From an optimization exercise on the open Yosys and OpenROAD flow, aimed at small area and a short achievable clock period; shortcuts taken in it are not production practice.
RTL that was checked went through simulation tests only; none was proved equivalent to the original.
The series may have gaps, and a smaller design here may also do less where the tests do not look.
No functional check of the RTL was part of runs 1, 2 and 4 to 6.
Power and IR drop assume default switching activity.

==> flow/design.v, too long to show whole: its modules and the start of the top module <==
// module alu: 64 lines
// module mul_cs: 892 lines
// module csa_fa: 4 lines
// module csa_fx: 4 lines
// module csa_x2: 3 lines
// module csa_xn: 3 lines
// module pfx_add: 255 lines
module alu #(parameter DATA_WIDTH = 32, OP = 3)
(
    input wire start,
    input wire clk,
    input wire reset_n,
    input wire [DATA_WIDTH - 1 : 0] A,
    input wire [DATA_WIDTH - 1 : 0] B,
    input wire [OP - 1 : 0] op,
    output wire [DATA_WIDTH - 1 : 0] result,
    output reg done
);
  // ...
==> flow/run.sh <==
#!/bin/bash
# synth_recipe.tcl (not shown) runs the flow's synth.tcl, then flattens the netlist and writes it again
# the make line also repeats each setting of config.mk as NAME=value (left out here)
make -C /OpenROAD-flow-scripts/flow DESIGN_CONFIG=/design/flow/config.mk WORK_HOME=/design/flow/orfs CLKGATE_MAP_FILE= SYNTH_SCRIPT=/design/flow/synth_recipe.tcl finish
==> flow/config.mk <==
export PLATFORM = sky130hd
export DESIGN_NAME = alu
export DESIGN_NICKNAME = alu
export VERILOG_FILES = /design/flow/design.v
export SDC_FILE = /design/flow/constraint.sdc
export NUM_CORES = 4
export LEC_CHECK = 0
export CAP_MARGIN = 20
export CORE_MARGIN = 2
export CORE_UTILIZATION = 45
export SETUP_SLACK_MARGIN = 4.5
export SLEW_MARGIN = 20
export SYNTH_HIERARCHICAL = 1
export SYNTH_MINIMUM_KEEP_SIZE = 0
==> flow/constraint.sdc <==
create_clock -name core_clock -period 9.5 [get_ports {clk}]
set_input_delay 1.9000 -clock core_clock [delete_from_list [all_inputs] [get_ports {clk}]]
set_output_delay 1.9000 -clock core_clock [all_outputs]
set_load 0.01 [all_outputs]
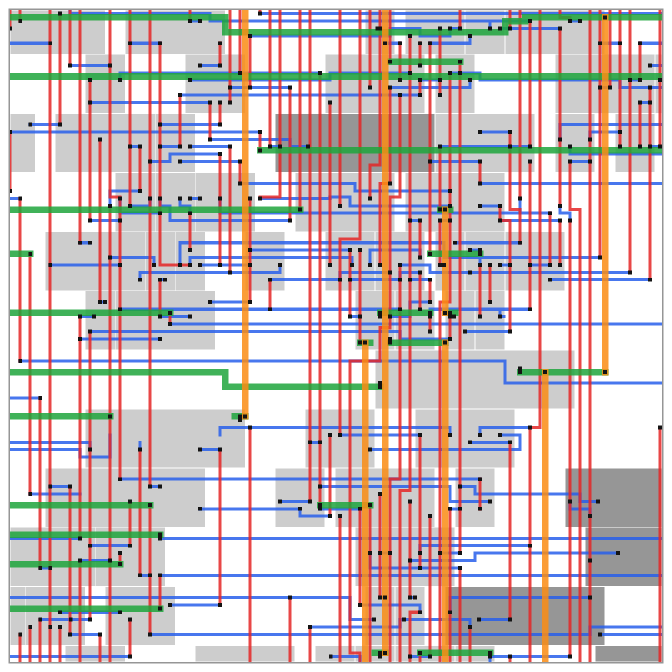
Run 1: a small window of the routed layout
Window x 89 to 119, y 89 to 119 um. Cells in grey, sequential cells in the stronger grey; small squares are vias.
Orange stands for met4. Green stands for met3. Blue stands for met1. Red stands for met2.
54 logic cells have their middle in the window. Sequential cells in the window: 3. Most frequent: ha_1 (11), a21oi_1 (10), inv_1 (7).

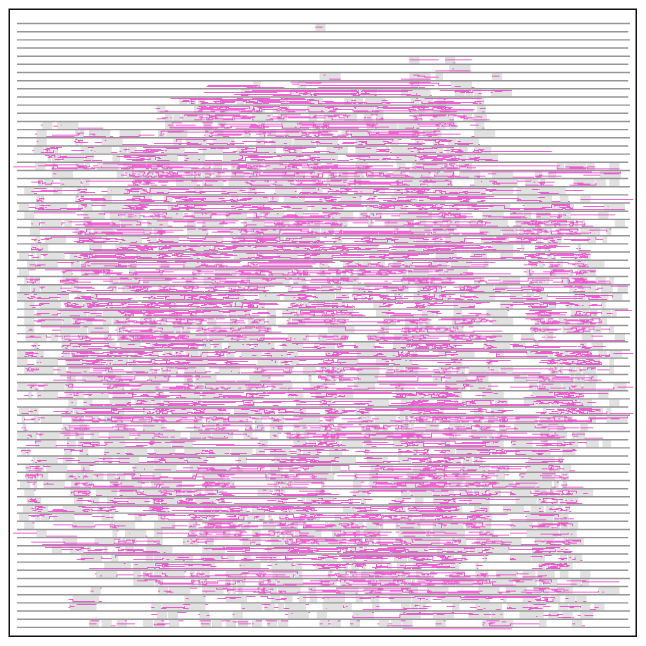
Run 1: metal 1
Drawn at 3 px/um. Supply wires on this layer in grey. Cells faint in the background.
The layer carries 24.7 mm of wire. The layer holds 40% of the routed length.

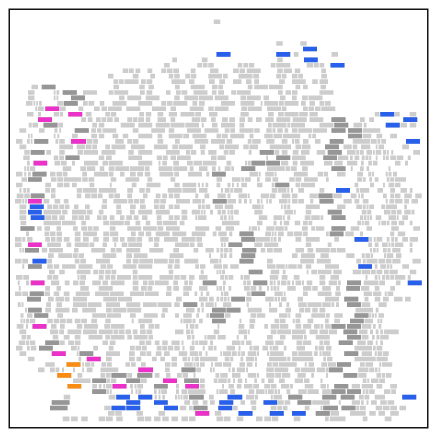
Run 1: register map, names as in the netlist
Drawn at 2 px/um.
Magenta stands for `bone_r`, placed flops 16. Orange stands for `op_r`, placed flops 3. Blue stands for `a_r`, placed flops 32, where all over the die.
final core utilization: 49.0%
sequential cell area share: 15.0%
flip-flop and latch power: 868 uW
footprint of the flip-flops and latches: 3020 sq um

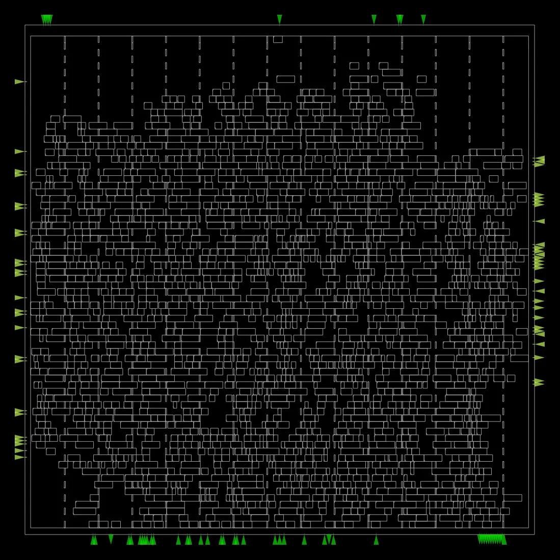
Run 1: placement view
placeable core region: 41,000 sq um
number of flip-flops and latches: 150

==> flow_summary.toml, run 1 <==
[die]
die_h_um = 209
design.portCount = 103
dieArea_sq_um = 43500

[final_layout]
finish.net_count = 2221
combined_area_of_the_multi_input_logic_cells_sq_um = 14100
area_growth_syn_to_layout_pct = 6.81
final_cell_mix = "xnor2_1 (374), a22oi_1 (203), fa_1 (196)"
filler_cell_count = 3865

[outcome]
result_of_the_run = "finished clean"

[clock_network]
cts_hold_buffers = 0
clkTransAtPathRegs_ns = 0.06
cts.sink_count = 150
worst_skew_pair.late_latency_ns = 0.47
tritoncts_clock_tree = "done"
h-tree-depth = 4

[placed_design]
place_ws_ns = 4.27
detailedPlacementHpwl_um = 40300

[routing]
drtAntennaViolNets = 0
vias_per_cell = 6.35
firstDrtPassIters = 13
vias = 15300

[global_routing]
antenna_found_initial = 0
grt_usage_pct = 28.5
grt_first_pass_wirelength_um = 93900
grt_max_usage_layer = "met2"
met1_track_demand_over_resource_pct = 36.5
grt_start_max_net_pins = 39

[timing]
timing.fmax_mhz = 194
slew_headroom_pct = 24.9
finClkSkew_ns = 0.0235
final_max_slew_viol_count = 0
rsz_0062_raised_after_global_routing = "true"
setup_viol = 0
period_minus_slack_ns = 5.16

[min_path]
hold_path.class = "flop to flop"
whs_path_depth = 0

[worst_setup_path]
worstPathRequired_ns = 7.60
timing.reg2reg.setup_slack_ns = 4.69
path_max_fanout = 3
cp-start-kind = "flop"
worst_ep_arrival_time_ns = 3.26
timing.critical_path.cells = "fa_2 -> fa_2 -> a21o_1 -> a221o_2 -> o211ai_4 -> o211a_1 -> buf_4 -> buf_6 -> nor4_2 -> nor3_2 -> xnor2_1 -> buf_2"

[power_and_ir_drop]
p_sw_mw = 4.00
internal_power_mw = 4.55
logic_pwr_share_pct = 81.2
ir_worst_vdd_mv = 0.549

[synthesis]
synth.cell_area_sq_um = 18800
postSynthRegisterBits = 150
synth_cell_types = 68
yosysWarnings = 7
netlist.area_leader.share_pct = 21.1
post_synth_edffs = 0
synth_sequential_area_ratio_pct = 16.0

[flow_run]
max_cap_violations = 0
run 1: power groups by stage:
stage | clock [mW] | combinational [mW] | sequential (mW)
2_1_floorplan | 0 | 7.35 | 0.806
3_3_place_gp | 0 | 6.73 | 0.872
3_5_place_dp | 0 | 6.83 | 0.873
4_1_cts | 0.750 | 6.86 | 0.860
5_1_grt | 0.769 | 7.58 | 0.874
6_report | 0.737 | 6.94 | 0.868
run 1: synthesized netlist by cell type, types with 3 or more instances:
cell type and instances:
xor2_1 16, o22ai_1 4, o31a_1 3, nor2_1 36, clkbuf_1 15, nand2b_1 3, buf_6 34, a31oi_1 3
a21oi_2 3, a21oi_1 113, o211ai_1 4, xnor2_1 375, nor2b_1 5, nor3_1 8, nand2_1 89, a22oi_1 203
a22oi_2 54, nand4_1 11, buf_4 83, o21ai_1 3, or3_1 5, a21o_1 9, a2bb2oi_1 18, a221oi_1 23
o21a_1 7, nand3_1 11, o21ai_0 54, and2_1 5, o22ai_2 30, ha_1 92, and3_1 4, buf_2 101
fa_1 198, dfxtp_1 148, a211oi_1 14, or2_2 22, inv_1 72
run 1: cells by family after synthesis:
group	synth area share [%]
compound gates	23.0
xor+xnor	18.4
fa+ha+maj	27.2
buf+inv	9.88
flops	16.0
other cells	0.0199
simple gates	5.56
run 1: final cells by class:
class	count	area share (%)
multi-input combinational	1459	70.1
tap	532	3.31
sequential	150	15.0
clock inverter	12	0.828
clock buffer	20	2.27
inverter	74	1.38
timing repair buffer	159	7.11
run 1: per-layer routing:
layer,up-vias,routed length (um)
met5,-,0
met4,0,2700
met3,230,6730
met2,1012,28200
met1,7576,24700
li1,6461,-
run 1: per-stage QoR:
step / cells / hold WS [ns] / power, mW / cell area (sq um)
floorplan: 1919 / 0.331 / 8.16 / 18800
finish: 2406 / 0.358 / 8.55 / 20100
global placement: 2362 / 0.337 / 7.60 / 19300
global route: 2406 / 0.371 / 9.23 / 20100
CTS: 2401 / 0.362 / 8.47 / 20000
detailed placement: 2362 / 0.346 / 7.71 / 19300
run 1: worst max-delay path, delay by kind of cell, from the launching register on:
kind	cells	cell delay, ns
DFF	1	0.32
adders and majority gates	2	0.75
and+or+nand+nor	2	0.19
buffers and inverters	3	0.35
xor gates and xnor gates	1	0.13
AOI/OAI and AO/OA	4	1.06
run 1: timing repair:
action / 4_1_cts / 5_1_grt
setup buffers: 7 / 5
endpoints found under the setup margin: 19 / 21
resized for setup: 45 / 30
hold endpoints to repair: 0 / 0
pin swaps: 10 / 13
Run 1, routing congestion:
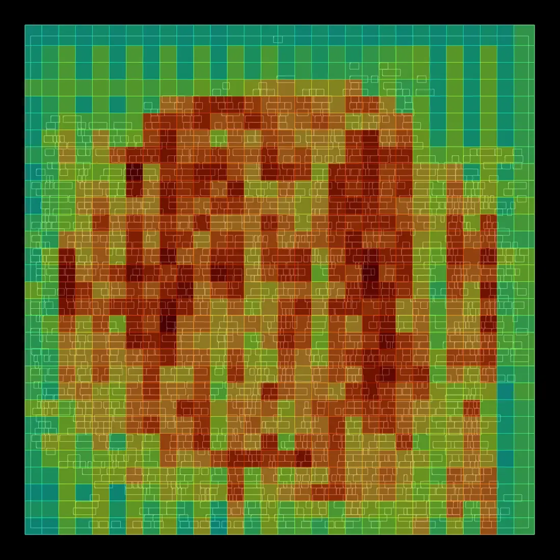

==> run 2, diff against run 1 <==
--- a/flow/config.mk
+++ b/flow/config.mk
@@ -8,7 +8,7 @@
 export CAP_MARGIN = 20
 export CORE_MARGIN = 2
 export CORE_UTILIZATION = 45
-export SETUP_SLACK_MARGIN = 4.5
+export SETUP_SLACK_MARGIN = 5
 export SLEW_MARGIN = 20
 export SYNTH_HIERARCHICAL = 1
 export SYNTH_MINIMUM_KEEP_SIZE = 0
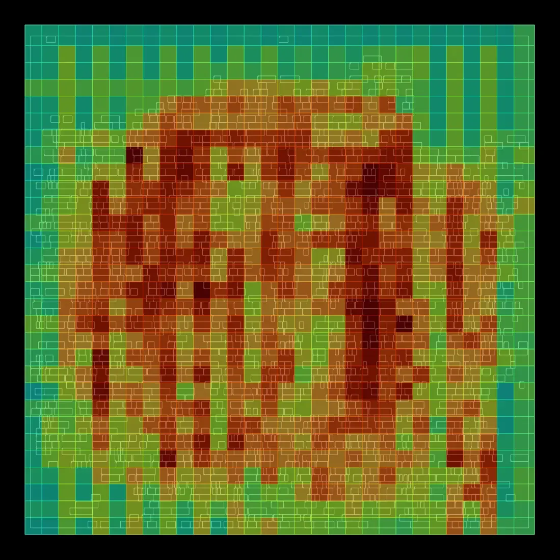
Run 2: routing congestion
GRT Max-Usage Layer: met2
met1 track demand over resource: 37.2%
WL per Instance: 25.8 um

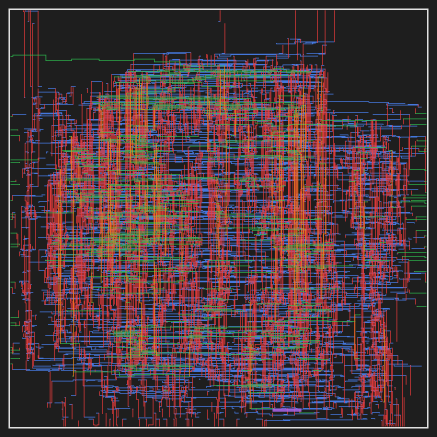
Run 2: metal layers overlaid
Drawn at 2 px/um.
Green stands for met3, wire length 5,930 um. Red stands for met2, wire length 28.7 mm. Purple stands for met5, wire length 12.9 um. Orange stands for met4, wire length 2,890 um. Blue stands for met1, wire length 25.1 mm.

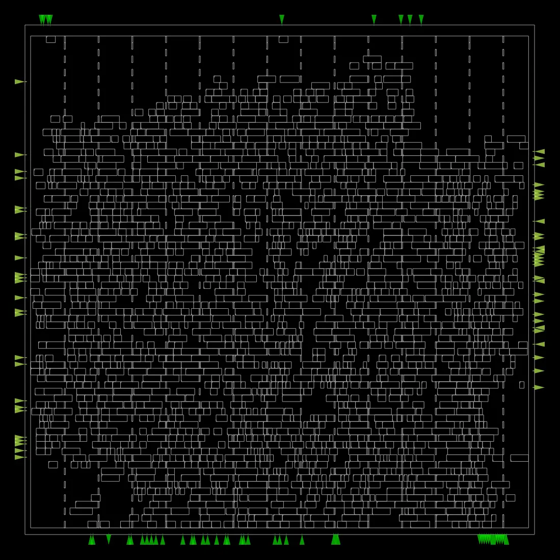
Run 2: placement view
Tapcells: 532
fill cell instance count of the final layout: 3,812
final core utilization: 49.9%
sequential cell area share: 14.9%
Finished Layout Cells: 2,420

==> run 2 against run 1 <==
Compared with the run above: still clean on timing, DRC and antenna; final cell count rose by 0.58%; via count fell by 0.67%; clock-buffer cell count fell by 3; hold slack got worse by 0.0043 ns; fmax rose by 1.1%; sequential share of layout area fell by 0.12 points; die area did not move; clock power fell by 4.3%; largest cell class unchanged.
==> flow_summary.toml, run 2 <==
[global_routing]
grt_usage_pct = 28.8
grt_start_max_net_pins = 39

[final_layout]
final_cell_mix = "xnor2_1 (373), a22oi_1 (203), fa_1 (196)"
layout.area.seq_sq_um = 3050
finish.net_count = 2235

[synthesis]
simple_logic_cell_fraction_of_the_synthesized_area_pct = 5.56
yosysWarnings = 7
synth_sequential_area_ratio_pct = 16.0
postSynthRegisterBits = 150
yosys.area_share.xor_xnor_pct = 18.4
synth.cells.most_frequent = "xnor2_1 (375), a22oi_1 (203), fa_1 (198)"
synth_top_family_by_area = "adder cells"
synth-compound-area-share_pct = 23.0

[clock_network]
h-tree-depth = 4
cts_hold_buffers = 0
clkTransAtPathRegs_ns = 0.07

[placed_design]
detailedPlacementHpwl_um = 40800

[outcome]
result_of_the_run = "finished clean"

[worst_setup_path]
worstPathRequired_ns = 7.60
timing.reg2reg.setup_slack_ns = 5.08
timing.critical_path.cells = "fa_2 -> fa_2 -> a21o_1 -> a221o_2 -> o211ai_4 -> o211a_1 -> buf_6 -> nor4_4 -> a211oi_2 -> a221oi_2 -> buf_2"
worst_path_dominant_cell_family = "compound AO/OA/AOI/OAI gates"
cp_num_buf_inv = 2
path_max_fanout = 3

[timing]
finClkSkew_ns = 0.0139
hold_ws_ns = 0.354
setup_viol = 0
timing.fmax_mhz = 196

[die]
core_area_sq_um = 41000
die_h_um = 209

[routing]
vias_per_cell = 6.27
firstDrtPassIters = 6
drtAntennaViolNets = 0
-- run 2: cell counts after synthesis --
Identical to the previous run, type by type.
-- run 2: cell families after synthesis --
family                     after synthesis
adders and majority gates              290
DFF                                    150
and+or+nand+nor                        214
AOI/OAI and AO/OA                      561
buffers and inverters                  310
xor gates and xnor gates               393
other                                    1
-- run 2: routing by layer --
layer / wire (um) / track usage [%]
met3: 5930 / 6.22
met2: 28700 / 46.1
met5: 12 / 0
met1: 25100 / 37.2
met4: 2890 / 13.2
-- run 2: per-stage QoR --
stage                     instance area, sq um  setup WS, ns  cells  power, mW  utilization, %
after floorplan                          18800          5.04   1919       8.16               -
after global placement                   19300          4.27   2360       7.62            47.0
after detailed placement                 19300          4.26   2361       7.74            47.0
after CTS                                20200          4.33   2410       8.48            49.3
after global routing                     20500          4.25   2420       9.20            49.9
final                                    20500          4.39   2420       8.60            49.9
-- run 2: power breakdown --
group	internal (mW)	total (mW)	leakage (nW)	switching [mW]
Clock	0.371	0.705	0.276	0.334
Combinational	3.39	7.00	5.97	3.62
Sequential	0.747	0.891	1.27	0.144
Total	4.50	8.60	7.51	4.10
-- run 2: final cells by class --
cell class	count	area share, %
Clock buffer	17	2.08
Timing Repair Buffer	173	7.64
Inverter	74	1.36
Clock inverter	15	0.794
Sequential cell	150	14.9
Tap cell	532	3.25
Multi-Input combinational cell	1459	70.0
-- run 2: repair_timing --
item,CTS,global route
resized for setup,142,67
hold endpoints to repair,0,0
pin swaps,26,18
endpoints found under the setup margin,34,30
setup buffers,17,10
Run 2, a small window of the routed layout:
Window x 89 to 119, y 89 to 119 um. Cells in grey, sequential cells in the stronger grey; small squares are vias.
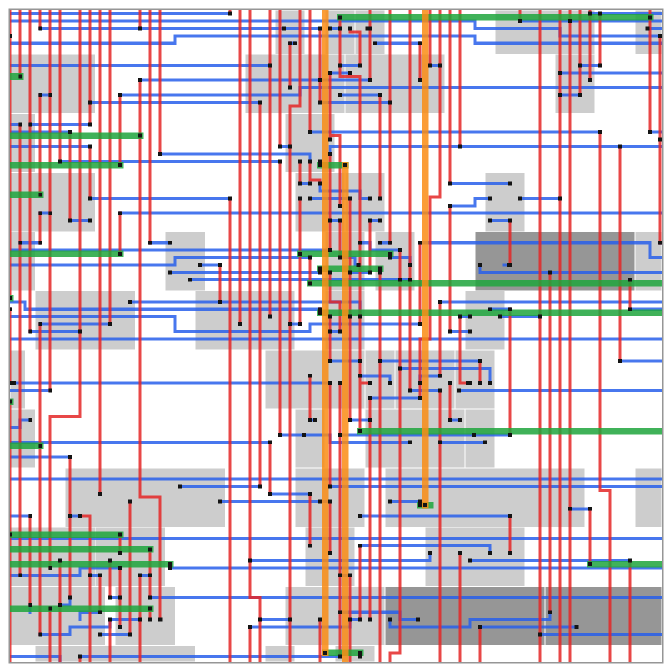

--- run 3: outline of the changes from run 2 ---
flow/design.v: 1225 -> 1527 lines; modules unchanged: 5
  alu: edited, 64 -> 63 lines
  pfx_add: edited, 255 -> 540 lines
  pfx_nand: new, 3 lines
  pfx_nor: new, 3 lines
  pfx_xnor: new, 3 lines
  pfx_inv: new, 3 lines
  pfx_aoi: new, 3 lines
  pfx_oai: new, 3 lines
==> module pfx_nor as of run 3 <==
module pfx_nor (input wire a, input wire b, output wire y);
  assign y = ~(a | b);
endmodule
==> module pfx_inv as of run 3 <==
module pfx_inv (input wire a, output wire y);
  assign y = ~a;
endmodule
==> module pfx_xnor as of run 3 <==
module pfx_xnor (input wire a, input wire b, output wire y);
  assign y = ~(a ^ b);
endmodule
==> module pfx_oai as of run 3 <==
module pfx_oai (input wire gn, input wire pn, input wire gln, output wire y);
  assign y = ~(gn & (pn | gln));
endmodule
==> module pfx_nand as of run 3 <==
module pfx_nand (input wire a, input wire b, output wire y);
  assign y = ~(a & b);
endmodule
==> module pfx_aoi as of run 3 <==
module pfx_aoi (input wire g, input wire p, input wire gl, output wire y);
  assign y = ~(g | (p & gl));
endmodule
==> module alu as of run 3 <==
module alu #(parameter DATA_WIDTH = 32, OP = 3)
(
    input wire start,
    input wire clk,
    input wire reset_n,
    input wire [DATA_WIDTH - 1 : 0] A,
    input wire [DATA_WIDTH - 1 : 0] B,
    input wire [OP - 1 : 0] op,
    output wire [DATA_WIDTH - 1 : 0] result,
    output reg done
);
  wire in_mul = (op == 3'b101);
  wire in_sub = (op == 3'b100) | (op == 3'b110);
  wire [32:0] bx = {B, 1'b0};
  reg [31:0] a_r;
  reg [2:0]  op_r;
  reg [15:0] bone_r, btwo_r, nneg_r;
  reg        done_reg;
  integer k;
  always @(posedge clk) begin
    a_r  <= A;
    op_r <= op;
    for (k = 0; k < 16; k = k + 1) begin
      bone_r[k] <= bx[2*k+1] ^ (in_mul ? bx[2*k] : in_sub);
      btwo_r[k] <= (bx[2*k+2] ^ bx[2*k+1]) & ~(bx[2*k+1] ^ bx[2*k]);
      nneg_r[k] <= ~(bx[2*k+2] ^ (in_sub & ~in_mul));
    end
  end
  always @(posedge clk or negedge reset_n) begin
    if (!reset_n) done_reg <= 1'b0;
    else          done_reg <= start && (op != 3'b011);
  end
  wire [31:0] bs;    
  genvar gb;
  generate for (gb = 0; gb < 16; gb = gb + 1) begin : brec
    assign bs[2*gb]   = bone_r[gb];
    assign bs[2*gb+1] = ~nneg_r[gb];
  end endgenerate
  wire [31:0] mxn, myn;
  mul_cs u_mul (.a(a_r), .bone(bone_r), .btwo(btwo_r), .nneg(nneg_r), .xn(mxn), .yn(myn));
  wire is_and = (op_r == 3'b000);
  wire is_or  = (op_r == 3'b001);
  wire is_add = (op_r == 3'b010);
  wire is_sub = (op_r == 3'b100);
  wire is_mul = (op_r == 3'b101);
  wire is_slt = (op_r == 3'b110);
  wire arith = is_add | is_sub | is_slt;
  wire [31:0] nx = ({32{arith}} & a_r) | ({32{is_and}} & (a_r & bs)) | ({32{is_or}} & (a_r | bs));
  wire [31:0] ny = {32{arith}} & bs;
  reg [31:0] x_r, y_r;
  reg        cinn_r, lt_r;
  always @(posedge clk) begin
    x_r   <= is_mul ? ~mxn : nx;
    y_r   <= is_mul ? ~myn : ny;
    cinn_r <= ~(is_sub | is_slt);
    lt_r  <= is_slt;
  end
  always @(posedge clk or negedge reset_n) begin
    if (!reset_n) done <= 1'b0;
    else          done <= done_reg;
  end
  pfx_add u_add (.x(x_r), .y(y_r), .cinn(cinn_r), .lt(lt_r), .s(result));
endmodule
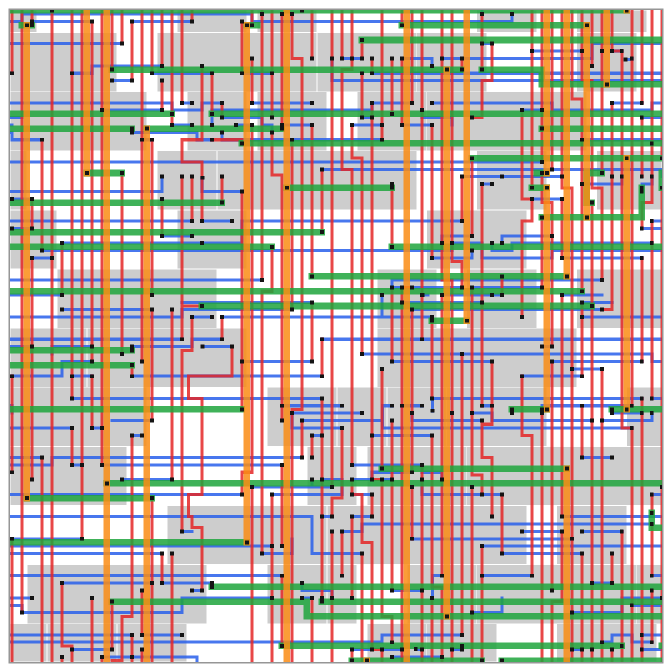
Run 3: a small window of the routed layout
Window x 88 to 118, y 88 to 118 um. Cells in grey, sequential cells in the stronger grey; small squares are vias.
Orange stands for met4. Red stands for met2. Green stands for met3. Blue stands for met1.
Sequential cells in the window: 0. Most frequent: xnor2_1 (13), fa_1 (11). 45 logic cells have their middle in the window.

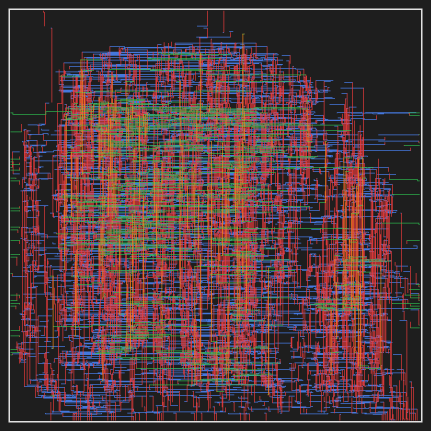
Run 3: metal layers overlaid
Drawn at 2 px/um.
Orange stands for met4, wire length 3,260 um. Blue stands for met1, wire length 24.9 mm. Green stands for met3, wire length 6,750 um. Red stands for met2, wire length 30.0 mm.

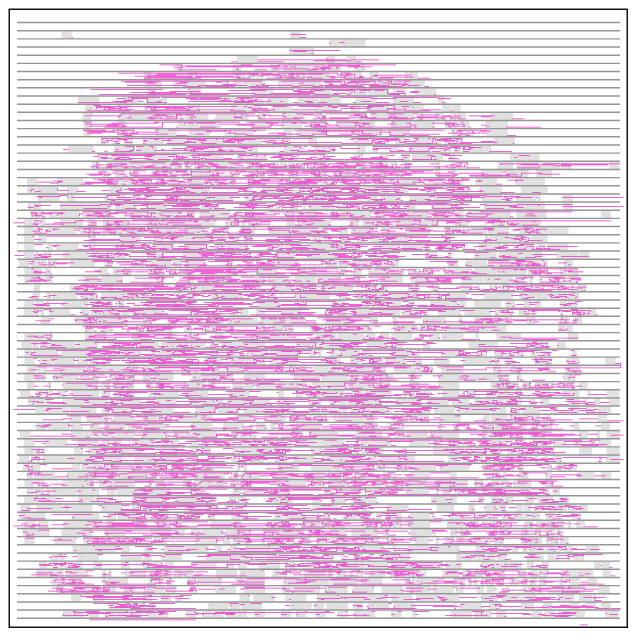
Run 3: metal 1
Drawn at 3 px/um. Supply wires on this layer in grey. Cells faint in the background.
The wires run mostly horizontal. The layer carries 24.9 mm of wire. 2,008 nets have wire on it. The layer holds 38% of the routed length.
met1 track demand over resource: 36.9%
total vias in the final route: 15,500
total length of routed wires: 64,900 um

==> run 3 against run 2 <==
Compared with the run above: largest cell class unchanged; utilization is 4.2 points higher; sequential power rose by 16%; fmax rose by 11%; hold slack improved by 0.010 ns; clock power shrank 3.5%; via count up 2.3%; non-clock buffer count increased by 48; total power rose by 10%; final area increased by 5.4%; largest power group unchanged; critical path depth fell by 2; still clean.
==> flow_summary.toml, run 3 <==
[final_layout]
instances_no_fill = 2496
fin_area_sq_um = 21600
finish.net_count = 2224
finish.utilization_pct = 54.1
area_growth_syn_to_layout_pct = 18.2

[global_routing]
antenna_found_initial = 1
grt_usage_pct = 29.8
grt_first_pass_wirelength_um = 93900

[worst_setup_path]
timing.reg2reg.setup_slack_ns = 5.07
worstPathRequired_ns = 7.60
path_max_fanout = 4
worst_path_dominant_cell_family = "simple AND/OR/NAND/NOR gates"
cp_num_buf_inv = 1
timing.critical_path.cells = "xnor2_4 -> nor2_2 -> nand2_1 -> nor2_1 -> nand2_1 -> o21ai_2 -> xor2_1 -> nor2_4 -> clkdlybuf4s50_1"

[clock_network]
cts.sink_count = 151
worst_skew_pair.late_latency_ns = 0.46
tritoncts_clock_tree = "done"
clkTransAtPathRegs_ns = 0.08

[min_path]
hold_path.class = "flop to flop"

[timing]
timing.fmax_mhz = 218
rsz_0062_raised_after_global_routing = "true"
finClkSkew_ns = 0.0152
final_max_slew_viol_count = 0
slew_headroom_pct = 30.0
period_minus_slack_ns = 4.58

[synthesis]
yosysWarnings = 7
synth.most_common_cell = "xnor2_1"
postSynthRegisterBits = 151
synth_cell_types = 44
synth.cell_area_sq_um = 18300
synth.cells.most_frequent = "xnor2_1 (386), a22oi_1 (202), fa_1 (196)"
netlist.area_leader.share_pct = 21.5
synth_sequential_area_ratio_pct = 16.6

[routing]
wl_per_instance_um = 26.0
vias_per_cell = 6.22
maxUsedRoutingLayer = "met4"
firstDrtPassIters = 6

[die]
die_h_um = 205
core_area_sq_um = 39900

[power_and_ir_drop]
total_power_mw = 9.47

[flow_run]
max_cap_violations = 0

[placed_design]
detailedPlacementHpwl_um = 41100
dpl_cell_area_sq_um = 18700
place.detailed.instances = 2385

[outcome]
result_of_the_run = "finished clean"
-- run 3: changes by cell type in the layout (fill, tap and decap cells not counted), sizes merged, moves of 23 or more --
cell / change
a21oi: -28
a221oi: -23
ha: -92
inv: -59
mux2i: +32
nand2: +85
nor2: +82
o21ai: +53
o22ai: -34
or3: +31
-- run 3: cells by family (layout without fill, tap and decap cells) --
logic type | after synthesis | in the layout | synth area share [%]
flops | 151 | 151 | 16.6
xor+xnor | 426 | 426 | 20.5
mux | 32 | 32 | 1.75
compound gates | 519 | 519 | 21.5
buf+inv | 253 | 269 | 8.95
other cells | 1 | 1 | 0.0205
fa+ha+maj | 196 | 196 | 21.5
simple gates | 377 | 377 | 9.15
-- run 3: cell type report --
type	instances	area, sq um
Sequential cell	151	3190
Clock buffer	17	425
Clock inverter	15	163
Inverter	16	60.1
Timing Repair Buffer	221	2510
Tap cell	525	657
Fill cell	3516	18300
Multi-Input combinational cell	1551	14600
-- run 3: what timing repair did --
action                     in CTS  in global routing
buffers inserted               36                 30
cloned                          0                 13
gates resized for setup       196                179
hold buffers                    0                  0
setup endpoints to repair      52                 32
pin swaps                      34                 44
-- run 3: per-layer routing --
metal | up-vias | global-route usage (%)
met5 | - | 0.119
met4 | 0 | 15.6
met3 | 252 | 6.75
met2 | 1038 | 48.3
met1 | 7677 | 36.9
li1 | 6552 | -
-- run 3: metrics by stage --
| stage | setup WS (ns) | hold WS (ns) |
|---|---|---|
| after floorplan | 5.11 | 0.331 |
| after global placement | 4.51 | 0.341 |
| after detailed placement | 4.47 | 0.349 |
| after CTS | 4.87 | 0.365 |
| after global routing | 4.78 | 0.376 |
| final | 4.92 | 0.364 |
-- run 3: worst register-to-register path, cell delays in order (launching register included) --
cell	delay (ns)
dfxtp_4	0.38
buf_12	0.16
a22oi_2	0.22
xnor2_2	0.11
fa_1	0.60
fa_1	0.48
fa_2	0.39
fa_2	0.37
fa_1	0.53
fa_1	0.45
buf_4	0.16
xnor2_1	0.11
or3_1	0.34
nand2_1	0.07
-- run 3: power breakdown --
| part | switching (mW) | internal, mW |
|---|---|---|
| Clock | 0.330 | 0.350 |
| Sequential | 0.250 | 0.775 |
| Combinational | 3.82 | 3.95 |
| Total | 4.40 | 5.07 |
Run 3, register map, names as in the netlist:
Drawn at 2 px/um.
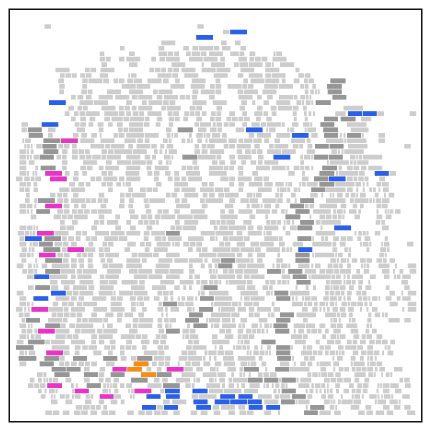

==> run 4: too many edits to list; what changed since run 3 <==
flow/design.v: 1527 -> 1349 lines; modules unchanged: 11
  alu: edited, 63 -> 71 lines
  row_mux4: new, 3 lines
  mul_cs: edited, 892 -> 636 lines
  csa_or: new, 3 lines
  booth_row2: new, 4 lines
  booth_row4: new, 4 lines
  booth_row6: new, 4 lines
  booth_row8: new, 4 lines
  booth_row10: new, 4 lines
  booth_row12: new, 4 lines
  booth_row14: new, 4 lines
  booth_row16: new, 4 lines
  booth_row18: new, 4 lines
  booth_row20: new, 4 lines
  booth_row22: new, 4 lines
  booth_row24: new, 4 lines
  booth_row26: new, 4 lines
  booth_row28: new, 4 lines
  booth_row30: new, 4 lines
  booth_row32: new, 4 lines
==> module booth_row18 as of run 4 <==
module booth_row18 (input wire one, input wire two, input wire [17:0] a, input wire nneg,
                   output wire [17:0] ppn);
  assign ppn = (({18{one}} & a) | ({18{two}} & {a[16:0], 1'b0})) ^ {18{nneg}};
endmodule
==> module booth_row6 as of run 4 <==
module booth_row6 (input wire one, input wire two, input wire [5:0] a, input wire nneg,
                   output wire [5:0] ppn);
  assign ppn = (({6{one}} & a) | ({6{two}} & {a[4:0], 1'b0})) ^ {6{nneg}};
endmodule
==> module booth_row22 as of run 4 <==
module booth_row22 (input wire one, input wire two, input wire [21:0] a, input wire nneg,
                   output wire [21:0] ppn);
  assign ppn = (({22{one}} & a) | ({22{two}} & {a[20:0], 1'b0})) ^ {22{nneg}};
endmodule
==> module booth_row32 as of run 4 <==
module booth_row32 (input wire one, input wire two, input wire [31:0] a, input wire nneg,
                   output wire [31:0] ppn);
  assign ppn = (({32{one}} & a) | ({32{two}} & {a[30:0], 1'b0})) ^ {32{nneg}};
endmodule
==> module booth_row24 as of run 4 <==
module booth_row24 (input wire one, input wire two, input wire [23:0] a, input wire nneg,
                   output wire [23:0] ppn);
  assign ppn = (({24{one}} & a) | ({24{two}} & {a[22:0], 1'b0})) ^ {24{nneg}};
endmodule
==> module csa_or as of run 4 <==
module csa_or (input wire a, input wire b, output wire y);
  assign y = a | b;
endmodule
==> module booth_row10 as of run 4 <==
module booth_row10 (input wire one, input wire two, input wire [9:0] a, input wire nneg,
                   output wire [9:0] ppn);
  assign ppn = (({10{one}} & a) | ({10{two}} & {a[8:0], 1'b0})) ^ {10{nneg}};
endmodule
==> module booth_row16 as of run 4 <==
module booth_row16 (input wire one, input wire two, input wire [15:0] a, input wire nneg,
                   output wire [15:0] ppn);
  assign ppn = (({16{one}} & a) | ({16{two}} & {a[14:0], 1'b0})) ^ {16{nneg}};
endmodule
==> module alu as of run 4 <==
module alu #(parameter DATA_WIDTH = 32, OP = 3)
(
    input wire start,
    input wire clk,
    input wire reset_n,
    input wire [DATA_WIDTH - 1 : 0] A,
    input wire [DATA_WIDTH - 1 : 0] B,
    input wire [OP - 1 : 0] op,
    output wire [DATA_WIDTH - 1 : 0] result,
    output reg done
);
  wire in_mul = (op == 3'b101);
  wire in_sub = (op == 3'b100) | (op == 3'b110);
  wire [32:0] bx = {B, 1'b0};
  reg [31:0] a_r;
  reg [2:0]  op_r;
  reg [15:0] bone_r, btwo_r, nneg_r;
  reg        done_reg;
  integer k;
  always @(posedge clk) begin
    a_r  <= A;
    op_r <= op;
    for (k = 0; k < 16; k = k + 1) begin
      bone_r[k] <= bx[2*k+1] ^ (in_mul ? bx[2*k] : in_sub);
      btwo_r[k] <= (bx[2*k+2] ^ bx[2*k+1]) & ~(bx[2*k+1] ^ bx[2*k]);
      nneg_r[k] <= ~(bx[2*k+2] ^ (in_sub & ~in_mul));
    end
  end
  always @(posedge clk or negedge reset_n) begin
    if (!reset_n) done_reg <= 1'b0;
    else          done_reg <= start && (op != 3'b011);
  end
  wire [31:0] bs;    
  genvar gb;
  generate for (gb = 0; gb < 16; gb = gb + 1) begin : brec
    assign bs[2*gb]   = bone_r[gb];
    assign bs[2*gb+1] = ~nneg_r[gb];
  end endgenerate
  wire [31:0] mxn, myn;
  mul_cs u_mul (.a(a_r), .bone(bone_r), .btwo(btwo_r), .nneg(nneg_r), .xn(mxn), .yn(myn));
  wire is_and = (op_r == 3'b000);
  wire is_or  = (op_r == 3'b001);
  wire is_add = (op_r == 3'b010);
  wire is_sub = (op_r == 3'b100);
  wire is_mul = (op_r == 3'b101);
  wire is_slt = (op_r == 3'b110);
  wire arith = is_add | is_sub | is_slt;
  wire [31:0] nx = ({32{arith}} & a_r) | ({32{is_and}} & (a_r & bs)) | ({32{is_or}} & (a_r | bs));
  wire [31:0] ny = {32{arith}} & bs;
  reg [31:0] x_r, y_r;
  wire [31:0] xd, yd;
  wire mul_n = ~is_mul;
  wire [31:0] nxn = ~nx, nyn = ~ny;
  genvar gm;
  generate for (gm = 0; gm < 32; gm = gm + 4) begin : rowmux
    row_mux4 u_x (.seln({4{mul_n}}), .an(mxn[gm+3:gm]), .bn(nxn[gm+3:gm]), .y(xd[gm+3:gm]));
    row_mux4 u_y (.seln({4{mul_n}}), .an(myn[gm+3:gm]), .bn(nyn[gm+3:gm]), .y(yd[gm+3:gm]));
  end endgenerate
  reg        cinn_r, lt_r;
  always @(posedge clk) begin
    x_r   <= xd;
    y_r   <= yd;
    cinn_r <= ~(is_sub | is_slt);
    lt_r  <= is_slt;
  end
  always @(posedge clk or negedge reset_n) begin
    if (!reset_n) done <= 1'b0;
    else          done <= done_reg;
  end
  pfx_add u_add (.x(x_r), .y(y_r), .cinn(cinn_r), .lt(lt_r), .s(result));
endmodule
==> module booth_row8 as of run 4 <==
module booth_row8 (input wire one, input wire two, input wire [7:0] a, input wire nneg,
                   output wire [7:0] ppn);
  assign ppn = (({8{one}} & a) | ({8{two}} & {a[6:0], 1'b0})) ^ {8{nneg}};
endmodule
==> module row_mux4 as of run 4 <==
module row_mux4 (input wire [3:0] seln, input wire [3:0] an, input wire [3:0] bn, output wire [3:0] y);
  assign y = ~((seln | an) & bn);
endmodule
==> module booth_row26 as of run 4 <==
module booth_row26 (input wire one, input wire two, input wire [25:0] a, input wire nneg,
                   output wire [25:0] ppn);
  assign ppn = (({26{one}} & a) | ({26{two}} & {a[24:0], 1'b0})) ^ {26{nneg}};
endmodule
==> module booth_row4 as of run 4 <==
module booth_row4 (input wire one, input wire two, input wire [3:0] a, input wire nneg,
                   output wire [3:0] ppn);
  assign ppn = (({4{one}} & a) | ({4{two}} & {a[2:0], 1'b0})) ^ {4{nneg}};
endmodule
==> module booth_row14 as of run 4 <==
module booth_row14 (input wire one, input wire two, input wire [13:0] a, input wire nneg,
                   output wire [13:0] ppn);
  assign ppn = (({14{one}} & a) | ({14{two}} & {a[12:0], 1'b0})) ^ {14{nneg}};
endmodule
==> module booth_row28 as of run 4 <==
module booth_row28 (input wire one, input wire two, input wire [27:0] a, input wire nneg,
                   output wire [27:0] ppn);
  assign ppn = (({28{one}} & a) | ({28{two}} & {a[26:0], 1'b0})) ^ {28{nneg}};
endmodule
==> module booth_row30 as of run 4 <==
module booth_row30 (input wire one, input wire two, input wire [29:0] a, input wire nneg,
                   output wire [29:0] ppn);
  assign ppn = (({30{one}} & a) | ({30{two}} & {a[28:0], 1'b0})) ^ {30{nneg}};
endmodule
==> module booth_row20 as of run 4 <==
module booth_row20 (input wire one, input wire two, input wire [19:0] a, input wire nneg,
                   output wire [19:0] ppn);
  assign ppn = (({20{one}} & a) | ({20{two}} & {a[18:0], 1'b0})) ^ {20{nneg}};
endmodule
==> module booth_row2 as of run 4 <==
module booth_row2 (input wire one, input wire two, input wire [1:0] a, input wire nneg,
                   output wire [1:0] ppn);
  assign ppn = (({2{one}} & a) | ({2{two}} & {a[0:0], 1'b0})) ^ {2{nneg}};
endmodule
==> module booth_row12 as of run 4 <==
module booth_row12 (input wire one, input wire two, input wire [11:0] a, input wire nneg,
                   output wire [11:0] ppn);
  assign ppn = (({12{one}} & a) | ({12{two}} & {a[10:0], 1'b0})) ^ {12{nneg}};
endmodule
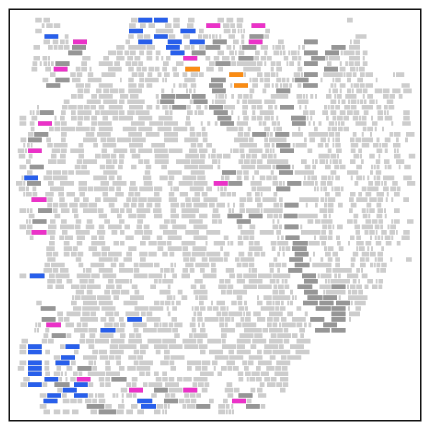
Run 4: register map, names as in the netlist
Drawn at 2 px/um.
Magenta stands for `bone_r`, placed flops 16. Orange stands for `op_r`, placed flops 3. Blue stands for `a_r`, placed flops 32.
final core utilization: 51.5%
sequential cell area share: 15.0%
flip-flop and latch power: 949 uW

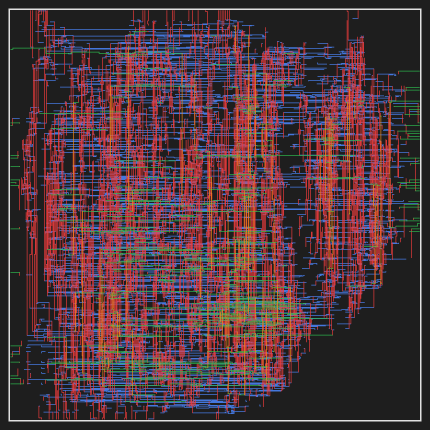
Run 4: metal layers overlaid
Drawn at 2 px/um.
Orange stands for met4, wire length 2,480 um. Red stands for met2, wire length 28.7 mm. Green stands for met3, wire length 4,320 um. Blue stands for met1, wire length 23.6 mm.

==> run 4 against run 3 <==
Compared with the run above: final cell count shrank 3.2%; synthesized cell count shrank 6.1%; final area shrank 4.9%; fmax shrank 1.4%; global-route usage shrank 1.2 points; total power shrank 7.4%; setup slack lost 0.064 ns; utilization shrank 2.5 points; combinational power shrank 8.0%; sequential share of layout area grew 0.16 points; highest routed layer unchanged.
==> flow_summary.toml, run 4 <==
[die]
design.portCount = 103
core_area_sq_um = 39800
dieArea_sq_um = 42000

[timing]
hold_ws_ns = 0.353
setup_viol = 0
period_minus_slack_ns = 4.65
final_max_slew_viol_count = 0
slew_headroom_pct = 32.4
finClkSkew_ns = 0.0108
rsz_0062_raised_after_global_routing = "true"

[routing]
wl_per_instance_um = 24.5
maxUsedRoutingLayer = "met4"
vias = 14500
wl_met3_um = 4320

[synthesis]
synth-adder-area-share_pct = 21.6
synth.most_common_cell = "xnor2_1"
synth.cell_area_sq_um = 18200
synth.cells.most_frequent = "xnor2_1 (389), fa_1 (196), nand2_1 (155)"
synth_cell_types = 41
synth-compound-area-share_pct = 25.2
synthMuxAreaShare_pct = 0

[placed_design]
detailedPlacementHpwl_um = 39900

[power_and_ir_drop]
power.sequential.fraction_pct = 10.8
logic_pwr_share_pct = 81.5
switching_share_pct = 47.1
share_clk_of_total_power_pct = 7.7

[clock_network]
cts_hold_buffers = 0

[outcome]
result_of_the_run = "finished clean"

[global_routing]
grt_usage_pct = 28.5
antenna_found_initial = 0

[final_layout]
area_growth_syn_to_layout_pct = 12.9
finish.net_count = 2144
filler_cell_count = 3758

[worst_setup_path]
worstPathRequired_ns = 7.60
path_max_fanout = 3
timing.reg2reg.setup_slack_ns = 5.06
worst_ep_arrival_time_ns = 2.75
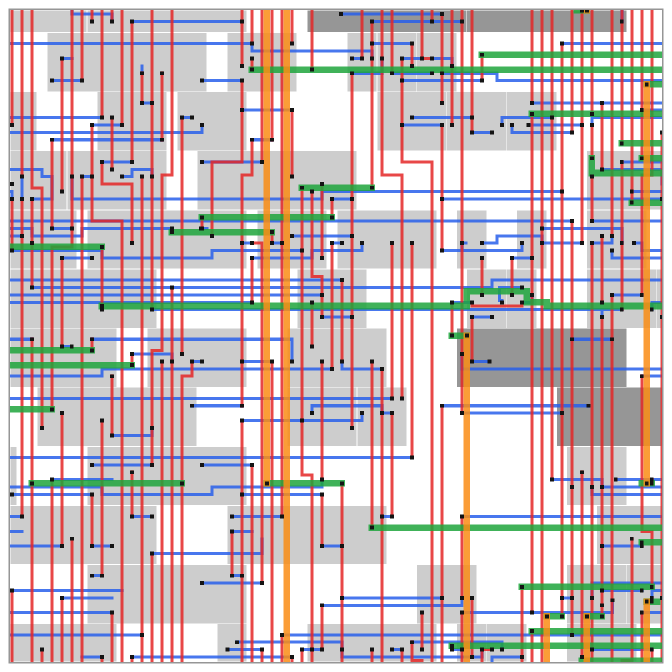
Run 4: a small window of the routed layout
Window x 88 to 118, y 88 to 118 um. Cells in grey, sequential cells in the stronger grey; small squares are vias.
Blue stands for met1. Red stands for met2. Green stands for met3. Orange stands for met4.
48 logic cells have their middle in the window. Most frequent: xnor2_1 (11), fa_1 (10). Sequential cells in the window: 2.

[run 4: through the flow]
step                      utilization, %  area [sq um]  setup slack [ns]  total power [mW]  std cells
after floorplan                        -         18200              5.02              8.11       1836
final                               51.5         20500              4.85              8.77       2416
after detailed placement            47.1         18800              4.89              7.68       2337
after CTS                           50.3         20000              4.80              8.58       2395
after global routing                51.5         20500              4.79              9.47       2416
after global placement              47.1         18800              4.92              7.55       2337
[run 4: final cells by class]
type | instances | area [sq um] | area share [%]
Clock inverter | 14 | 141 | 0.689
Sequential cell | 151 | 3070 | 15.0
Timing Repair Buffer | 193 | 1720 | 8.37
Multi-Input combinational cell | 1487 | 14400 | 70.2
Inverter | 28 | 105 | 0.512
Clock buffer | 18 | 429 | 2.09
Tap cell | 525 | 657 | 3.20
[run 4: cells by family (layout without fill, tap and decap cells)]
group,count (synthesis),after routing
AND/OR/NAND/NOR,313,313
flip-flops,151,151
XOR/XNOR,426,426
buffers and inverters,198,253
other,1,1
AO/OA/AOI/OAI,551,551
adder cells (fa/ha/maj),196,196
[run 4: metal layers]
metal  vias to the layer above  GRT usage, %
li1                       6330             -
met3                       176          3.69
met5                         -             0
met2                       708          48.3
met4                         0          13.3
met1                      7272          36.1
[run 4: critical path, cell delays in order, from the launching register on]
cell	delay [ns]
dfxtp_1	0.33
xnor2_2	0.21
buf_4	0.14
o21ai_2	0.08
a21oi_2	0.29
o21ai_2	0.13
a21oi_2	0.17
o21ai_2	0.10
xor2_2	0.21
nor2_4	0.10
clkdlybuf4s50_1	0.53
[run 4: timing repair]
item,in CTS,in global routing
buffers inserted,26,21
pin swaps,24,30
resized for setup,109,96
setup endpoints to repair,35,26
[run 4: power by group through the flow]
stage               Clock [mW]  Sequential (mW)  Combinational [mW]
finish                   0.677            0.949                7.14
global route             0.713            0.964                7.79
CTS                      0.685            0.933                6.96
detailed placement           0            0.907                6.77
global placement             0            0.905                6.64
floorplan                    0            0.880                7.23
Run 4, placement view:
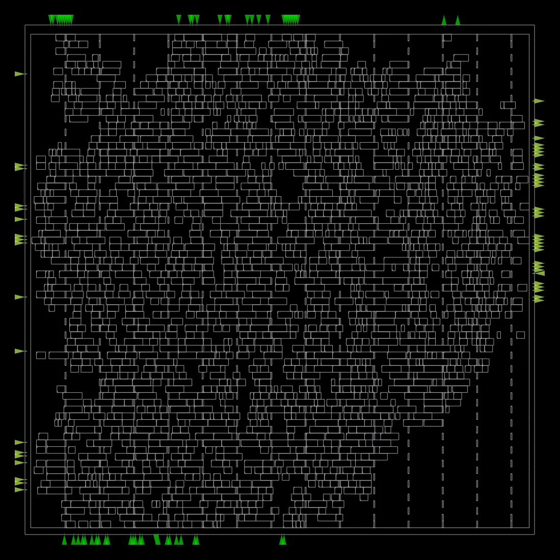

==> run 5, diff against run 4 <==
==> flow/flow/run.sh (new file) <==
#!/bin/bash
# The standard layout flow (standard.sh, ORFS with the standard flow's config), with two changes:
#  - the ports are buffered with buf_2 cells (ORFS would pick clkdlybuf4s50_1 delay cells);
#  - repair_timing aims at a setup slack margin of 5 ns.
export BUFFER_PORTS_ARGS="-buffer_cell sky130_fd_sc_hd__buf_2"
bash standard.sh SETUP_SLACK_MARGIN=5 finish > standard.log 2>&1
==> flow/standard.sh (new file) <==
#!/bin/bash
# synth_recipe.tcl (not shown) runs the flow's synth.tcl, then flattens the netlist and writes it again
# the make line also repeats each setting of config.mk as NAME=value (left out here)
make -C /OpenROAD-flow-scripts/flow DESIGN_CONFIG=/design/flow/config.mk WORK_HOME=/design/flow/orfs CLKGATE_MAP_FILE= SYNTH_SCRIPT=/design/flow/synth_recipe.tcl "${@:-finish}"
removed: flow/run.sh
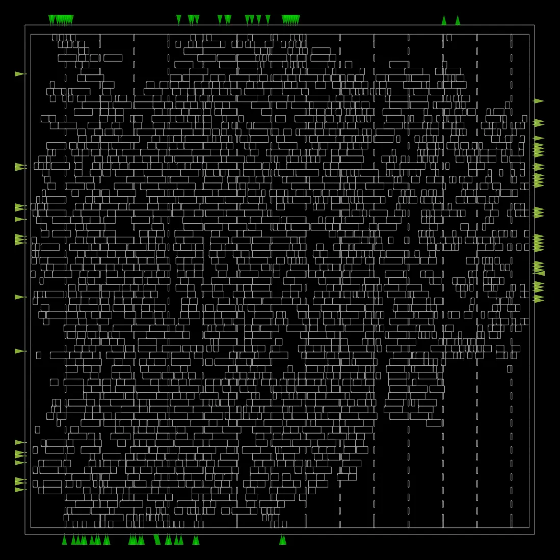
Run 5: placement view
number of flip-flops and latches: 151
row count: 73
sequential cell area share: 16.0%
Tapcells: 525
placeable core region: 39,800 sq um

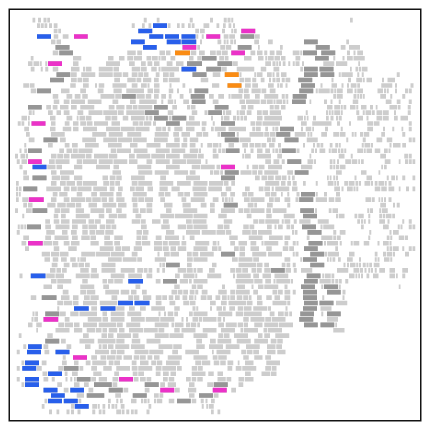
Run 5: register map, names as in the netlist
Drawn at 2 px/um.
Blue stands for `a_r`, placed flops 32. Magenta stands for `bone_r`, placed flops 16. Orange stands for `op_r`, placed flops 3.
Another 100 sequential cells are not coloured.
flip-flop and latch power: 923 uW
final core utilization: 48.1%

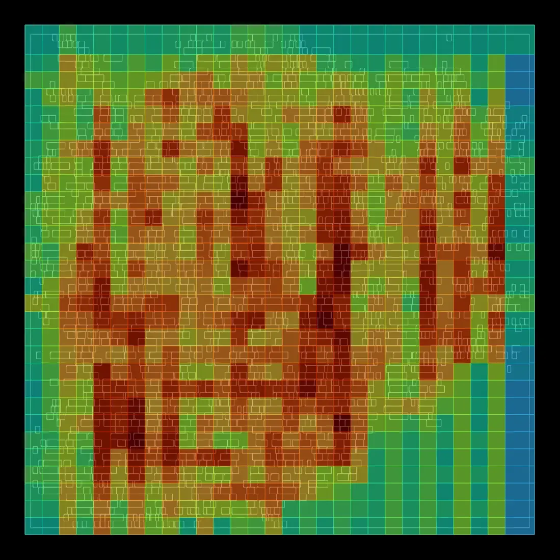
Run 5: routing congestion
global-route track usage on met3: 5.20%
met1 track demand over resource: 35.4%
GR met2 Demand/Resource: 46.1%

==> run 5 against run 4 <==
Compared with the run above: final cell count is 1.9% lower; fmax is 5.4% higher; wire length decreased by 3.3%; register-to-register slack gained 0.11 ns; clock power is 0.6% higher; clock-buffer cell count stayed put; die area did not move; total power is 5.2% lower; sequential share of layout area grew 1.0 points; utilization shrank 3.5 points; sequential power is 2.7% lower; critical path type unchanged; largest cell class unchanged; highest routed layer unchanged.
==> flow_summary.toml, run 5 <==
[power_and_ir_drop]
share_clk_of_total_power_pct = 8.2
power.sequential.fraction_pct = 11.1
total_power_mw = 8.32
p_sw_mw = 3.99
ir_worst_vdd_mv = 0.468
switching_share_pct = 47.9
internal_power_mw = 4.33

[worst_setup_path]
slowest_stage = "xnor2_1"
worstPathRequired_ns = 7.60
worst_path_dominant_cell_family = "compound AO/OA/AOI/OAI gates"
cp_num_buf_inv = 1
path_max_fanout = 4

[clock_network]
ctsResizeCount = 15
buffers_inserted_during_post_cts_setup_optimization = 0

[routing]
vias_per_cell = 5.96
vias = 14100
drtAntennaViolNets = 0
firstDrtPassIters = 5
wl_um = 57200

[placed_design]
place.detailed.instances = 2338
dpl_cell_area_sq_um = 18300

[global_routing]
grt_first_pass_wirelength_um = 87600
grt_usage_pct = 27.6

[synthesis]
post_synth_edffs = 0
synth.cells.most_frequent = "xnor2_1 (389), fa_1 (196), nand2_1 (155)"
synth.most_common_cell = "xnor2_1"
synth_sequential_area_ratio_pct = 16.7
synth_cell_types = 41

[final_layout]
fin_area_sq_um = 19100
final_cell_mix = "xnor2_1 (362), fa_1 (196), nand2_1 (155)"
finish.net_count = 2098

[die]
die_h_um = 205
design.portCount = 103

[timing]
finClkSkew_ns = 0.0152
setup_viol = 0
period_minus_slack_ns = 4.41
final_max_slew_viol_count = 0
timing.fmax_mhz = 227

[min_path]
hold_path.class = "flop to flop"
whs_path_depth = 0

[outcome]
result_of_the_run = "finished clean"
==> run 5: cell count changes in the layout (fill, tap and decap cells not counted), moves of 9 or more <==
cell	before	now
buf_4	87	40
nor2_2	33	11
nor2_4	14	5
o21ai_1	103	135
buf_2	1	102
dfxtp_1	120	130
dlygate4sd2_1	9	0
nand2_1	146	155
dfxtp_2	29	19
clkdlybuf4s50_1	80	0
o21ai_2	33	6
xnor2_4	13	1
dlymetal6s2s_1	10	0
nor2_1	58	89
==> run 5: kinds of logic (layout without fill, tap and decap cells) <==
family	count (synthesis)	count (layout)	share of synthesized area [%]
AOI/OAI and AO/OA	551	551	25.2
xor gates and xnor gates	426	426	20.5
adders and majority gates	196	196	21.6
buffers and inverters	198	207	8.49
DFF	151	151	16.7
other	1	2	0.0206
and+or+nand+nor	313	313	7.51
==> run 5: power by group through the flow <==
stage               registers (mW)  clock network (mW)  logic (mW)
floorplan                    0.880                   0        7.23
global placement             0.906                   0        6.53
detailed placement           0.909                   0        6.60
CTS                          0.905               0.694        6.63
global route                 0.937               0.721        7.44
finish                       0.923               0.681        6.71
==> run 5: area by class of cell <==
class,count,area (sq um)
Multi-Input combinational cell,1487,13900
Sequential cell,151,3060
Fill cell,3877,20700
Timing Repair Buffer,147,867
Clock inverter,14,134
Tap cell,525,657
Antenna cell,1,2.50
Clock buffer,18,439
Inverter,28,105
==> run 5: per-layer routing <==
| metal | wire length [um] | GRT usage, % |
|---|---|---|
| met5 | 0 | 0 |
| met4 | 2240 | 10.7 |
| met2 | 27300 | 46.1 |
| met3 | 4560 | 5.20 |
| met1 | 23000 | 35.4 |
==> run 5: through the flow <==
stage	setup WS (ns)	hold WS [ns]
floorplan	5.02	0.331
detailed placement	5.01	0.346
finish	5.09	0.368
global route	4.96	0.382
global placement	5.05	0.338
CTS	4.98	0.372
==> run 5: worst reg2reg max path, cell delays in order (launching register included) <==
cell	delay, ns
dfxtp_1	0.31
buf_4	0.50
a22oi_2	0.13
xnor2_1	0.21
fa_1	0.49
fa_1	0.46
fa_1	0.47
fa_1	0.39
fa_1	0.50
fa_1	0.44
or2_1	0.24
o21ai_1	0.12
Run 5, a small window of the routed layout:
Window x 88 to 118, y 88 to 118 um. Cells in grey, sequential cells in the stronger grey; small squares are vias.
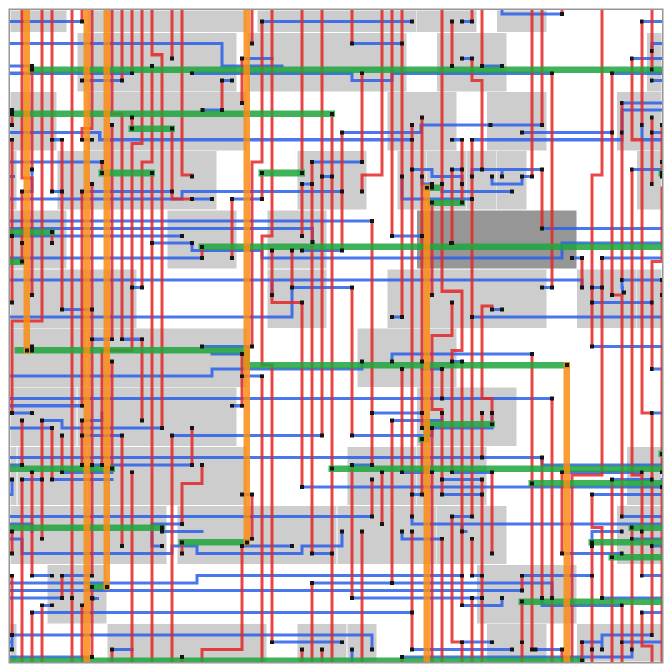

==> run 6, diff against run 5 <==
==> flow/flow/run.sh (replaced) <==
#!/bin/bash
# The standard layout flow (standard.sh, ORFS with the standard flow's config), with two changes:
#  - the ports are buffered with buf_2 cells (ORFS would pick clkdlybuf4s50_1 delay cells);
#  - repair_timing aims at a setup slack margin of 5.5 ns.
export BUFFER_PORTS_ARGS="-buffer_cell sky130_fd_sc_hd__buf_2"
bash standard.sh SETUP_SLACK_MARGIN=5.5 finish > standard.log 2>&1
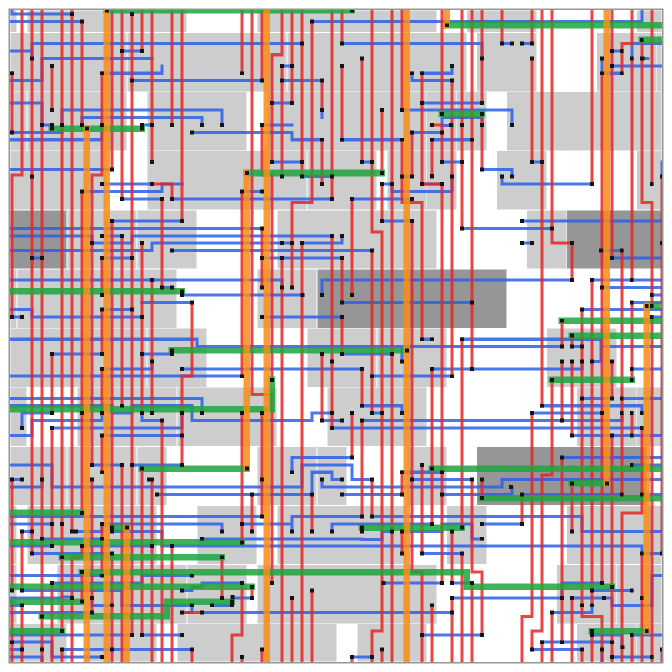
Run 6: a small window of the routed layout
Window x 88 to 118, y 88 to 118 um. Cells in grey, sequential cells in the stronger grey; small squares are vias.
Blue stands for met1. Orange stands for met4. Red stands for met2. Green stands for met3.
56 logic cells have their middle in the window. Sequential cells in the window: 3. Most frequent: xnor2_1 (9), a22oi_2 (7), a22oi_1 (6).

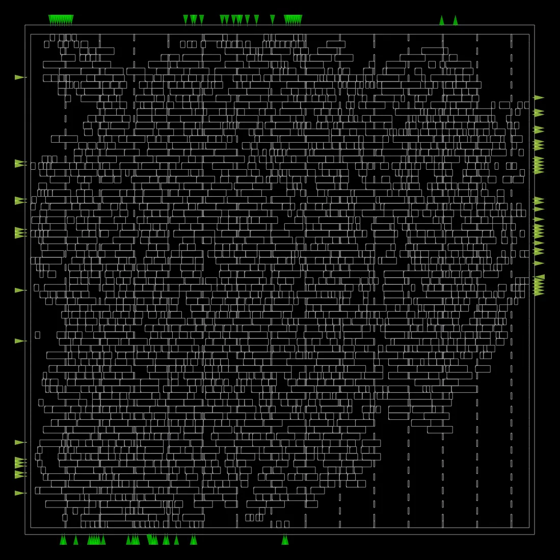
Run 6: placement view
fill cell instance count of the final layout: 3,363
final core utilization: 58.1%
sequential cell area share: 14.3%
Finished Layout Cells: 2,573

==> run 6 against run 5 <==
Compared with the run above: area after synthesis did not move; utilization grew 10 points; synthesized cell count unchanged; via count up 9.9%; final area up 21%; wire length increased by 16%; clock power is 2% higher; total power increased by 13%.
==> flow_summary.toml, run 6 <==
[worst_setup_path]
worst_ep_arrival_time_ns = 2.32
cp-start-kind = "flop"
worstPathRequired_ns = 7.60

[final_layout]
area_growth_syn_to_layout_pct = 27.2
finish.net_count = 2299

[clock_network]
cts_hold_buffers = 0
clkTransAtPathRegs_ns = 0.07
cts.sink_count = 151

[min_path]
whs_path_depth = 0

[timing]
final_max_slew_viol_count = 0
setup_viol = 0
rsz_0062_raised_after_global_routing = "true"
finClkSkew_ns = 0.0132
slew_headroom_pct = 38.1

[routing]
wl_per_instance_um = 25.9
drtAntennaViolNets = 0

[die]
rows = 73
core_area_sq_um = 39800
design.portCount = 103
die_h_um = 205

[global_routing]
grt_start_max_net_pins = 70
grt_first_pass_wirelength_um = 97700
antenna_found_initial = 1

[synthesis]
post_synth_edffs = 0
yosysWarnings = 7
synth.most_common_cell = "xnor2_1"
simple_logic_cell_fraction_of_the_synthesized_area_pct = 7.51
synth-adder-area-share_pct = 21.6
synth_sequential_area_ratio_pct = 16.7

[outcome]
result_of_the_run = "finished clean"

[power_and_ir_drop]
total_power_mw = 9.41

[flow_run]
max_cap_violations = 0
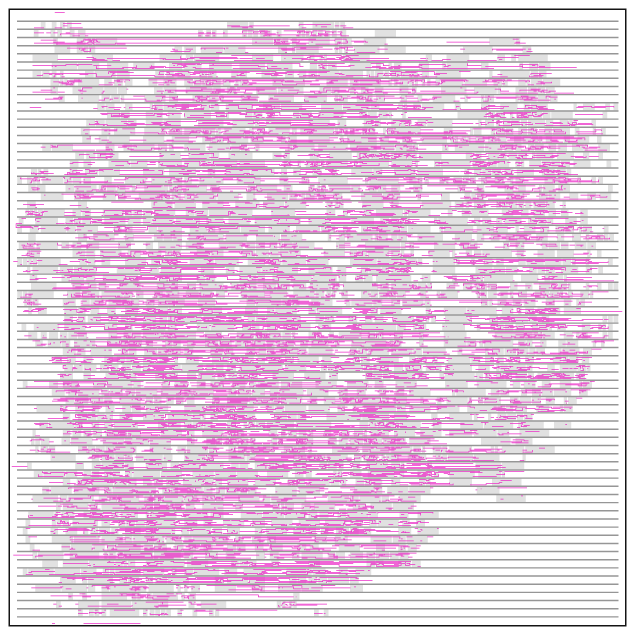
Run 6: metal 1
Drawn at 3 px/um. Supply wires on this layer in grey. Cells faint in the background.
The wires run mostly horizontal. The longest straight run is 71.8 um.
total length of routed wires: 66,600 um
total vias in the final route: 15,500

==> run 6: stage by stage <==
stage               cells  setup slack (ns)  hold slack, ns  area [sq um]
detailed placement   2321              5.03           0.341         18200
CTS                  2477              5.26           0.360         21700
global placement     2321              5.10           0.335         18200
floorplan            1836              5.47           0.331         18300
global route         2571              5.19           0.380         23100
finish               2573              5.28           0.361         23100
==> run 6: kinds of logic after synthesis <==
| group | after synthesis |
|---|---|
| AO/OA/AOI/OAI | 551 |
| XOR/XNOR | 426 |
| adder cells (fa/ha/maj) | 196 |
| buffers and inverters | 198 |
| flip-flops | 151 |
| other | 1 |
| AND/OR/NAND/NOR | 313 |
==> run 6: layout make-up <==
class	count	area [sq um]
fill	3363	16700
multi-input combinational	1487	15200
clock buffer	22	475
inverter	28	105
timing repair buffer	348	3220
antenna	2	5.00
clock inverter	10	105
sequential	151	3310
tap	525	657
==> run 6: where the power goes <==
part | leakage [nW] | internal, mW | total (mW) | switching, mW
Clock | 0.288 | 0.390 | 0.698 | 0.308
Sequential | 1.31 | 0.779 | 1.02 | 0.237
Combinational | 6.74 | 3.81 | 7.70 | 3.89
Total | 8.33 | 4.98 | 9.41 | 4.43
==> run 6: critical path, stage by stage, from the launching register on <==
cell,delay [ns]
dfxtp_2,0.35
xnor2_4,0.21
nor2_4,0.20
nand2_2,0.14
nor2_2,0.19
nand2_1,0.10
o21ai_2,0.24
xor2_1,0.23
nor2_1,0.07
buf_2,0.15
==> run 6: metal layers <==
layer | GRT usage [%] | wire, um
met1 | 37.5 | 24800
met2 | 51.4 | 31400
met3 | 7.40 | 6200
met4 | 18.6 | 4090
met5 | 0 | 17
==> run 6: what timing repair did <==
action / in CTS / in global routing
setup buffers: 116 / 92
resized for setup: 348 / 160
gates cloned: 8 / 2
setup endpoints to repair: 54 / 45
pin swaps: 53 / 105
Run 6, register map, names as in the netlist:
Drawn at 2 px/um.
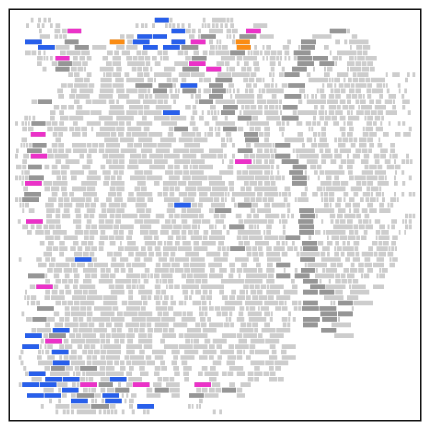

==> run 7: too many edits to list; what changed since run 6 <==
flow/design.v: 1349 -> 1327 lines; modules unchanged: 28
  alu: edited, 71 -> 66 lines
  row_mux: new, 3 lines
  row_mux_or: new, 3 lines
  mul_cs: edited, 636 -> 616 lines
  removed: row_mux4
==> module row_mux as of run 7 <==
module row_mux (input wire seln, input wire an, input wire otn, output wire y);
  assign y = ~((seln | an) & otn);
endmodule
==> module row_mux_or as of run 7 <==
module row_mux_or (input wire seln, input wire an, input wire bn, input wire otn, output wire y);
  assign y = ~((seln | an | bn) & otn);
endmodule
==> module alu as of run 7 <==
module alu #(parameter DATA_WIDTH = 32, OP = 3)
(
    input wire start,
    input wire clk,
    input wire reset_n,
    input wire [DATA_WIDTH - 1 : 0] A,
    input wire [DATA_WIDTH - 1 : 0] B,
    input wire [OP - 1 : 0] op,
    output wire [DATA_WIDTH - 1 : 0] result,
    output reg done
);
  wire in_mul = (op == 3'b101);
  wire in_sub = (op == 3'b100) | (op == 3'b110);
  wire [32:0] bx = {B, 1'b0};
  reg [31:0] a_r;
  reg [2:0]  op_r;
  reg [15:0] bone_r, btwo_r, nneg_r;
  reg        done_reg;
  integer k;
  always @(posedge clk) begin
    a_r  <= A;
    op_r <= op;
    for (k = 0; k < 16; k = k + 1) begin
      bone_r[k] <= bx[2*k+1] ^ (in_mul ? bx[2*k] : in_sub);
      btwo_r[k] <= (bx[2*k+2] ^ bx[2*k+1]) & ~(bx[2*k+1] ^ bx[2*k]);
      nneg_r[k] <= ~(bx[2*k+2] ^ (in_sub & ~in_mul));
    end
  end
  always @(posedge clk or negedge reset_n) begin
    if (!reset_n) done_reg <= 1'b0;
    else          done_reg <= start && (op != 3'b011);
  end
  wire [31:0] bs;    
  genvar gb;
  generate for (gb = 0; gb < 16; gb = gb + 1) begin : brec
    assign bs[2*gb]   = bone_r[gb];
    assign bs[2*gb+1] = ~nneg_r[gb];
  end endgenerate
  wire is_and = (op_r == 3'b000);
  wire is_or  = (op_r == 3'b001);
  wire is_add = (op_r == 3'b010);
  wire is_sub = (op_r == 3'b100);
  wire is_mul = (op_r == 3'b101);
  wire is_slt = (op_r == 3'b110);
  wire arith = is_add | is_sub | is_slt;
  wire [31:0] nx = ({32{arith}} & a_r) | ({32{is_and}} & (a_r & bs)) | ({32{is_or}} & (a_r | bs));
  wire [31:0] ny = {32{arith}} & bs;
  reg [31:0] x_r, y_r;
  wire [31:0] xd, yd;
  wire mul_n = ~is_mul;
  wire [31:0] nxn = ~nx, nyn = ~ny;
  mul_cs u_mul (.a(a_r), .bone(bone_r), .btwo(btwo_r), .nneg(nneg_r), .seln(mul_n), .nxn(nxn), .nyn(nyn),
                .xd(xd), .yd(yd));
  reg        cinn_r, lt_r;
  always @(posedge clk) begin
    x_r   <= xd;
    y_r   <= yd;
    cinn_r <= ~(is_sub | is_slt);
    lt_r  <= is_slt;
  end
  always @(posedge clk or negedge reset_n) begin
    if (!reset_n) done <= 1'b0;
    else          done <= done_reg;
  end
  pfx_add u_add (.x(x_r), .y(y_r), .cinn(cinn_r), .lt(lt_r), .s(result));
endmodule
==> flow/flow/run.sh (replaced) <==
#!/bin/bash
# The standard layout flow (standard.sh, ORFS with the standard flow's config), with two changes:
#  - the ports are buffered with buf_2 cells (ORFS would pick clkdlybuf4s50_1 delay cells);
#  - repair_timing aims at a setup slack margin of 4.6 ns.
export BUFFER_PORTS_ARGS="-buffer_cell sky130_fd_sc_hd__buf_2"
bash standard.sh SETUP_SLACK_MARGIN=4.6 finish > standard.log 2>&1
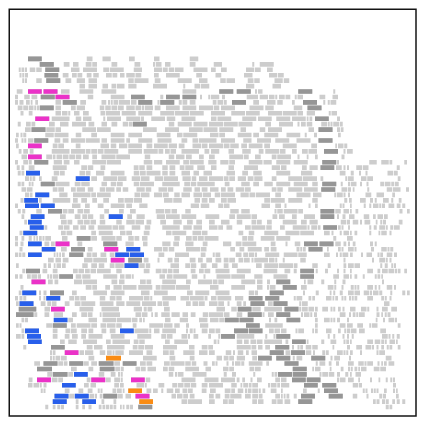
Run 7: register map, names as in the netlist
Drawn at 2 px/um.
Orange stands for `op_r`, placed flops 3. Magenta stands for `bone_r`, placed flops 16. Blue stands for `a_r`, placed flops 32.
flip-flop and latch power: 916 uW
sequential cell area share: 16.2%
footprint of the flip-flops and latches: 3040 sq um
final core utilization: 48.4%

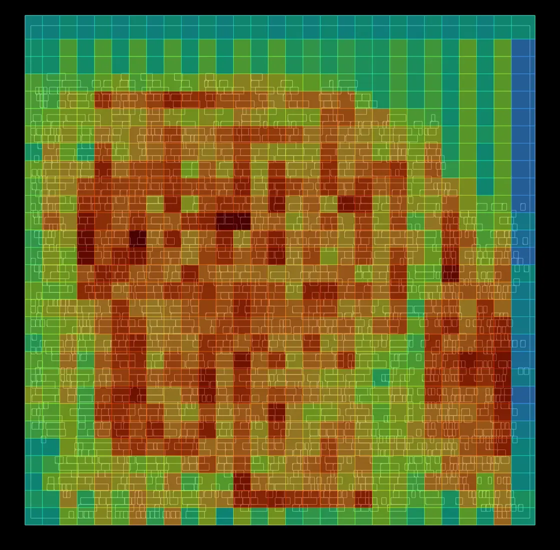
Run 7: routing congestion
combined global-route utilization of all metal layers: 28.6%
GR met2 Demand/Resource: 46.1%

==> run 7 against run 6 <==
Compared with the run above: global-route usage down 2.8 points; utilization down 9.6 points; clock power down 8.6%; total power decreased by 15%; sequential cell count unchanged; critical path type unchanged.
==> flow_summary.toml, run 7 <==
[outcome]
result_of_the_run = "finished clean"

[synthesis]
synth.most_common_cell = "xnor2_1"
netlist.area_leader.share_pct = 22.1
postSynthRegisterBits = 151
post_synth_edffs = 0
synth_cell_types = 42

[routing]
vias_per_cell = 5.99
vias = 14000

[worst_setup_path]
cp-start-kind = "flop"
path_max_fanout = 5

[global_routing]
grt_max_usage_layer = "met2"
grt_first_pass_wirelength_um = 89900

[timing]
timing.fmax_mhz = 220
slew_headroom_pct = 27.6
rsz_0062_raised_after_global_routing = "false"
setup_viol = 0

[final_layout]
combined_area_of_the_multi_input_logic_cells_sq_um = 13600
finish.net_count = 2075
final_cell_mix = "xnor2_1 (389), fa_1 (196), nand2_1 (155)"
fin_area_sq_um = 18800

[min_path]
hold_path.class = "flop to flop"

[clock_network]
worst_skew_pair.late_latency_ns = 0.44

[placed_design]
detailedPlacementHpwl_um = 40000

[die]
die_h_um = 203
dieArea_sq_um = 41000

[power_and_ir_drop]
total_power_mw = 8.04
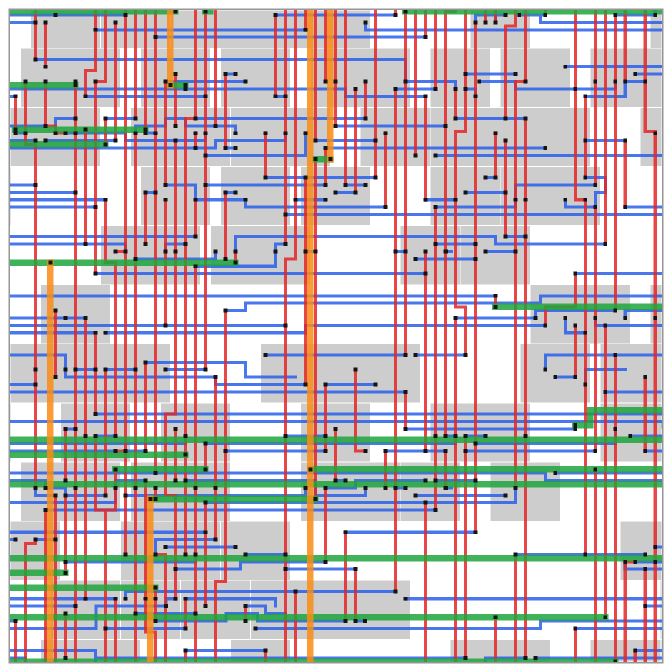
Run 7: a small window of the routed layout
Window x 86 to 116, y 86 to 116 um. Cells in grey, sequential cells in the stronger grey; small squares are vias.
Red stands for met2. Orange stands for met4. Green stands for met3. Blue stands for met1.
Most frequent: xnor2_1 (21), a22oi_2 (15), a22oi_1 (6). Sequential cells in the window: 0. 47 logic cells have their middle in the window.

run 7: changes by cell type in the layout (fill, tap and decap cells not counted), moves of 38 or more:
cell / before / now
buf_4: 170 / 43
dfxtp_1: 42 / 144
xnor2_1: 328 / 389
dfxtp_4: 59 / 0
nor2_1: 41 / 94
o21ai_2: 47 / 0
dfxtp_2: 48 / 5
o21ai_1: 83 / 121
run 7: kinds of logic (layout without fill, tap and decap cells):
| family | count (synthesis) | in the layout | share of synthesized area (%) |
|---|---|---|---|
| AO/OA/AOI/OAI | 551 | 551 | 26.7 |
| other | 1 | 1 | 0.0211 |
| adder cells (fa/ha/maj) | 196 | 196 | 22.1 |
| buffers and inverters | 137 | 205 | 6.12 |
| AND/OR/NAND/NOR | 292 | 292 | 6.95 |
| flip-flops | 151 | 151 | 17.1 |
| XOR/XNOR | 426 | 426 | 21.0 |
run 7: layout make-up:
type / instances / share of cell area [%]
clock buffers: 20 / 2.32
clock inverters: 12 / 0.512
inverters: 28 / 0.559
multi-input cells: 1466 / 72.6
flip-flops and latches: 151 / 16.2
well taps: 518 / 3.45
repair buffers: 145 / 4.43
run 7: worst max-delay path: cells and delay by family, from the launching register on:
family	cells	cell delay (ns)
flops	1	0.33
simple gates	1	0.05
compound gates	5	1.35
buf+inv	1	0.15
xor+xnor	2	0.33
run 7: metal layers:
metal	vias up	part of all wire [%]
met2	786	46
li1	6175	-
met1	6936	41
met5	-	0
met3	125	9.3
met4	0	3.7
run 7: power breakdown:
group / switching (mW) / internal, mW
Sequential: 0.152 / 0.763
Clock: 0.301 / 0.338
Combinational: 3.43 / 3.06
Total: 3.88 / 4.16
Run 7, placement view:
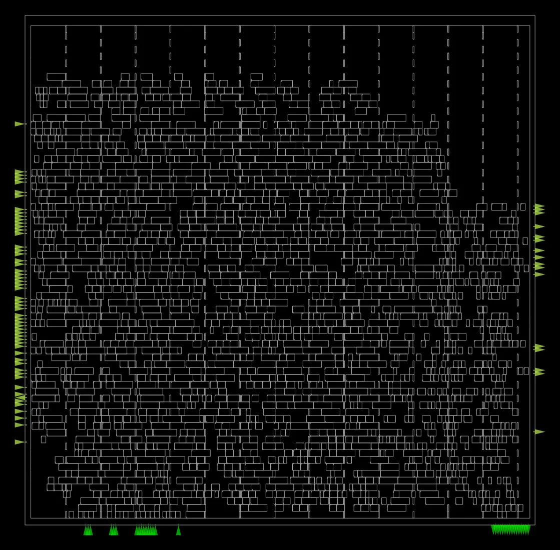

==> run 8, diff against run 7 <==
==> flow/flow/run.sh (replaced) <==
#!/bin/bash
# The standard layout flow (standard.sh, ORFS with the standard flow's config), with two changes:
#  - the ports are buffered with buf_2 cells (ORFS would pick clkdlybuf4s50_1 delay cells);
#  - repair_timing aims at a setup slack margin of 5.25 ns.
export BUFFER_PORTS_ARGS="-buffer_cell sky130_fd_sc_hd__buf_2"
bash standard.sh SETUP_SLACK_MARGIN=5.25 finish > standard.log 2>&1
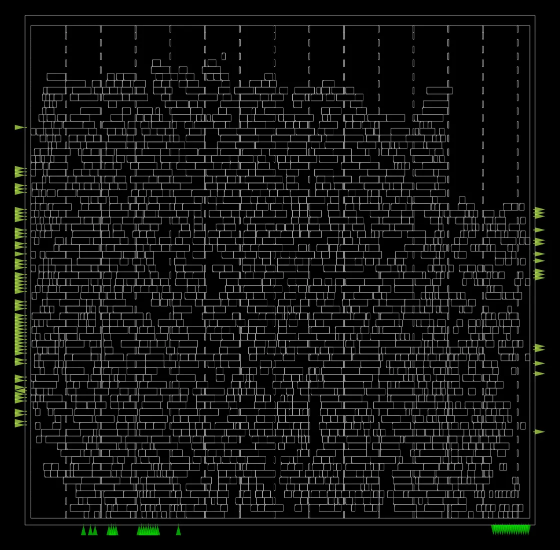
Run 8: placement view
fill cell instance count of the final layout: 3,494
Tapcells: 518
placeable core region: 38,800 sq um
Finished Layout Cells: 2,369

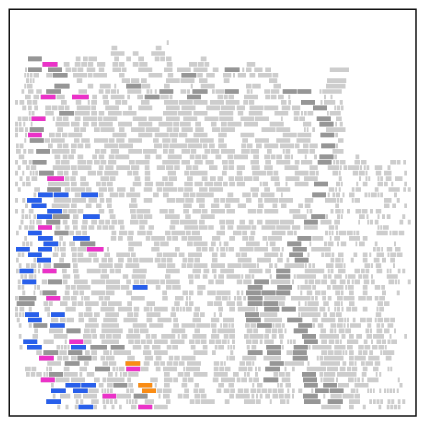
Run 8: register map, names as in the netlist
Drawn at 2 px/um.
Blue stands for `a_r`, placed flops 32. Orange stands for `op_r`, placed flops 3. Magenta stands for `bone_r`, placed flops 16.

==> run 8 against run 7 <==
Compared with the run above: clock power grew 15%; hold slack gained 0.0066 ns; critical path depth rose by 1; first-iteration DRC count rose by 6.3%; area after synthesis unchanged; clock skew increased by 0.013 ns; final area grew 8.5%; critical endpoint is now result[0]; largest power group unchanged.
==> flow_summary.toml, run 8 <==
[outcome]
result_of_the_run = "finished clean"

[worst_setup_path]
timing.reg2reg.setup_slack_ns = 5.31
path_max_fanout = 4
cp-start-kind = "flop"

[timing]
timing.fmax_mhz = 238
hold_ws_ns = 0.364
finClkSkew_ns = 0.0213
setup_viol = 0
final_max_slew_viol_count = 0
setup_slack_ns = 5.30

[global_routing]
grt_start_max_net_pins = 65
grt_first_pass_wirelength_um = 91200
antenna_found_initial = 1
grt_usage_pct = 29.2

[synthesis]
synth.cell_area_sq_um = 17700
synth_sequential_area_ratio_pct = 17.1
netlist.area_leader.share_pct = 22.1
synth_cell_types = 42
postSynthRegisterBits = 151
yosysWarnings = 7

[clock_network]
tritoncts_clock_tree = "done"
cts.sink_count = 151
h-tree-depth = 4

[min_path]
hold_path.class = "flop to flop"
whs_path_depth = 0

[routing]
firstDrtPassIters = 6
vias_per_cell = 6.08

[flow_run]
max_cap_violations = 0

[placed_design]
place.detailed.instances = 2311
place_ws_ns = 4.97
detailedPlacementHpwl_um = 40100

[die]
rows = 72

[final_layout]
finish.net_count = 2104
antenna_cells = 0
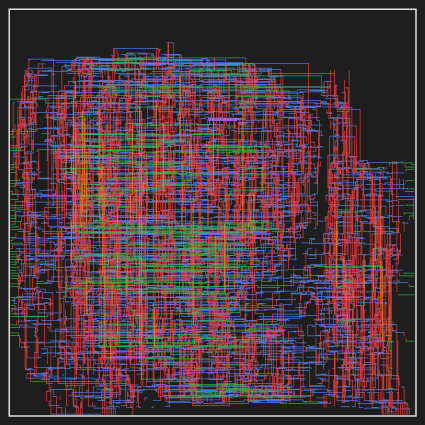
Run 8: metal layers overlaid
Drawn at 2 px/um.
Orange stands for met4, wire length 1,850 um. Purple stands for met5, wire length 12.9 um. Red stands for met2, wire length 28.0 mm. Green stands for met3, wire length 6,030 um. Blue stands for met1, wire length 24.3 mm.

run 8: cell counts after synthesis:
No cell type changed its count.
run 8: worst max-delay path: stages (launching register included):
cell and delay, ns:
dfxtp_1 0.39, xnor2_2 0.32, nor2_1 0.14, a21oi_2 0.16, o21ai_1 0.12, a21oi_2 0.14, o21ai_1 0.10, a21oi_2 0.16
nand2_1 0.07, o21ai_0 0.09, buf_2 0.16
run 8: layer usage:
layer / wire length [um] / global-route usage (%)
met3: 6030 / 7.19
met4: 1850 / 11.1
met2: 28000 / 46.3
met1: 24300 / 38.4
met5: 12 / 0
run 8: repair_timing:
| action | 4_1_cts | 5_1_grt |
|---|---|---|
| endpoints found under the setup margin | 30 | 28 |
| hold buffers | 0 | 0 |
| cloned | 0 | 1 |
| gates resized for setup | 81 | 216 |
| pin swaps | 3 | 34 |
| setup buffers | 3 | 22 |
run 8: kinds of logic after synthesis:
group / count (synthesis) / share of synthesized area (%)
AO/OA/AOI/OAI: 551 / 26.7
XOR/XNOR: 426 / 21.0
adder cells (fa/ha/maj): 196 / 22.1
buffers and inverters: 137 / 6.12
flip-flops: 151 / 17.1
other: 1 / 0.0211
AND/OR/NAND/NOR: 292 / 6.95
run 8: stage by stage:
stage          power, mW  cell area (sq um)  utilization, %
2_1_floorplan       6.11              17800               -
3_3_place_gp        7.33              18300            47.1
3_5_place_dp        7.48              18300            47.1
4_1_cts             8.30              19300            49.7
5_1_grt             9.37              20400            52.6
6_report            8.69              20400            52.6
run 8: power by group:
group | leakage (nW) | switching, mW | internal, mW
sequential | 1.28 | 0.219 | 0.773
combinational | 5.40 | 3.64 | 3.33
clock | 0.286 | 0.306 | 0.426
run 8: cell type report:
cell class	count	area, sq um
Fill cell	3494	18400
Multi-Input combinational cell	1466	14600
Inverter	28	105
Clock inverter	12	166
Tap cell	518	648
Sequential cell	151	3140
Timing Repair Buffer	174	1310
Clock buffer	20	447
Run 8, a small window of the routed layout:
Window x 86 to 116, y 86 to 116 um. Cells in grey, sequential cells in the stronger grey; small squares are vias.
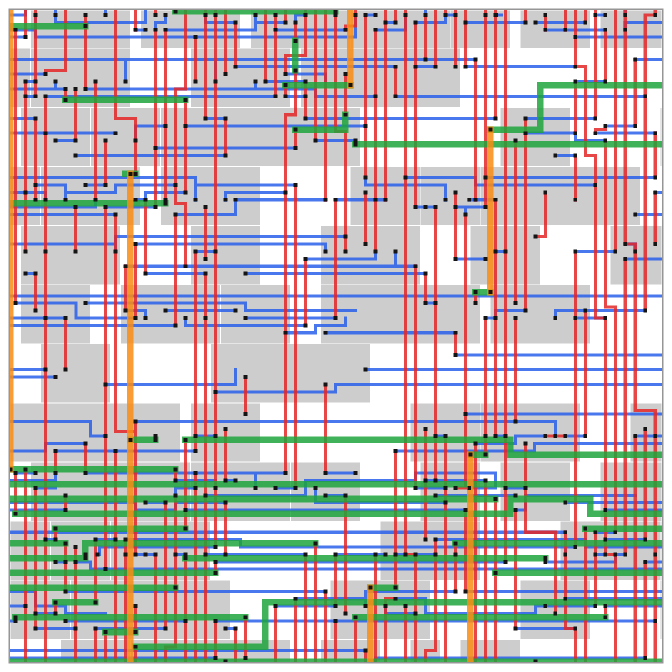

==> run 9, diff against run 8 <==
==> flow/flow/run.sh (replaced) <==
#!/bin/bash
# The standard layout flow (standard.sh, ORFS with the standard flow's config), with two changes:
#  - the ports are buffered with buf_2 cells (ORFS would pick clkdlybuf4s50_1 delay cells);
#  - repair_timing aims at a setup slack margin of 5 ns.
export BUFFER_PORTS_ARGS="-buffer_cell sky130_fd_sc_hd__buf_2"
bash standard.sh SETUP_SLACK_MARGIN=5 finish > standard.log 2>&1
--- a/flow/config.mk
+++ b/flow/config.mk
@@ -7,7 +7,7 @@
 export LEC_CHECK = 0
 export CAP_MARGIN = 20
 export CORE_MARGIN = 2
-export CORE_UTILIZATION = 45
+export CORE_UTILIZATION = 60
 export SETUP_SLACK_MARGIN = 5
 export SLEW_MARGIN = 20
 export SYNTH_HIERARCHICAL = 1
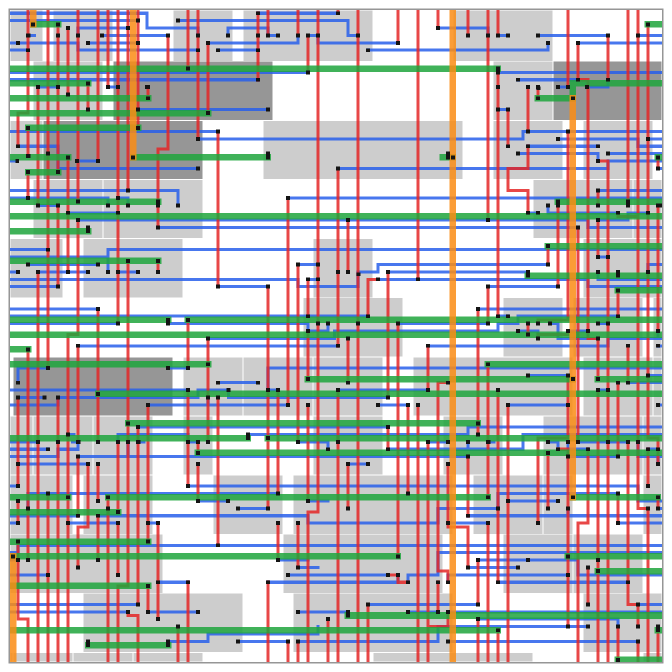
Run 9: a small window of the routed layout
Window x 73 to 103, y 73 to 103 um. Cells in grey, sequential cells in the stronger grey; small squares are vias.
Blue stands for met1. Red stands for met2. Green stands for met3. Orange stands for met4.
Sequential cells in the window: 4. Most frequent: xnor2_1 (16), a22oi_1 (10), a22oi_2 (7). 49 logic cells have their middle in the window.

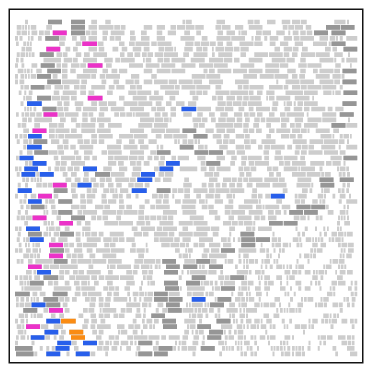
Run 9: register map, names as in the netlist
Drawn at 2 px/um.
Blue stands for `a_r`, placed flops 32. Magenta stands for `bone_r`, placed flops 16. Orange stands for `op_r`, placed flops 3.
Another 100 sequential cells are not coloured.
sequential cell area share: 16.2%
final core utilization: 65.2%

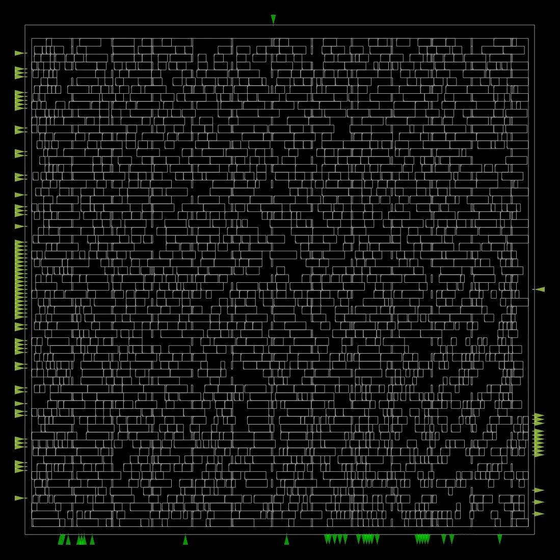
Run 9: placement view
Finished Layout Cells: 2,208
placeable core region: 28,900 sq um

==> run 9 against run 8 <==
Compared with the run above: critical path depth shrank 1; setup slack worse by 0.21 ns; utilization is 13 points higher; highest routed layer is now met4; critical path type unchanged; via count is 0.88% higher; final cell count shrank 6.8%; clock skew fell by 0.013 ns; largest power group unchanged; still clean; area after synthesis stayed put; sequential share of layout area increased by 0.79 points; sequential cell count unchanged.
==> flow_summary.toml, run 9 <==
[outcome]
result_of_the_run = "finished clean"

[global_routing]
grt_first_pass_wirelength_um = 89000

[routing]
wl_per_instance_um = 26.5
vias = 14500
drtAntennaViolNets = 0
firstDrtPassIters = 6

[placed_design]
place_ws_ns = 4.99
place.detailed.instances = 2176
dpl_cell_area_sq_um = 18100
detailedPlacementHpwl_um = 39800

[worst_setup_path]
timing.reg2reg.setup_slack_ns = 5.10
worst_ep_arrival_time_ns = 2.50
path_max_fanout = 4
cp-start-kind = "flop"

[power_and_ir_drop]
switching_share_pct = 49.0
power.sequential.fraction_pct = 11.2
internal_power_mw = 4.21
share_clk_of_total_power_pct = 7.9
p_sw_mw = 4.05

[final_layout]
finish.net_count = 2077
fin_area_sq_um = 18900
final_cell_mix = "xnor2_1 (371), fa_1 (196), nand2_1 (155)"
filler_cell_count = 2429
area_growth_syn_to_layout_pct = 6.29

[synthesis]
synth.cell_area_sq_um = 17700
synth.most_common_cell = "xnor2_1"
synth_cell_types = 42
synth_sequential_area_ratio_pct = 17.1
synthMuxAreaShare_pct = 0
synth.cells.most_frequent = "xnor2_1 (389), fa_1 (196), nand2_1 (155)"
netlist.area_leader.share_pct = 22.1
yosys.area_share.xor_xnor_pct = 21.0

[timing]
final_max_slew_viol_count = 0
finClkSkew_ns = 0.00878
timing.fmax_mhz = 227
hold_ws_ns = 0.360
slew_headroom_pct = 31.0
period_minus_slack_ns = 4.40
setup_slack_ns = 5.10

[clock_network]
clkTransAtPathRegs_ns = 0.07
h-tree-depth = 4
cts.sink_count = 151
buffers_inserted_during_post_cts_setup_optimization = 0
tritoncts_clock_tree = "done"
worst_skew_pair.late_latency_ns = 0.45

[min_path]
hold_path.class = "flop to flop"
whs_path_depth = 0

[die]
dieArea_sq_um = 31000
die_h_um = 176
design.portCount = 103
rows = 62
==> run 9: cell types whose count changed in the layout (fill, tap and decap cells not counted), moves of 10 or more <==
cell / before / now
o21ai_2: 26 / 6
buf_6: 15 / 1
nor2_4: 15 / 5
dfxtp_1: 85 / 135
o21ai_4: 10 / 0
o21ai_1: 85 / 115
nor2_2: 36 / 7
dfxtp_4: 10 / 0
xnor2_1: 354 / 371
nor2_1: 54 / 93
buf_12: 11 / 0
xnor2_4: 21 / 0
dfxtp_2: 54 / 14
==> run 9: final cells by class <==
class | instances | area [sq um] | share of cell area (%)
repair buffers | 147 | 852 | 4.52
well taps | 384 | 480 | 2.55
clock buffers | 19 | 453 | 2.40
inverters | 28 | 105 | 0.557
flip-flops and latches | 151 | 3050 | 16.2
multi-input cells | 1466 | 13800 | 73.2
clock inverters | 13 | 111 | 0.590
==> run 9: worst max-delay path: stages (launching register included) <==
cell and delay (ns):
dfxtp_1 0.43, xnor2_1 0.25, nor2_1 0.29, nand2_1 0.14
nor2_1 0.21, nand2_1 0.09, o21ai_1 0.21, xor2_1 0.25
nor2_2 0.05, buf_2 0.15
==> run 9: layer usage <==
metal	GRT usage (%)	vias to the layer above	wire, um
met4	14.6	0	2130
li1	-	6189	-
met3	11.2	174	6450
met2	59.2	978	26400
met5	0	-	0
met1	50.7	7187	23600
==> run 9: power by group through the flow <==
stage	registers [mW]	logic (mW)	clock network (mW)
after detailed placement	0.915	6.57	0
after global placement	0.910	6.46	0
after floorplan	0.880	5.23	0
after CTS	0.907	6.60	0.666
after global routing	0.932	7.28	0.697
final	0.922	6.69	0.657
==> run 9: cell families (layout without fill, tap and decap cells) <==
family,after synthesis,after routing
compound gates,551,551
xor+xnor,426,426
fa+ha+maj,196,196
buf+inv,137,207
flops,151,151
other cells,1,1
simple gates,292,292
==> run 9: what timing repair did <==
action | in CTS | in global routing
gates resized for setup | 6 | 30
hold buffers | 0 | 0
setup endpoints to repair | 8 | 20
pin swaps | 0 | 0
Run 9, metal 1:
Drawn at 4 px/um. Supply wires on this layer in grey. Cells faint in the background.
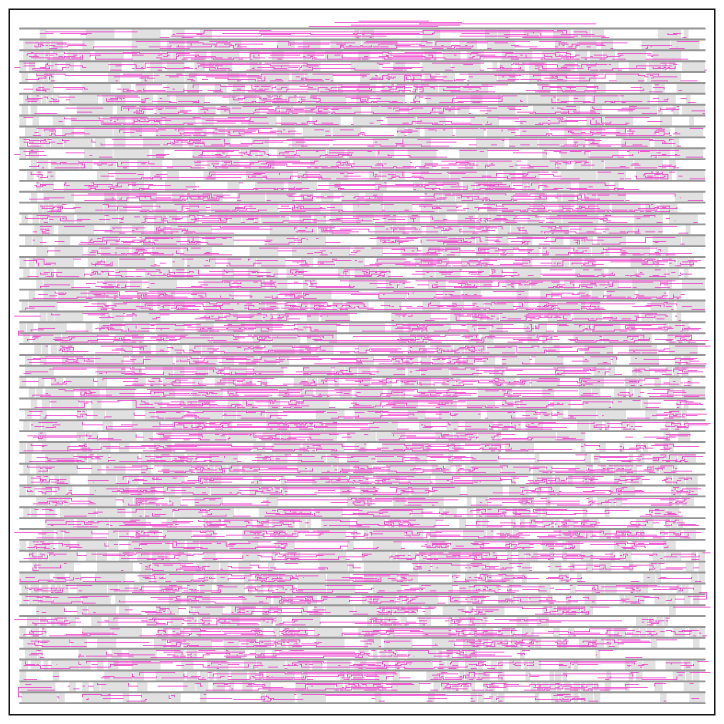

==> run 10, diff against run 9 <==
--- a/flow/config.mk
+++ b/flow/config.mk
@@ -7,7 +7,7 @@
 export LEC_CHECK = 0
 export CAP_MARGIN = 20
 export CORE_MARGIN = 2
-export CORE_UTILIZATION = 60
+export CORE_UTILIZATION = 45
 export SETUP_SLACK_MARGIN = 5
 export SLEW_MARGIN = 20
 export SYNTH_HIERARCHICAL = 1
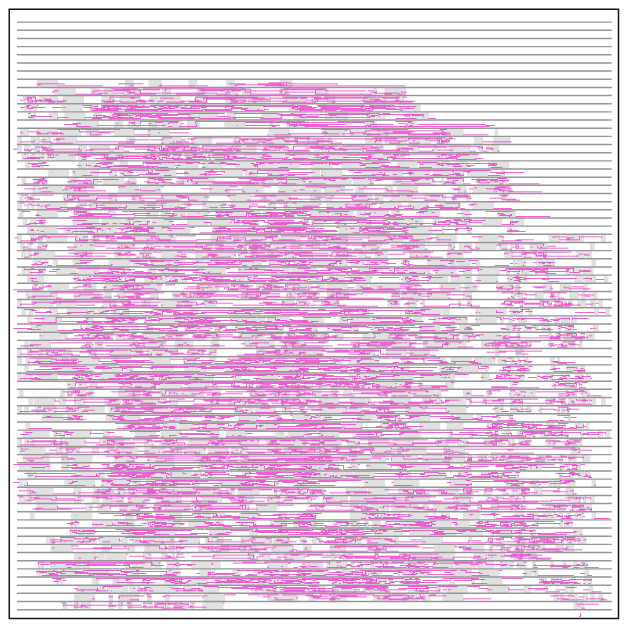
Run 10: metal 1
Drawn at 3 px/um. Supply wires on this layer in grey. Cells faint in the background.
The layer carries 24.0 mm of wire. The longest straight run is 62.6 um. 1,834 nets have wire on it.

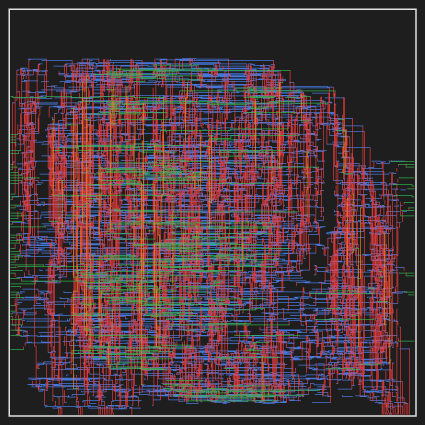
Run 10: metal layers overlaid
Drawn at 2 px/um.
Green stands for met3, wire length 5,630 um. Blue stands for met1, wire length 24.0 mm. Red stands for met2, wire length 26.6 mm. Orange stands for met4, wire length 2,110 um.

==> run 10 against run 9 <==
Compared with the run above: critical endpoint is now result[28]; total power shrank 2.2%; clock power fell by 3%; sequential share of layout area is 0.056 points lower; setup slack gained 0.0027 ns; largest power group unchanged; clock-buffer cell count increased by 1.
==> flow_summary.toml, run 10 <==
[outcome]
result_of_the_run = "finished clean"

[timing]
slew_headroom_pct = 28.2
final_max_slew_viol_count = 0
setup_slack_ns = 5.10
rsz_0062_raised_after_global_routing = "true"
timing.fmax_mhz = 227
finClkSkew_ns = 0.00961
period_minus_slack_ns = 4.40
setup_viol = 0
hold_ws_ns = 0.356

[die]
rows = 72
dieArea_sq_um = 41000

[clock_network]
ctsResizeCount = 1
cts.sink_count = 151
buffers_inserted_during_post_cts_setup_optimization = 0
cts_hold_buffers = 0
tritoncts_clock_tree = "done"
worst_skew_pair.late_latency_ns = 0.44
clkTransAtPathRegs_ns = 0.07

[placed_design]
detailedPlacementHpwl_um = 40000
place.detailed.instances = 2308
place_ws_ns = 5.05

[routing]
vias = 14100
vias_per_cell = 6.02
firstDrtPassIters = 5
drtAntennaViolNets = 0
wl_um = 58300

[synthesis]
synth.cell_area_sq_um = 17700
synth_sequential_area_ratio_pct = 17.1
postSynthRegisterBits = 151
synth.most_common_cell = "xnor2_1"

[worst_setup_path]
worstSetupPathDepth = 9
worstPathRequired_ns = 7.60
timing.critical_path.cells = "xnor2_1 -> nor2_1 -> a21oi_2 -> o21ai_1 -> a21oi_2 -> o21ai_1 -> xor2_1 -> nor2_4 -> buf_2"
cp_num_buf_inv = 1
slowest_stage = "xnor2_1"
critical-path-max-stage-delay_ns = 0.33
worst_ep_arrival_time_ns = 2.50

[final_layout]
area_growth_syn_to_layout_pct = 6.83
filler_cell_count = 3688
antenna_cells = 0
final_cell_mix = "xnor2_1 (373), fa_1 (196), nand2_1 (155)"
instances_no_fill = 2340
finish.net_count = 2075
fin_area_sq_um = 19000

[global_routing]
antenna_found_initial = 0
grt_first_pass_wirelength_um = 89900
grt_start_max_net_pins = 65

[flow_run]
max_cap_violations = 0
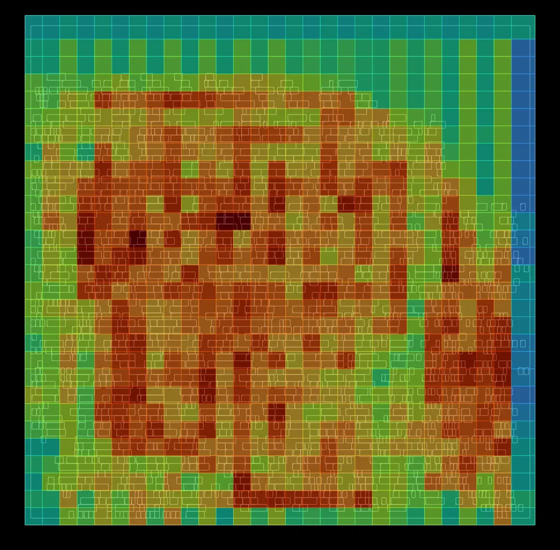
Run 10: routing congestion
global-route track usage on met3: 6.52%
combined global-route utilization of all metal layers: 28.6%
final core utilization: 48.8%
met1 track demand over resource: 37.6%
GR met2 Demand/Resource: 46.1%

==> run 10: cell types whose count changed in the layout (fill, tap and decap cells not counted), moves of 3 or more <==
cell / before / now
dfxtp_1: 135 / 131
dfxtp_2: 14 / 18
buf_4: 44 / 41
clkbuf_1: 0 / 3
clkinvlp_4: 3 / 6
o21ai_1: 115 / 118
o21ai_2: 6 / 3
==> run 10: layout make-up <==
| cell class | count | area [sq um] | share of cell area, % |
|---|---|---|---|
| Clock buffer | 20 | 437 | 2.30 |
| Clock inverter | 12 | 96.3 | 0.508 |
| Inverter | 28 | 105 | 0.554 |
| Multi-Input combinational cell | 1466 | 13800 | 72.7 |
| Sequential cell | 151 | 3060 | 16.1 |
| Tap cell | 518 | 648 | 3.42 |
| Timing Repair Buffer | 145 | 841 | 4.43 |
==> run 10: layer usage <==
layer	GRT usage [%]	vias up	wire (um)
li1	-	6184	-
met1	37.6	6974	24000
met5	0	-	0
met3	6.52	126	5630
met4	10.7	0	2110
met2	46.1	797	26600
==> run 10: worst register-to-register path: stages (launching register included) <==
cell     delay, ns
dfxtp_1       1.03
xnor2_1       0.24
fa_1          0.49
fa_1          0.49
fa_1          0.38
fa_1          0.39
fa_1          0.52
fa_1          0.46
xnor2_1       0.19
o21ai_1       0.09
==> run 10: cells by family (layout without fill, tap and decap cells) <==
kind of cell             Yosys count  in the layout  synth area share (%)
AND/OR/NAND/NOR                  292            292                  6.95
buffers and inverters            137            205                  6.12
AO/OA/AOI/OAI                    551            551                  26.7
flip-flops                       151            151                  17.1
adder cells (fa/ha/maj)          196            196                  22.1
other                              1              1                0.0211
XOR/XNOR                         426            426                  21.0
==> run 10: power breakdown <==
group | internal [mW] | total (mW) | switching [mW]
combinational | 3.08 | 6.51 | 3.43
sequential | 0.764 | 0.928 | 0.164
clock | 0.338 | 0.640 | 0.302
Run 10, a small window of the routed layout:
Window x 86 to 116, y 86 to 116 um. Cells in grey, sequential cells in the stronger grey; small squares are vias.
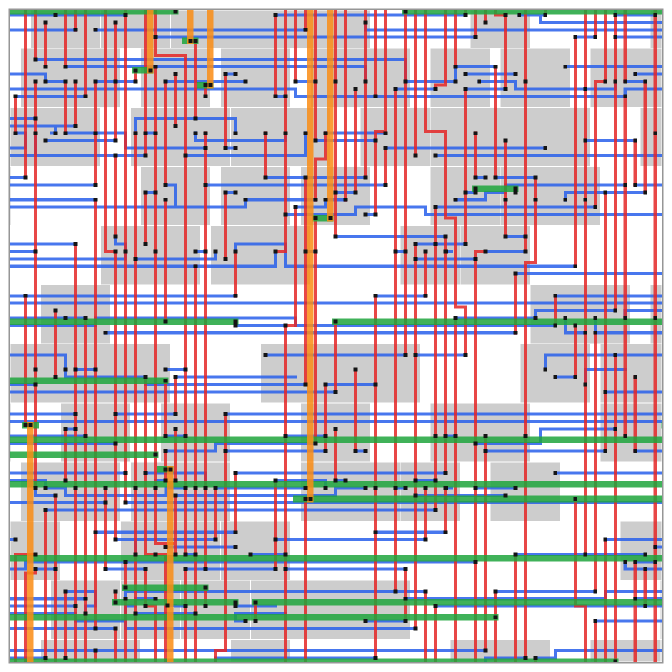

==> run 11, diff against run 10 <==
==> flow/flow/run.sh (replaced) <==
#!/bin/bash
# The standard layout flow (standard.sh, ORFS with the standard flow's config), with three changes:
#  - after floorplan, combinational cells are set to drive strength 1 (downsize.tcl), so that
#    the resizer, which sees the placement, chooses the sizes instead of synthesis;
#  - the ports are buffered with buf_2 cells (ORFS would pick clkdlybuf4s50_1 delay cells);
#  - repair_timing aims at a setup slack margin of 5 ns.
set -e
export BUFFER_PORTS_ARGS="-buffer_cell sky130_fd_sc_hd__buf_2"
bash standard.sh SETUP_SLACK_MARGIN=5 floorplan > standard_floorplan.log 2>&1
ODB_IN=$(ls -d orfs/results/*/alu/base)/2_floorplan.odb openroad -no_splash -exit flow/downsize.tcl > downsize.log 2>&1
bash standard.sh SETUP_SLACK_MARGIN=5 finish > standard.log 2>&1
==> flow/flow/downsize.tcl (new file) <==
# Set every combinational cell that synthesis gave a larger drive strength back to its
# drive-1 version; placement's repair_design and repair_timing then size cells for the
# actual loads and wires. Registers and other sequential cells are left as they are.
read_db $::env(ODB_IN)
set db [ord::get_db]
set n 0
foreach inst [[ord::get_db_block] getInsts] {
  set m [$inst getMaster]
  set name [$m getName]
  if {[$m isSequential]} { continue }
  if {[regexp {^(sky130_fd_sc_hd__[a-z0-9]+)_([0-9]+)$} $name -> base size] && $size > 1} {
    if {[string match "*df*" $base] || [string match "*dl*" $base] || [string match "*clk*" $base]} { continue }
    set new [$db findMaster ${base}_1]
    if {$new ne "NULL"} {
      $inst swapMaster $new
      incr n
    }
  }
}
puts "downsized $n instances"
write_db $::env(ODB_IN)
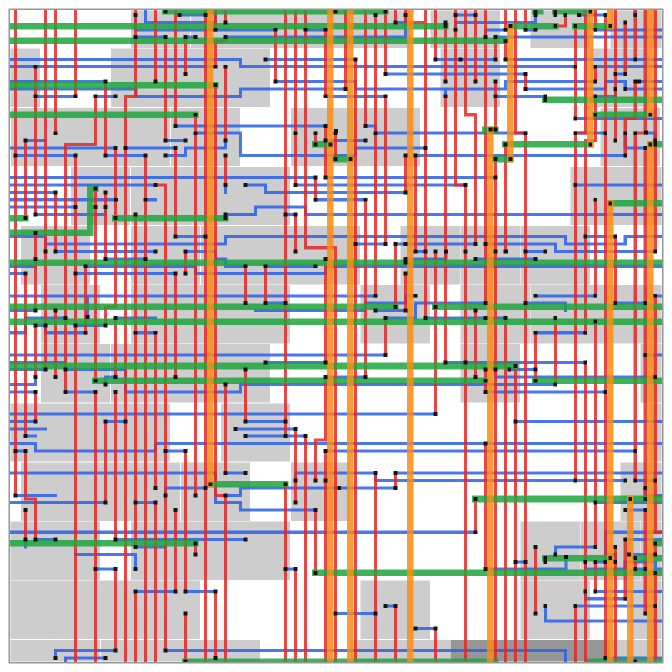
Run 11: a small window of the routed layout
Window x 86 to 116, y 86 to 116 um. Cells in grey, sequential cells in the stronger grey; small squares are vias.
Blue stands for met1. Red stands for met2. Orange stands for met4. Green stands for met3.
Most frequent: xnor2_1 (14), a22oi_1 (14), fa_1 (13). Sequential cells in the window: 0. 44 logic cells have their middle in the window.

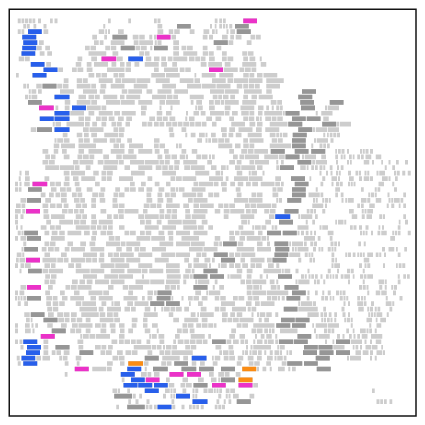
Run 11: register map, names as in the netlist
Drawn at 2 px/um.
Blue stands for `a_r`, placed flops 32. Magenta stands for `bone_r`, placed flops 16. Orange stands for `op_r`, placed flops 3.
Another 100 sequential cells are not coloured.
sequential cell area share: 16.8%
final core utilization: 46.7%

==> run 11 against run 10 <==
Compared with the run above: still clean; final area is 4.3% lower; area after synthesis stayed put; wire length is 0.93% lower; first-iteration DRC count is 13% higher; final cell count is 0.30% higher; sequential power hardly changed; synthesized cell count stayed put; combinational power is 2% lower; clock power is 17% higher; sequential cell count stayed put; clock skew is 0.00086 ns higher; utilization is 2.1 points lower; critical endpoint is now result[31]; highest routed layer unchanged.
==> flow_summary.toml, run 11 <==
[outcome]
result_of_the_run = "finished clean"

[power_and_ir_drop]
total_power_mw = 8.06
ir_worst_vdd_mv = 0.540

[global_routing]
grt_usage_pct = 28.4
antenna_found_initial = 0
grt_first_pass_wirelength_um = 88100
grt_start_max_net_pins = 70

[worst_setup_path]
worstSetupPathDepth = 9
timing.critical_path.cells = "nand2_1 -> o21ai_1 -> a21oi_1 -> o21ai_1 -> a21oi_1 -> o21ai_2 -> xor2_1 -> nor2_1 -> buf_2"
cp_num_buf_inv = 1
worstPathRequired_ns = 7.60
worst_path_dominant_cell_family = "compound AO/OA/AOI/OAI gates"
worst_ep_arrival_time_ns = 2.49
timing.reg2reg.setup_slack_ns = 5.16
critical-path-max-stage-delay_ns = 0.43

[timing]
final_max_slew_viol_count = 0
period_minus_slack_ns = 4.39
finClkSkew_ns = 0.0105
slew_headroom_pct = 37.1
setup_viol = 0

[clock_network]
worst_skew_pair.late_latency_ns = 0.46
cts_hold_buffers = 0
tritoncts_clock_tree = "done"
cts.sink_count = 151

[final_layout]
antenna_cells = 0
finish.net_count = 2082
area_growth_syn_to_layout_pct = 2.25

[synthesis]
synth.cells.most_frequent = "xnor2_1 (389), fa_1 (196), nand2_1 (155)"
post_synth_edffs = 0
yosysWarnings = 7
synth_cell_types = 42
postSynthRegisterBits = 151
netlist.area_leader.share_pct = 22.1

[routing]
firstDrtPassIters = 8
wl_per_instance_um = 24.6

[placed_design]
dpl_cell_area_sq_um = 17200

[die]
core_area_sq_um = 38800
die_h_um = 203
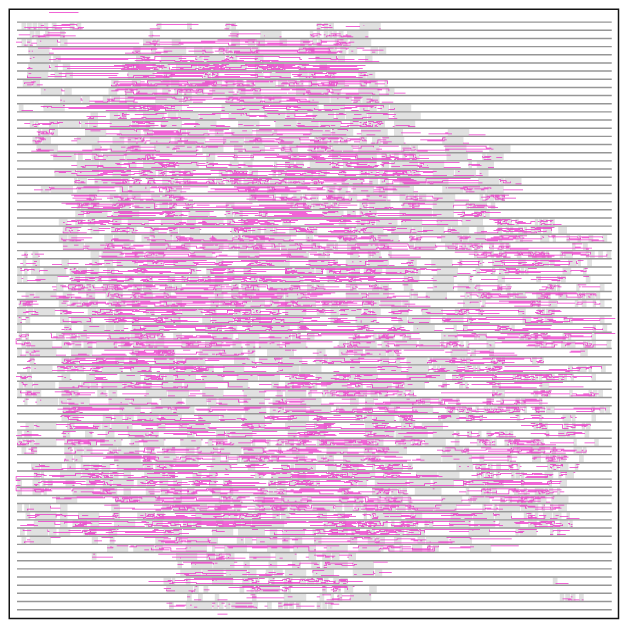
Run 11: metal 1
Drawn at 3 px/um. Supply wires on this layer in grey. Cells faint in the background.
The layer holds 40% of the routed length. The longest straight run is 73.1 um. 1,867 nets have wire on it. The layer carries 23.3 mm of wire. The wires run mostly horizontal.

==> run 11: per-stage QoR <==
stage	std cells	utilization, %	worst slack [ns]
2_1_floorplan	1754	-	5.13
3_3_place_gp	2308	44.2	5.12
3_5_place_dp	2308	44.2	5.09
4_1_cts	2340	46.3	4.98
5_1_grt	2347	46.7	4.94
6_report	2347	46.7	5.11
==> run 11: cell families after synthesis <==
kind of cell	Yosys count	synth area share (%)
buf+inv	137	6.12
xor+xnor	426	21.0
flops	151	17.1
simple gates	292	6.95
other cells	1	0.0211
fa+ha+maj	196	22.1
compound gates	551	26.7
==> run 11: per-layer routing <==
metal  part of all wire [%]  vias to the layer above  GRT usage [%]
li1                       -                     6191              -
met1                     40                     7001           37.0
met2                     45                      851           44.3
met3                    9.7                      190           7.11
met4                    4.8                        0           13.8
met5                      0                        -              0
==> run 11: power by group <==
group | switching [mW] | internal [mW]
Combinational | 3.35 | 3.03
Sequential | 0.162 | 0.765
Clock | 0.303 | 0.447
==> run 11: area by class of cell <==
cell class / instances / area (sq um)
clock buffers: 18 / 429
clock inverters: 14 / 210
fillers: 3758 / 20700
inverters: 28 / 105
multi-input cells: 1466 / 12800
flip-flops and latches: 151 / 3060
well taps: 518 / 648
repair buffers: 152 / 890
==> run 11: what timing repair did <==
item / CTS / global route
resized for setup: 25 / 31
buffers inserted: 0 / 7
setup endpoints to repair: 13 / 18
pin swaps: 0 / 6
Run 11, metal layers overlaid:
Drawn at 2 px/um.
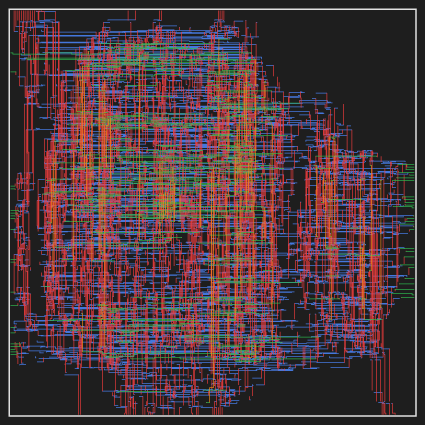

==> run 12, diff against run 11 <==
--- a/flow/config.mk
+++ b/flow/config.mk
@@ -8,6 +8,7 @@
 export CAP_MARGIN = 20
 export CORE_MARGIN = 2
 export CORE_UTILIZATION = 45
+export CTS_BUF_LIST = sky130_fd_sc_hd__clkbuf_4 sky130_fd_sc_hd__clkbuf_8
 export SETUP_SLACK_MARGIN = 5
 export SLEW_MARGIN = 20
 export SYNTH_HIERARCHICAL = 1
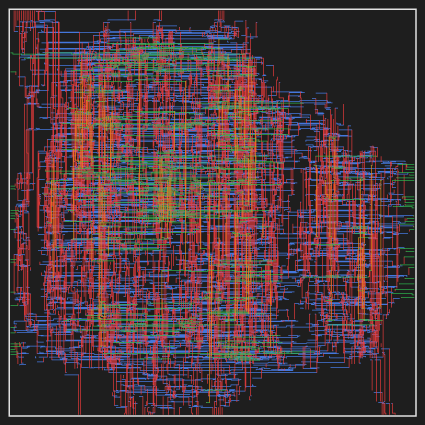
Run 12: metal layers overlaid
Drawn at 2 px/um.
Green stands for met3, wire length 5,540 um. Blue stands for met1, wire length 23.3 mm. Orange stands for met4, wire length 2,680 um. Red stands for met2, wire length 26.5 mm.

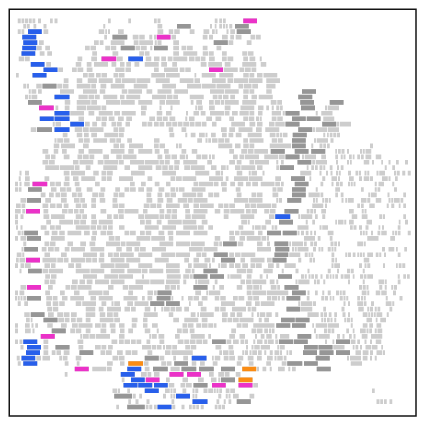
Run 12: register map, names as in the netlist
Drawn at 2 px/um.
Magenta stands for `bone_r`, placed flops 16. Orange stands for `op_r`, placed flops 3. Blue stands for `a_r`, placed flops 32.
Another 100 sequential cells are not coloured.
flip-flop and latch power: 928 uW
final core utilization: 46.5%
sequential cell area share: 16.9%
footprint of the flip-flops and latches: 3060 sq um

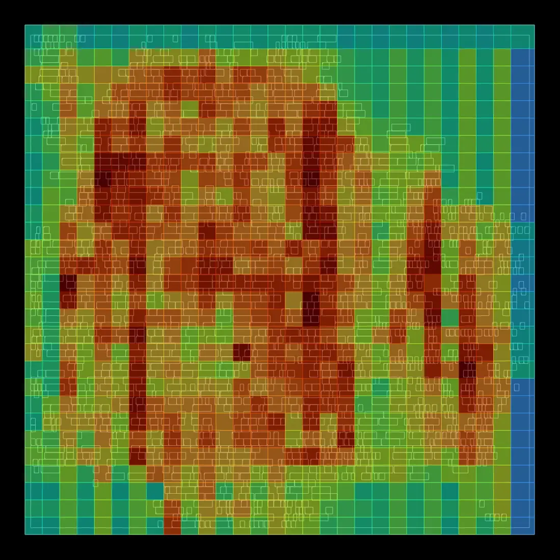
Run 12: routing congestion
global-route track usage on met3: 6.31%
met1 track demand over resource: 37.0%
combined global-route utilization of all metal layers: 28.3%

==> run 12 against run 11 <==
Compared with the run above: clock skew rose by 0.0097 ns; area after synthesis did not move; synthesized cell count did not move; final cell count rose by 0.34%; still clean on timing, DRC and antenna; final area fell by 0.50%; register-to-register slack barely moved.
==> flow_summary.toml, run 12 <==
[power_and_ir_drop]
ir_worst_vdd_mv = 0.538

[placed_design]
place_ws_ns = 5.09
place.detailed.instances = 2308
detailedPlacementHpwl_um = 38700
dpl_cell_area_sq_um = 17200

[routing]
vias = 14200
vias_per_cell = 6.04
wl_per_instance_um = 24.7
firstDrtPassIters = 6
drtAntennaViolNets = 0
wl_um = 58100

[worst_setup_path]
path_max_fanout = 3
critical-path-max-stage-delay_ns = 0.34
cp-start-kind = "flop"
timing.reg2reg.setup_slack_ns = 5.17
timing.critical_path.cells = "xnor2_2 -> buf_4 -> nor2_1 -> a21oi_1 -> o21ai_1 -> a21oi_1 -> o21ai_1 -> xor2_1 -> nor2_1 -> buf_2"
worst_ep_arrival_time_ns = 2.49
worstPathRequired_ns = 7.60

[global_routing]
grt_start_max_net_pins = 70
grt_first_pass_wirelength_um = 88000
grt_max_usage_layer = "met2"
groute.layer.met2.usage_pct = 44.4
antenna_found_initial = 1

[final_layout]
instances_no_fill = 2355
final_cell_mix = "xnor2_1 (357), a22oi_1 (256), fa_1 (196)"
finish.net_count = 2090
area_growth_syn_to_layout_pct = 1.73
antenna_cells = 0

[clock_network]
h-tree-depth = 4
cts.sink_count = 151
tritoncts_clock_tree = "done"
clkTransAtPathRegs_ns = 0.10
worst_skew_pair.late_latency_ns = 0.50

[min_path]
whs_path_depth = 0
hold_path.class = "flop to flop"

[die]
rows = 72
core_area_sq_um = 38800
dieArea_sq_um = 41000
die_h_um = 203
design.portCount = 103

[synthesis]
post_synth_edffs = 0
synth.cells.most_frequent = "xnor2_1 (389), fa_1 (196), nand2_1 (155)"
netlist.area_leader.share_pct = 22.1
netlist_top_cells_area = "fa_1 (22%), xnor2_1 (19%), dfxtp_1 (17%)"
synth_cell_types = 42
synth_sequential_area_ratio_pct = 17.1
syn-mean-instance-area_sq_um = 10.1
postSynthRegisterBits = 151
synth.cell_area_sq_um = 17700
synth.most_common_cell = "xnor2_1"
yosysWarnings = 7

[timing]
hold_violations = 0
timing.fmax_mhz = 228
slew_headroom_pct = 36.6
finClkSkew_ns = 0.0202
final_max_slew_viol_count = 0
setup_viol = 0
rsz_0062_raised_after_global_routing = "true"
period_minus_slack_ns = 4.39

[outcome]
result_of_the_run = "finished clean"
-- run 12: worst max-delay path: cells and delay by family, from the launching register on --
kind,cells,cell delay [ns]
compound gates,4,0.74
xor+xnor,2,0.49
simple gates,2,0.11
flops,1,0.34
buf+inv,2,0.33
-- run 12: power breakdown --
| part | internal, mW | switching, mW | total [mW] |
|---|---|---|---|
| logic | 3.06 | 3.37 | 6.43 |
| registers | 0.764 | 0.164 | 0.928 |
| clock network | 0.297 | 0.280 | 0.576 |
| total | 4.12 | 3.81 | 7.93 |
-- run 12: final cells by class --
class	count	area, sq um
Clock buffer	18	241
Clock inverter	14	210
Fill cell	3763	20800
Inverter	28	105
Multi-Input combinational cell	1466	12800
Sequential cell	151	3060
Tap cell	518	648
Timing Repair Buffer	160	950
-- run 12: per-layer routing --
metal	part of all wire (%)	up-vias	routed length, um
li1	-	6200	-
met1	40	6949	23300
met2	46	895	26500
met3	9.5	187	5540
met4	4.6	0	2680
met5	0	-	0
-- run 12: kinds of logic after synthesis --
group / Yosys count / share of synthesized area (%)
AOI/OAI and AO/OA: 551 / 26.7
xor gates and xnor gates: 426 / 21.0
and+or+nand+nor: 292 / 6.95
adders and majority gates: 196 / 22.1
DFF: 151 / 17.1
buffers and inverters: 137 / 6.12
other: 1 / 0.0211
-- run 12: what timing repair did --
item / 4_1_cts / 5_1_grt
hold buffers: 0 / 0
setup buffers: 1 / 14
resized for setup: 31 / 33
pin swaps: 1 / 10
setup endpoints to repair: 18 / 25
-- run 12: per-stage QoR --
stage | total power [mW] | hold WS (ns)
floorplan | 6.11 | 0.331
global placement | 7.04 | 0.333
detailed placement | 7.13 | 0.341
CTS | 7.76 | 0.364
global route | 8.55 | 0.373
finish | 7.93 | 0.363
Run 12, a small window of the routed layout:
Window x 86 to 116, y 86 to 116 um. Cells in grey, sequential cells in the stronger grey; small squares are vias.
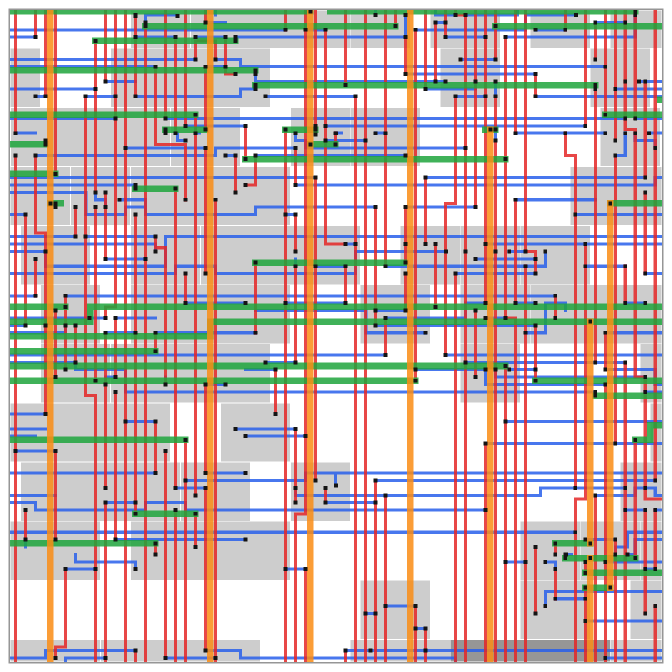

==> run 13, diff against run 12 <==
==> flow/flow/run.sh (replaced) <==
#!/bin/bash
# The standard layout flow (standard.sh, ORFS with the standard flow's config), with three changes:
#  - after floorplan, combinational cells are set to drive strength 1 (downsize.tcl), so that
#    the resizer, which sees the placement, chooses the sizes instead of synthesis;
#  - the ports are buffered with buf_2 cells (ORFS would pick clkdlybuf4s50_1 delay cells);
#  - repair_timing aims at a setup slack margin of 5.3 ns.
set -e
export BUFFER_PORTS_ARGS="-buffer_cell sky130_fd_sc_hd__buf_2"
bash standard.sh SETUP_SLACK_MARGIN=5.3 floorplan > standard_floorplan.log 2>&1
ODB_IN=$(ls -d orfs/results/*/alu/base)/2_floorplan.odb openroad -no_splash -exit flow/downsize.tcl > downsize.log 2>&1
bash standard.sh SETUP_SLACK_MARGIN=5.3 finish > standard.log 2>&1
--- a/flow/config.mk
+++ b/flow/config.mk
@@ -8,7 +8,6 @@
 export CAP_MARGIN = 20
 export CORE_MARGIN = 2
 export CORE_UTILIZATION = 45
-export CTS_BUF_LIST = sky130_fd_sc_hd__clkbuf_4 sky130_fd_sc_hd__clkbuf_8
 export SETUP_SLACK_MARGIN = 5
 export SLEW_MARGIN = 20
 export SYNTH_HIERARCHICAL = 1
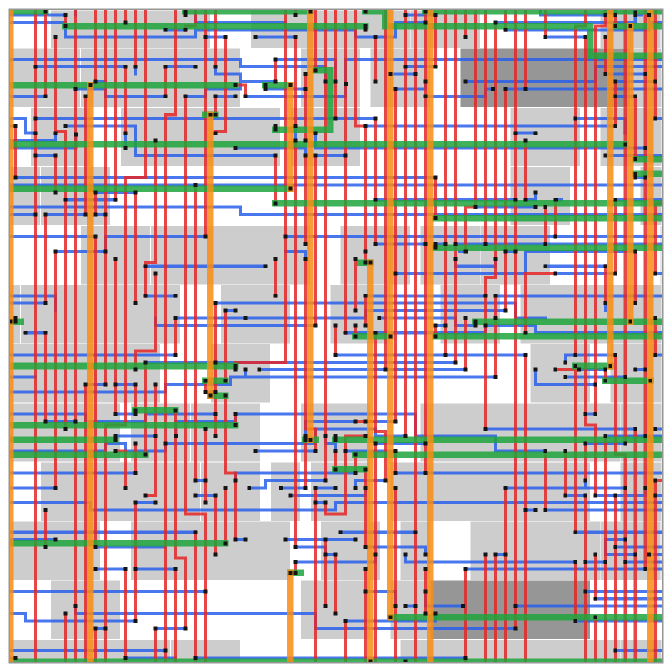
Run 13: a small window of the routed layout
Window x 86 to 116, y 86 to 116 um. Cells in grey, sequential cells in the stronger grey; small squares are vias.
Blue stands for met1. Green stands for met3. Orange stands for met4. Red stands for met2.
Most frequent: xnor2_1 (13), fa_1 (12), a22oi_1 (12). Sequential cells in the window: 2. 50 logic cells have their middle in the window.

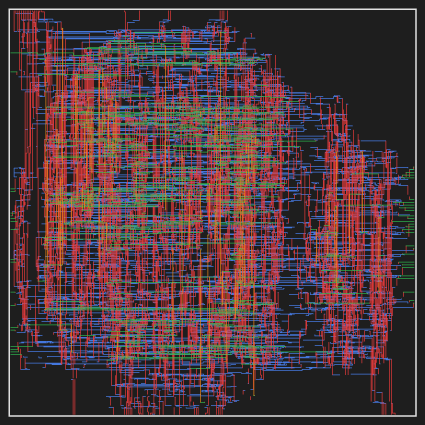
Run 13: metal layers overlaid
Drawn at 2 px/um.
Blue stands for met1, wire length 23.5 mm. Orange stands for met4, wire length 2,520 um. Red stands for met2, wire length 28.1 mm. Green stands for met3, wire length 6,070 um.
total length of routed wires: 60,300 um
total vias in the final route: 14,600
WL per Instance: 25.1 um
combined global-route utilization of all metal layers: 28.2%

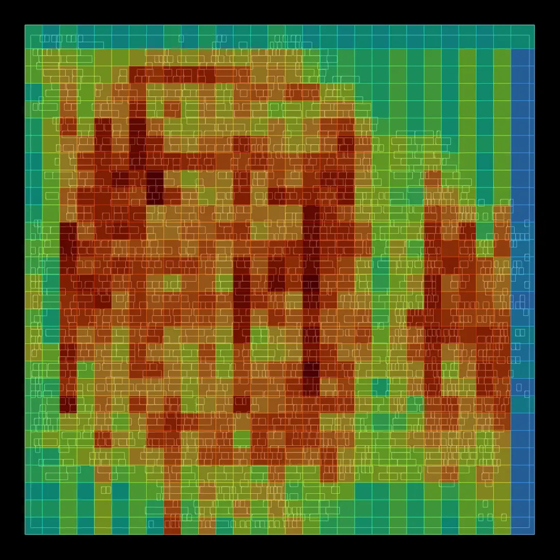
Run 13: routing congestion
global-route track usage on met3: 6.39%
GR met2 Demand/Resource: 45.8%

==> run 13 against run 12 <==
Compared with the run above: non-clock buffer count grew 45; combinational power grew 5.4%; critical path depth shrank 1; clock power grew 16%; synthesized cell count is the same; highest routed layer unchanged.
==> flow_summary.toml, run 13 <==
[final_layout]
filler_cell_count = 3658
finish.net_count = 2135
finish.utilization_pct = 50.1
final_cell_mix = "xnor2_1 (355), a22oi_1 (255), fa_1 (195)"
area_growth_syn_to_layout_pct = 9.57
combined_area_of_the_multi_input_logic_cells_sq_um = 13300
layout.area.seq_sq_um = 3180

[synthesis]
synth.cell_area_sq_um = 17700
yosysWarnings = 7
synth.most_common_cell = "xnor2_1"
synth.cells.most_frequent = "xnor2_1 (389), fa_1 (196), nand2_1 (155)"
post_synth_edffs = 0
netlist_top_cells_area = "fa_1 (22%), xnor2_1 (19%), dfxtp_1 (17%)"
postSynthRegisterBits = 151
syn-mean-instance-area_sq_um = 10.1
synth_cell_types = 42
synth_sequential_area_ratio_pct = 17.1
netlist.area_leader.share_pct = 22.1

[worst_setup_path]
critical-path-max-stage-delay_ns = 0.33
worstPathRequired_ns = 7.60
path_max_fanout = 4
slowest_stage = "dfxtp_1"
cp-start-kind = "flop"

[clock_network]
h-tree-depth = 4
clkTransAtPathRegs_ns = 0.07
tritoncts_clock_tree = "done"
cts.sink_count = 151
worst_skew_pair.late_latency_ns = 0.45
cts_hold_buffers = 0

[routing]
vias_per_cell = 6.08
firstDrtPassIters = 7
drtAntennaViolNets = 0

[die]
rows = 72
design.portCount = 103
die_h_um = 203
core_area_sq_um = 38800
dieArea_sq_um = 41000

[timing]
rsz_0062_raised_after_global_routing = "true"
timing.fmax_mhz = 236
period_minus_slack_ns = 4.23
final_max_slew_viol_count = 0
slew_headroom_pct = 27.3
setup_viol = 0
finClkSkew_ns = 0.0133

[outcome]
result_of_the_run = "finished clean"

[min_path]
hold_path.class = "flop to flop"
whs_path_depth = 0

[placed_design]
detailedPlacementHpwl_um = 39500

[global_routing]
antenna_found_initial = 0
grt_first_pass_wirelength_um = 87900
grt_start_max_net_pins = 70

[flow_run]
max_cap_violations = 0
==> run 13: where the power goes <==
part	switching [mW]	leakage [nW]	total, mW	internal, mW
registers	0.211	1.29	0.980	0.769
logic	3.50	5.39	6.78	3.28
clock network	0.321	0.274	0.667	0.346
total	4.03	6.96	8.43	4.40
==> run 13: cell type report <==
cell class / count / area share, %
multi-input cells: 1466 / 68.6
flip-flops and latches: 151 / 16.3
repair buffers: 205 / 8.25
well taps: 518 / 3.33
clock buffers: 18 / 2.21
clock inverters: 14 / 0.701
inverters: 28 / 0.540
==> run 13: critical path: cells and delay by family, from the launching register on <==
family / cells / cell delay, ns
AND/OR/NAND/NOR: 5 / 0.82
AO/OA/AOI/OAI: 1 / 0.20
XOR/XNOR: 2 / 0.35
buffers and inverters: 1 / 0.18
flip-flops: 1 / 0.33
==> run 13: cells by family (layout without fill, tap and decap cells) <==
family / count (synthesis) / after routing / share of synthesized area [%]
fa+ha+maj: 196 / 196 / 22.1
compound gates: 551 / 551 / 26.7
other cells: 1 / 1 / 0.0211
xor+xnor: 426 / 426 / 21.0
simple gates: 292 / 292 / 6.95
buf+inv: 137 / 265 / 6.12
flops: 151 / 151 / 17.1
==> run 13: routing by layer <==
| layer | share of wire (%) | vias up | track usage (%) |
|---|---|---|---|
| met2 | 47 | 895 | 45.8 |
| met5 | 0 | - | 0 |
| li1 | - | 6314 | - |
| met1 | 39 | 7185 | 36.3 |
| met3 | 10 | 196 | 6.39 |
| met4 | 4.2 | 0 | 11.6 |
==> run 13: repair_timing <==
action,in CTS,in global routing
pin swaps,22,35
setup buffers,32,32
endpoints found under the setup margin,46,35
resized for setup,109,169
gates cloned,0,5
==> run 13: per-stage QoR <==
| stage | area, sq um | std cells | power [mW] | hold WS (ns) | worst slack (ns) |
|---|---|---|---|---|---|
| 6_report | 19400 | 2400 | 8.43 | 0.346 | 5.27 |
| 5_1_grt | 19400 | 2400 | 9.04 | 0.362 | 5.12 |
| 4_1_cts | 18400 | 2363 | 8.11 | 0.351 | 5.26 |
| 3_5_place_dp | 17100 | 2299 | 7.19 | 0.343 | 5.02 |
| 3_3_place_gp | 17100 | 2299 | 7.10 | 0.335 | 5.05 |
| 2_1_floorplan | 17800 | 1754 | 6.11 | 0.331 | 5.30 |

==> separate check: timing with driven ports <==
In the flow no input, the clock included, has a driving cell. The finished layouts below were timed again as built, in two steps. Step 1 sets driving cells, clkbuf_16 on the clock port and buf_2 on the other inputs (assumed; they add their load-dependent delay and slew). Step 2, shift: input delay + t, output delay - t, t = (earliest + latest rising clock arrival at the registers) / 2. This alone moves slack from input paths to output paths. Slacks: no drivers / after step 1 / after step 2; pairs: no drivers / after step 1.
run | shift t [ns] | setup WS [ns] | worst setup path at the end | latest minus earliest clock arrival (ns) | worst slew at a driven data input, ns
run 1 | 0.513 | 4.340 / 4.285 / 4.691 | register to register | 0.024 / 0.024 | 0.05
run 2 | 0.525 | 4.394 / 4.338 / 4.863 | register to output | 0.014 / 0.014 | 0.05
run 3 | 0.502 | 4.917 / 4.866 / 5.071 | register to register | 0.018 / 0.018 | 0.05
run 4 | 0.516 | 4.854 / 4.798 / 5.057 | register to register | 0.011 / 0.011 | 0.11
run 5 | 0.489 | 5.092 / 5.040 / 5.166 | register to register | 0.016 / 0.015 | 0.09
run 6 | 0.495 | 5.279 / 5.224 / 5.561 | register to register | 0.013 / 0.013 | 0.10
run 7 | 0.483 | 4.953 / 4.902 / 4.974 | register to register | 0.013 / 0.012 | 0.04
run 8 | 0.481 | 5.303 / 5.252 / 5.314 | register to register | 0.025 / 0.025 | 0.04
run 9 | 0.491 | 5.096 / 5.044 / 5.098 | register to register | 0.013 / 0.013 | 0.05
run 10 | 0.481 | 5.099 / 5.050 / 5.099 | register to register | 0.013 / 0.012 | 0.04
run 11 | 0.512 | 5.114 / 5.057 / 5.161 | register to register | 0.011 / 0.010 | 0.05
run 12 | 0.542 | 5.106 / 5.056 / 5.169 | register to register | 0.020 / 0.020 | 0.05
run 13 | 0.494 | 5.267 / 5.213 / 5.383 | register to register | 0.014 / 0.014 | 0.06
After both steps every run listed still meets setup and hold.
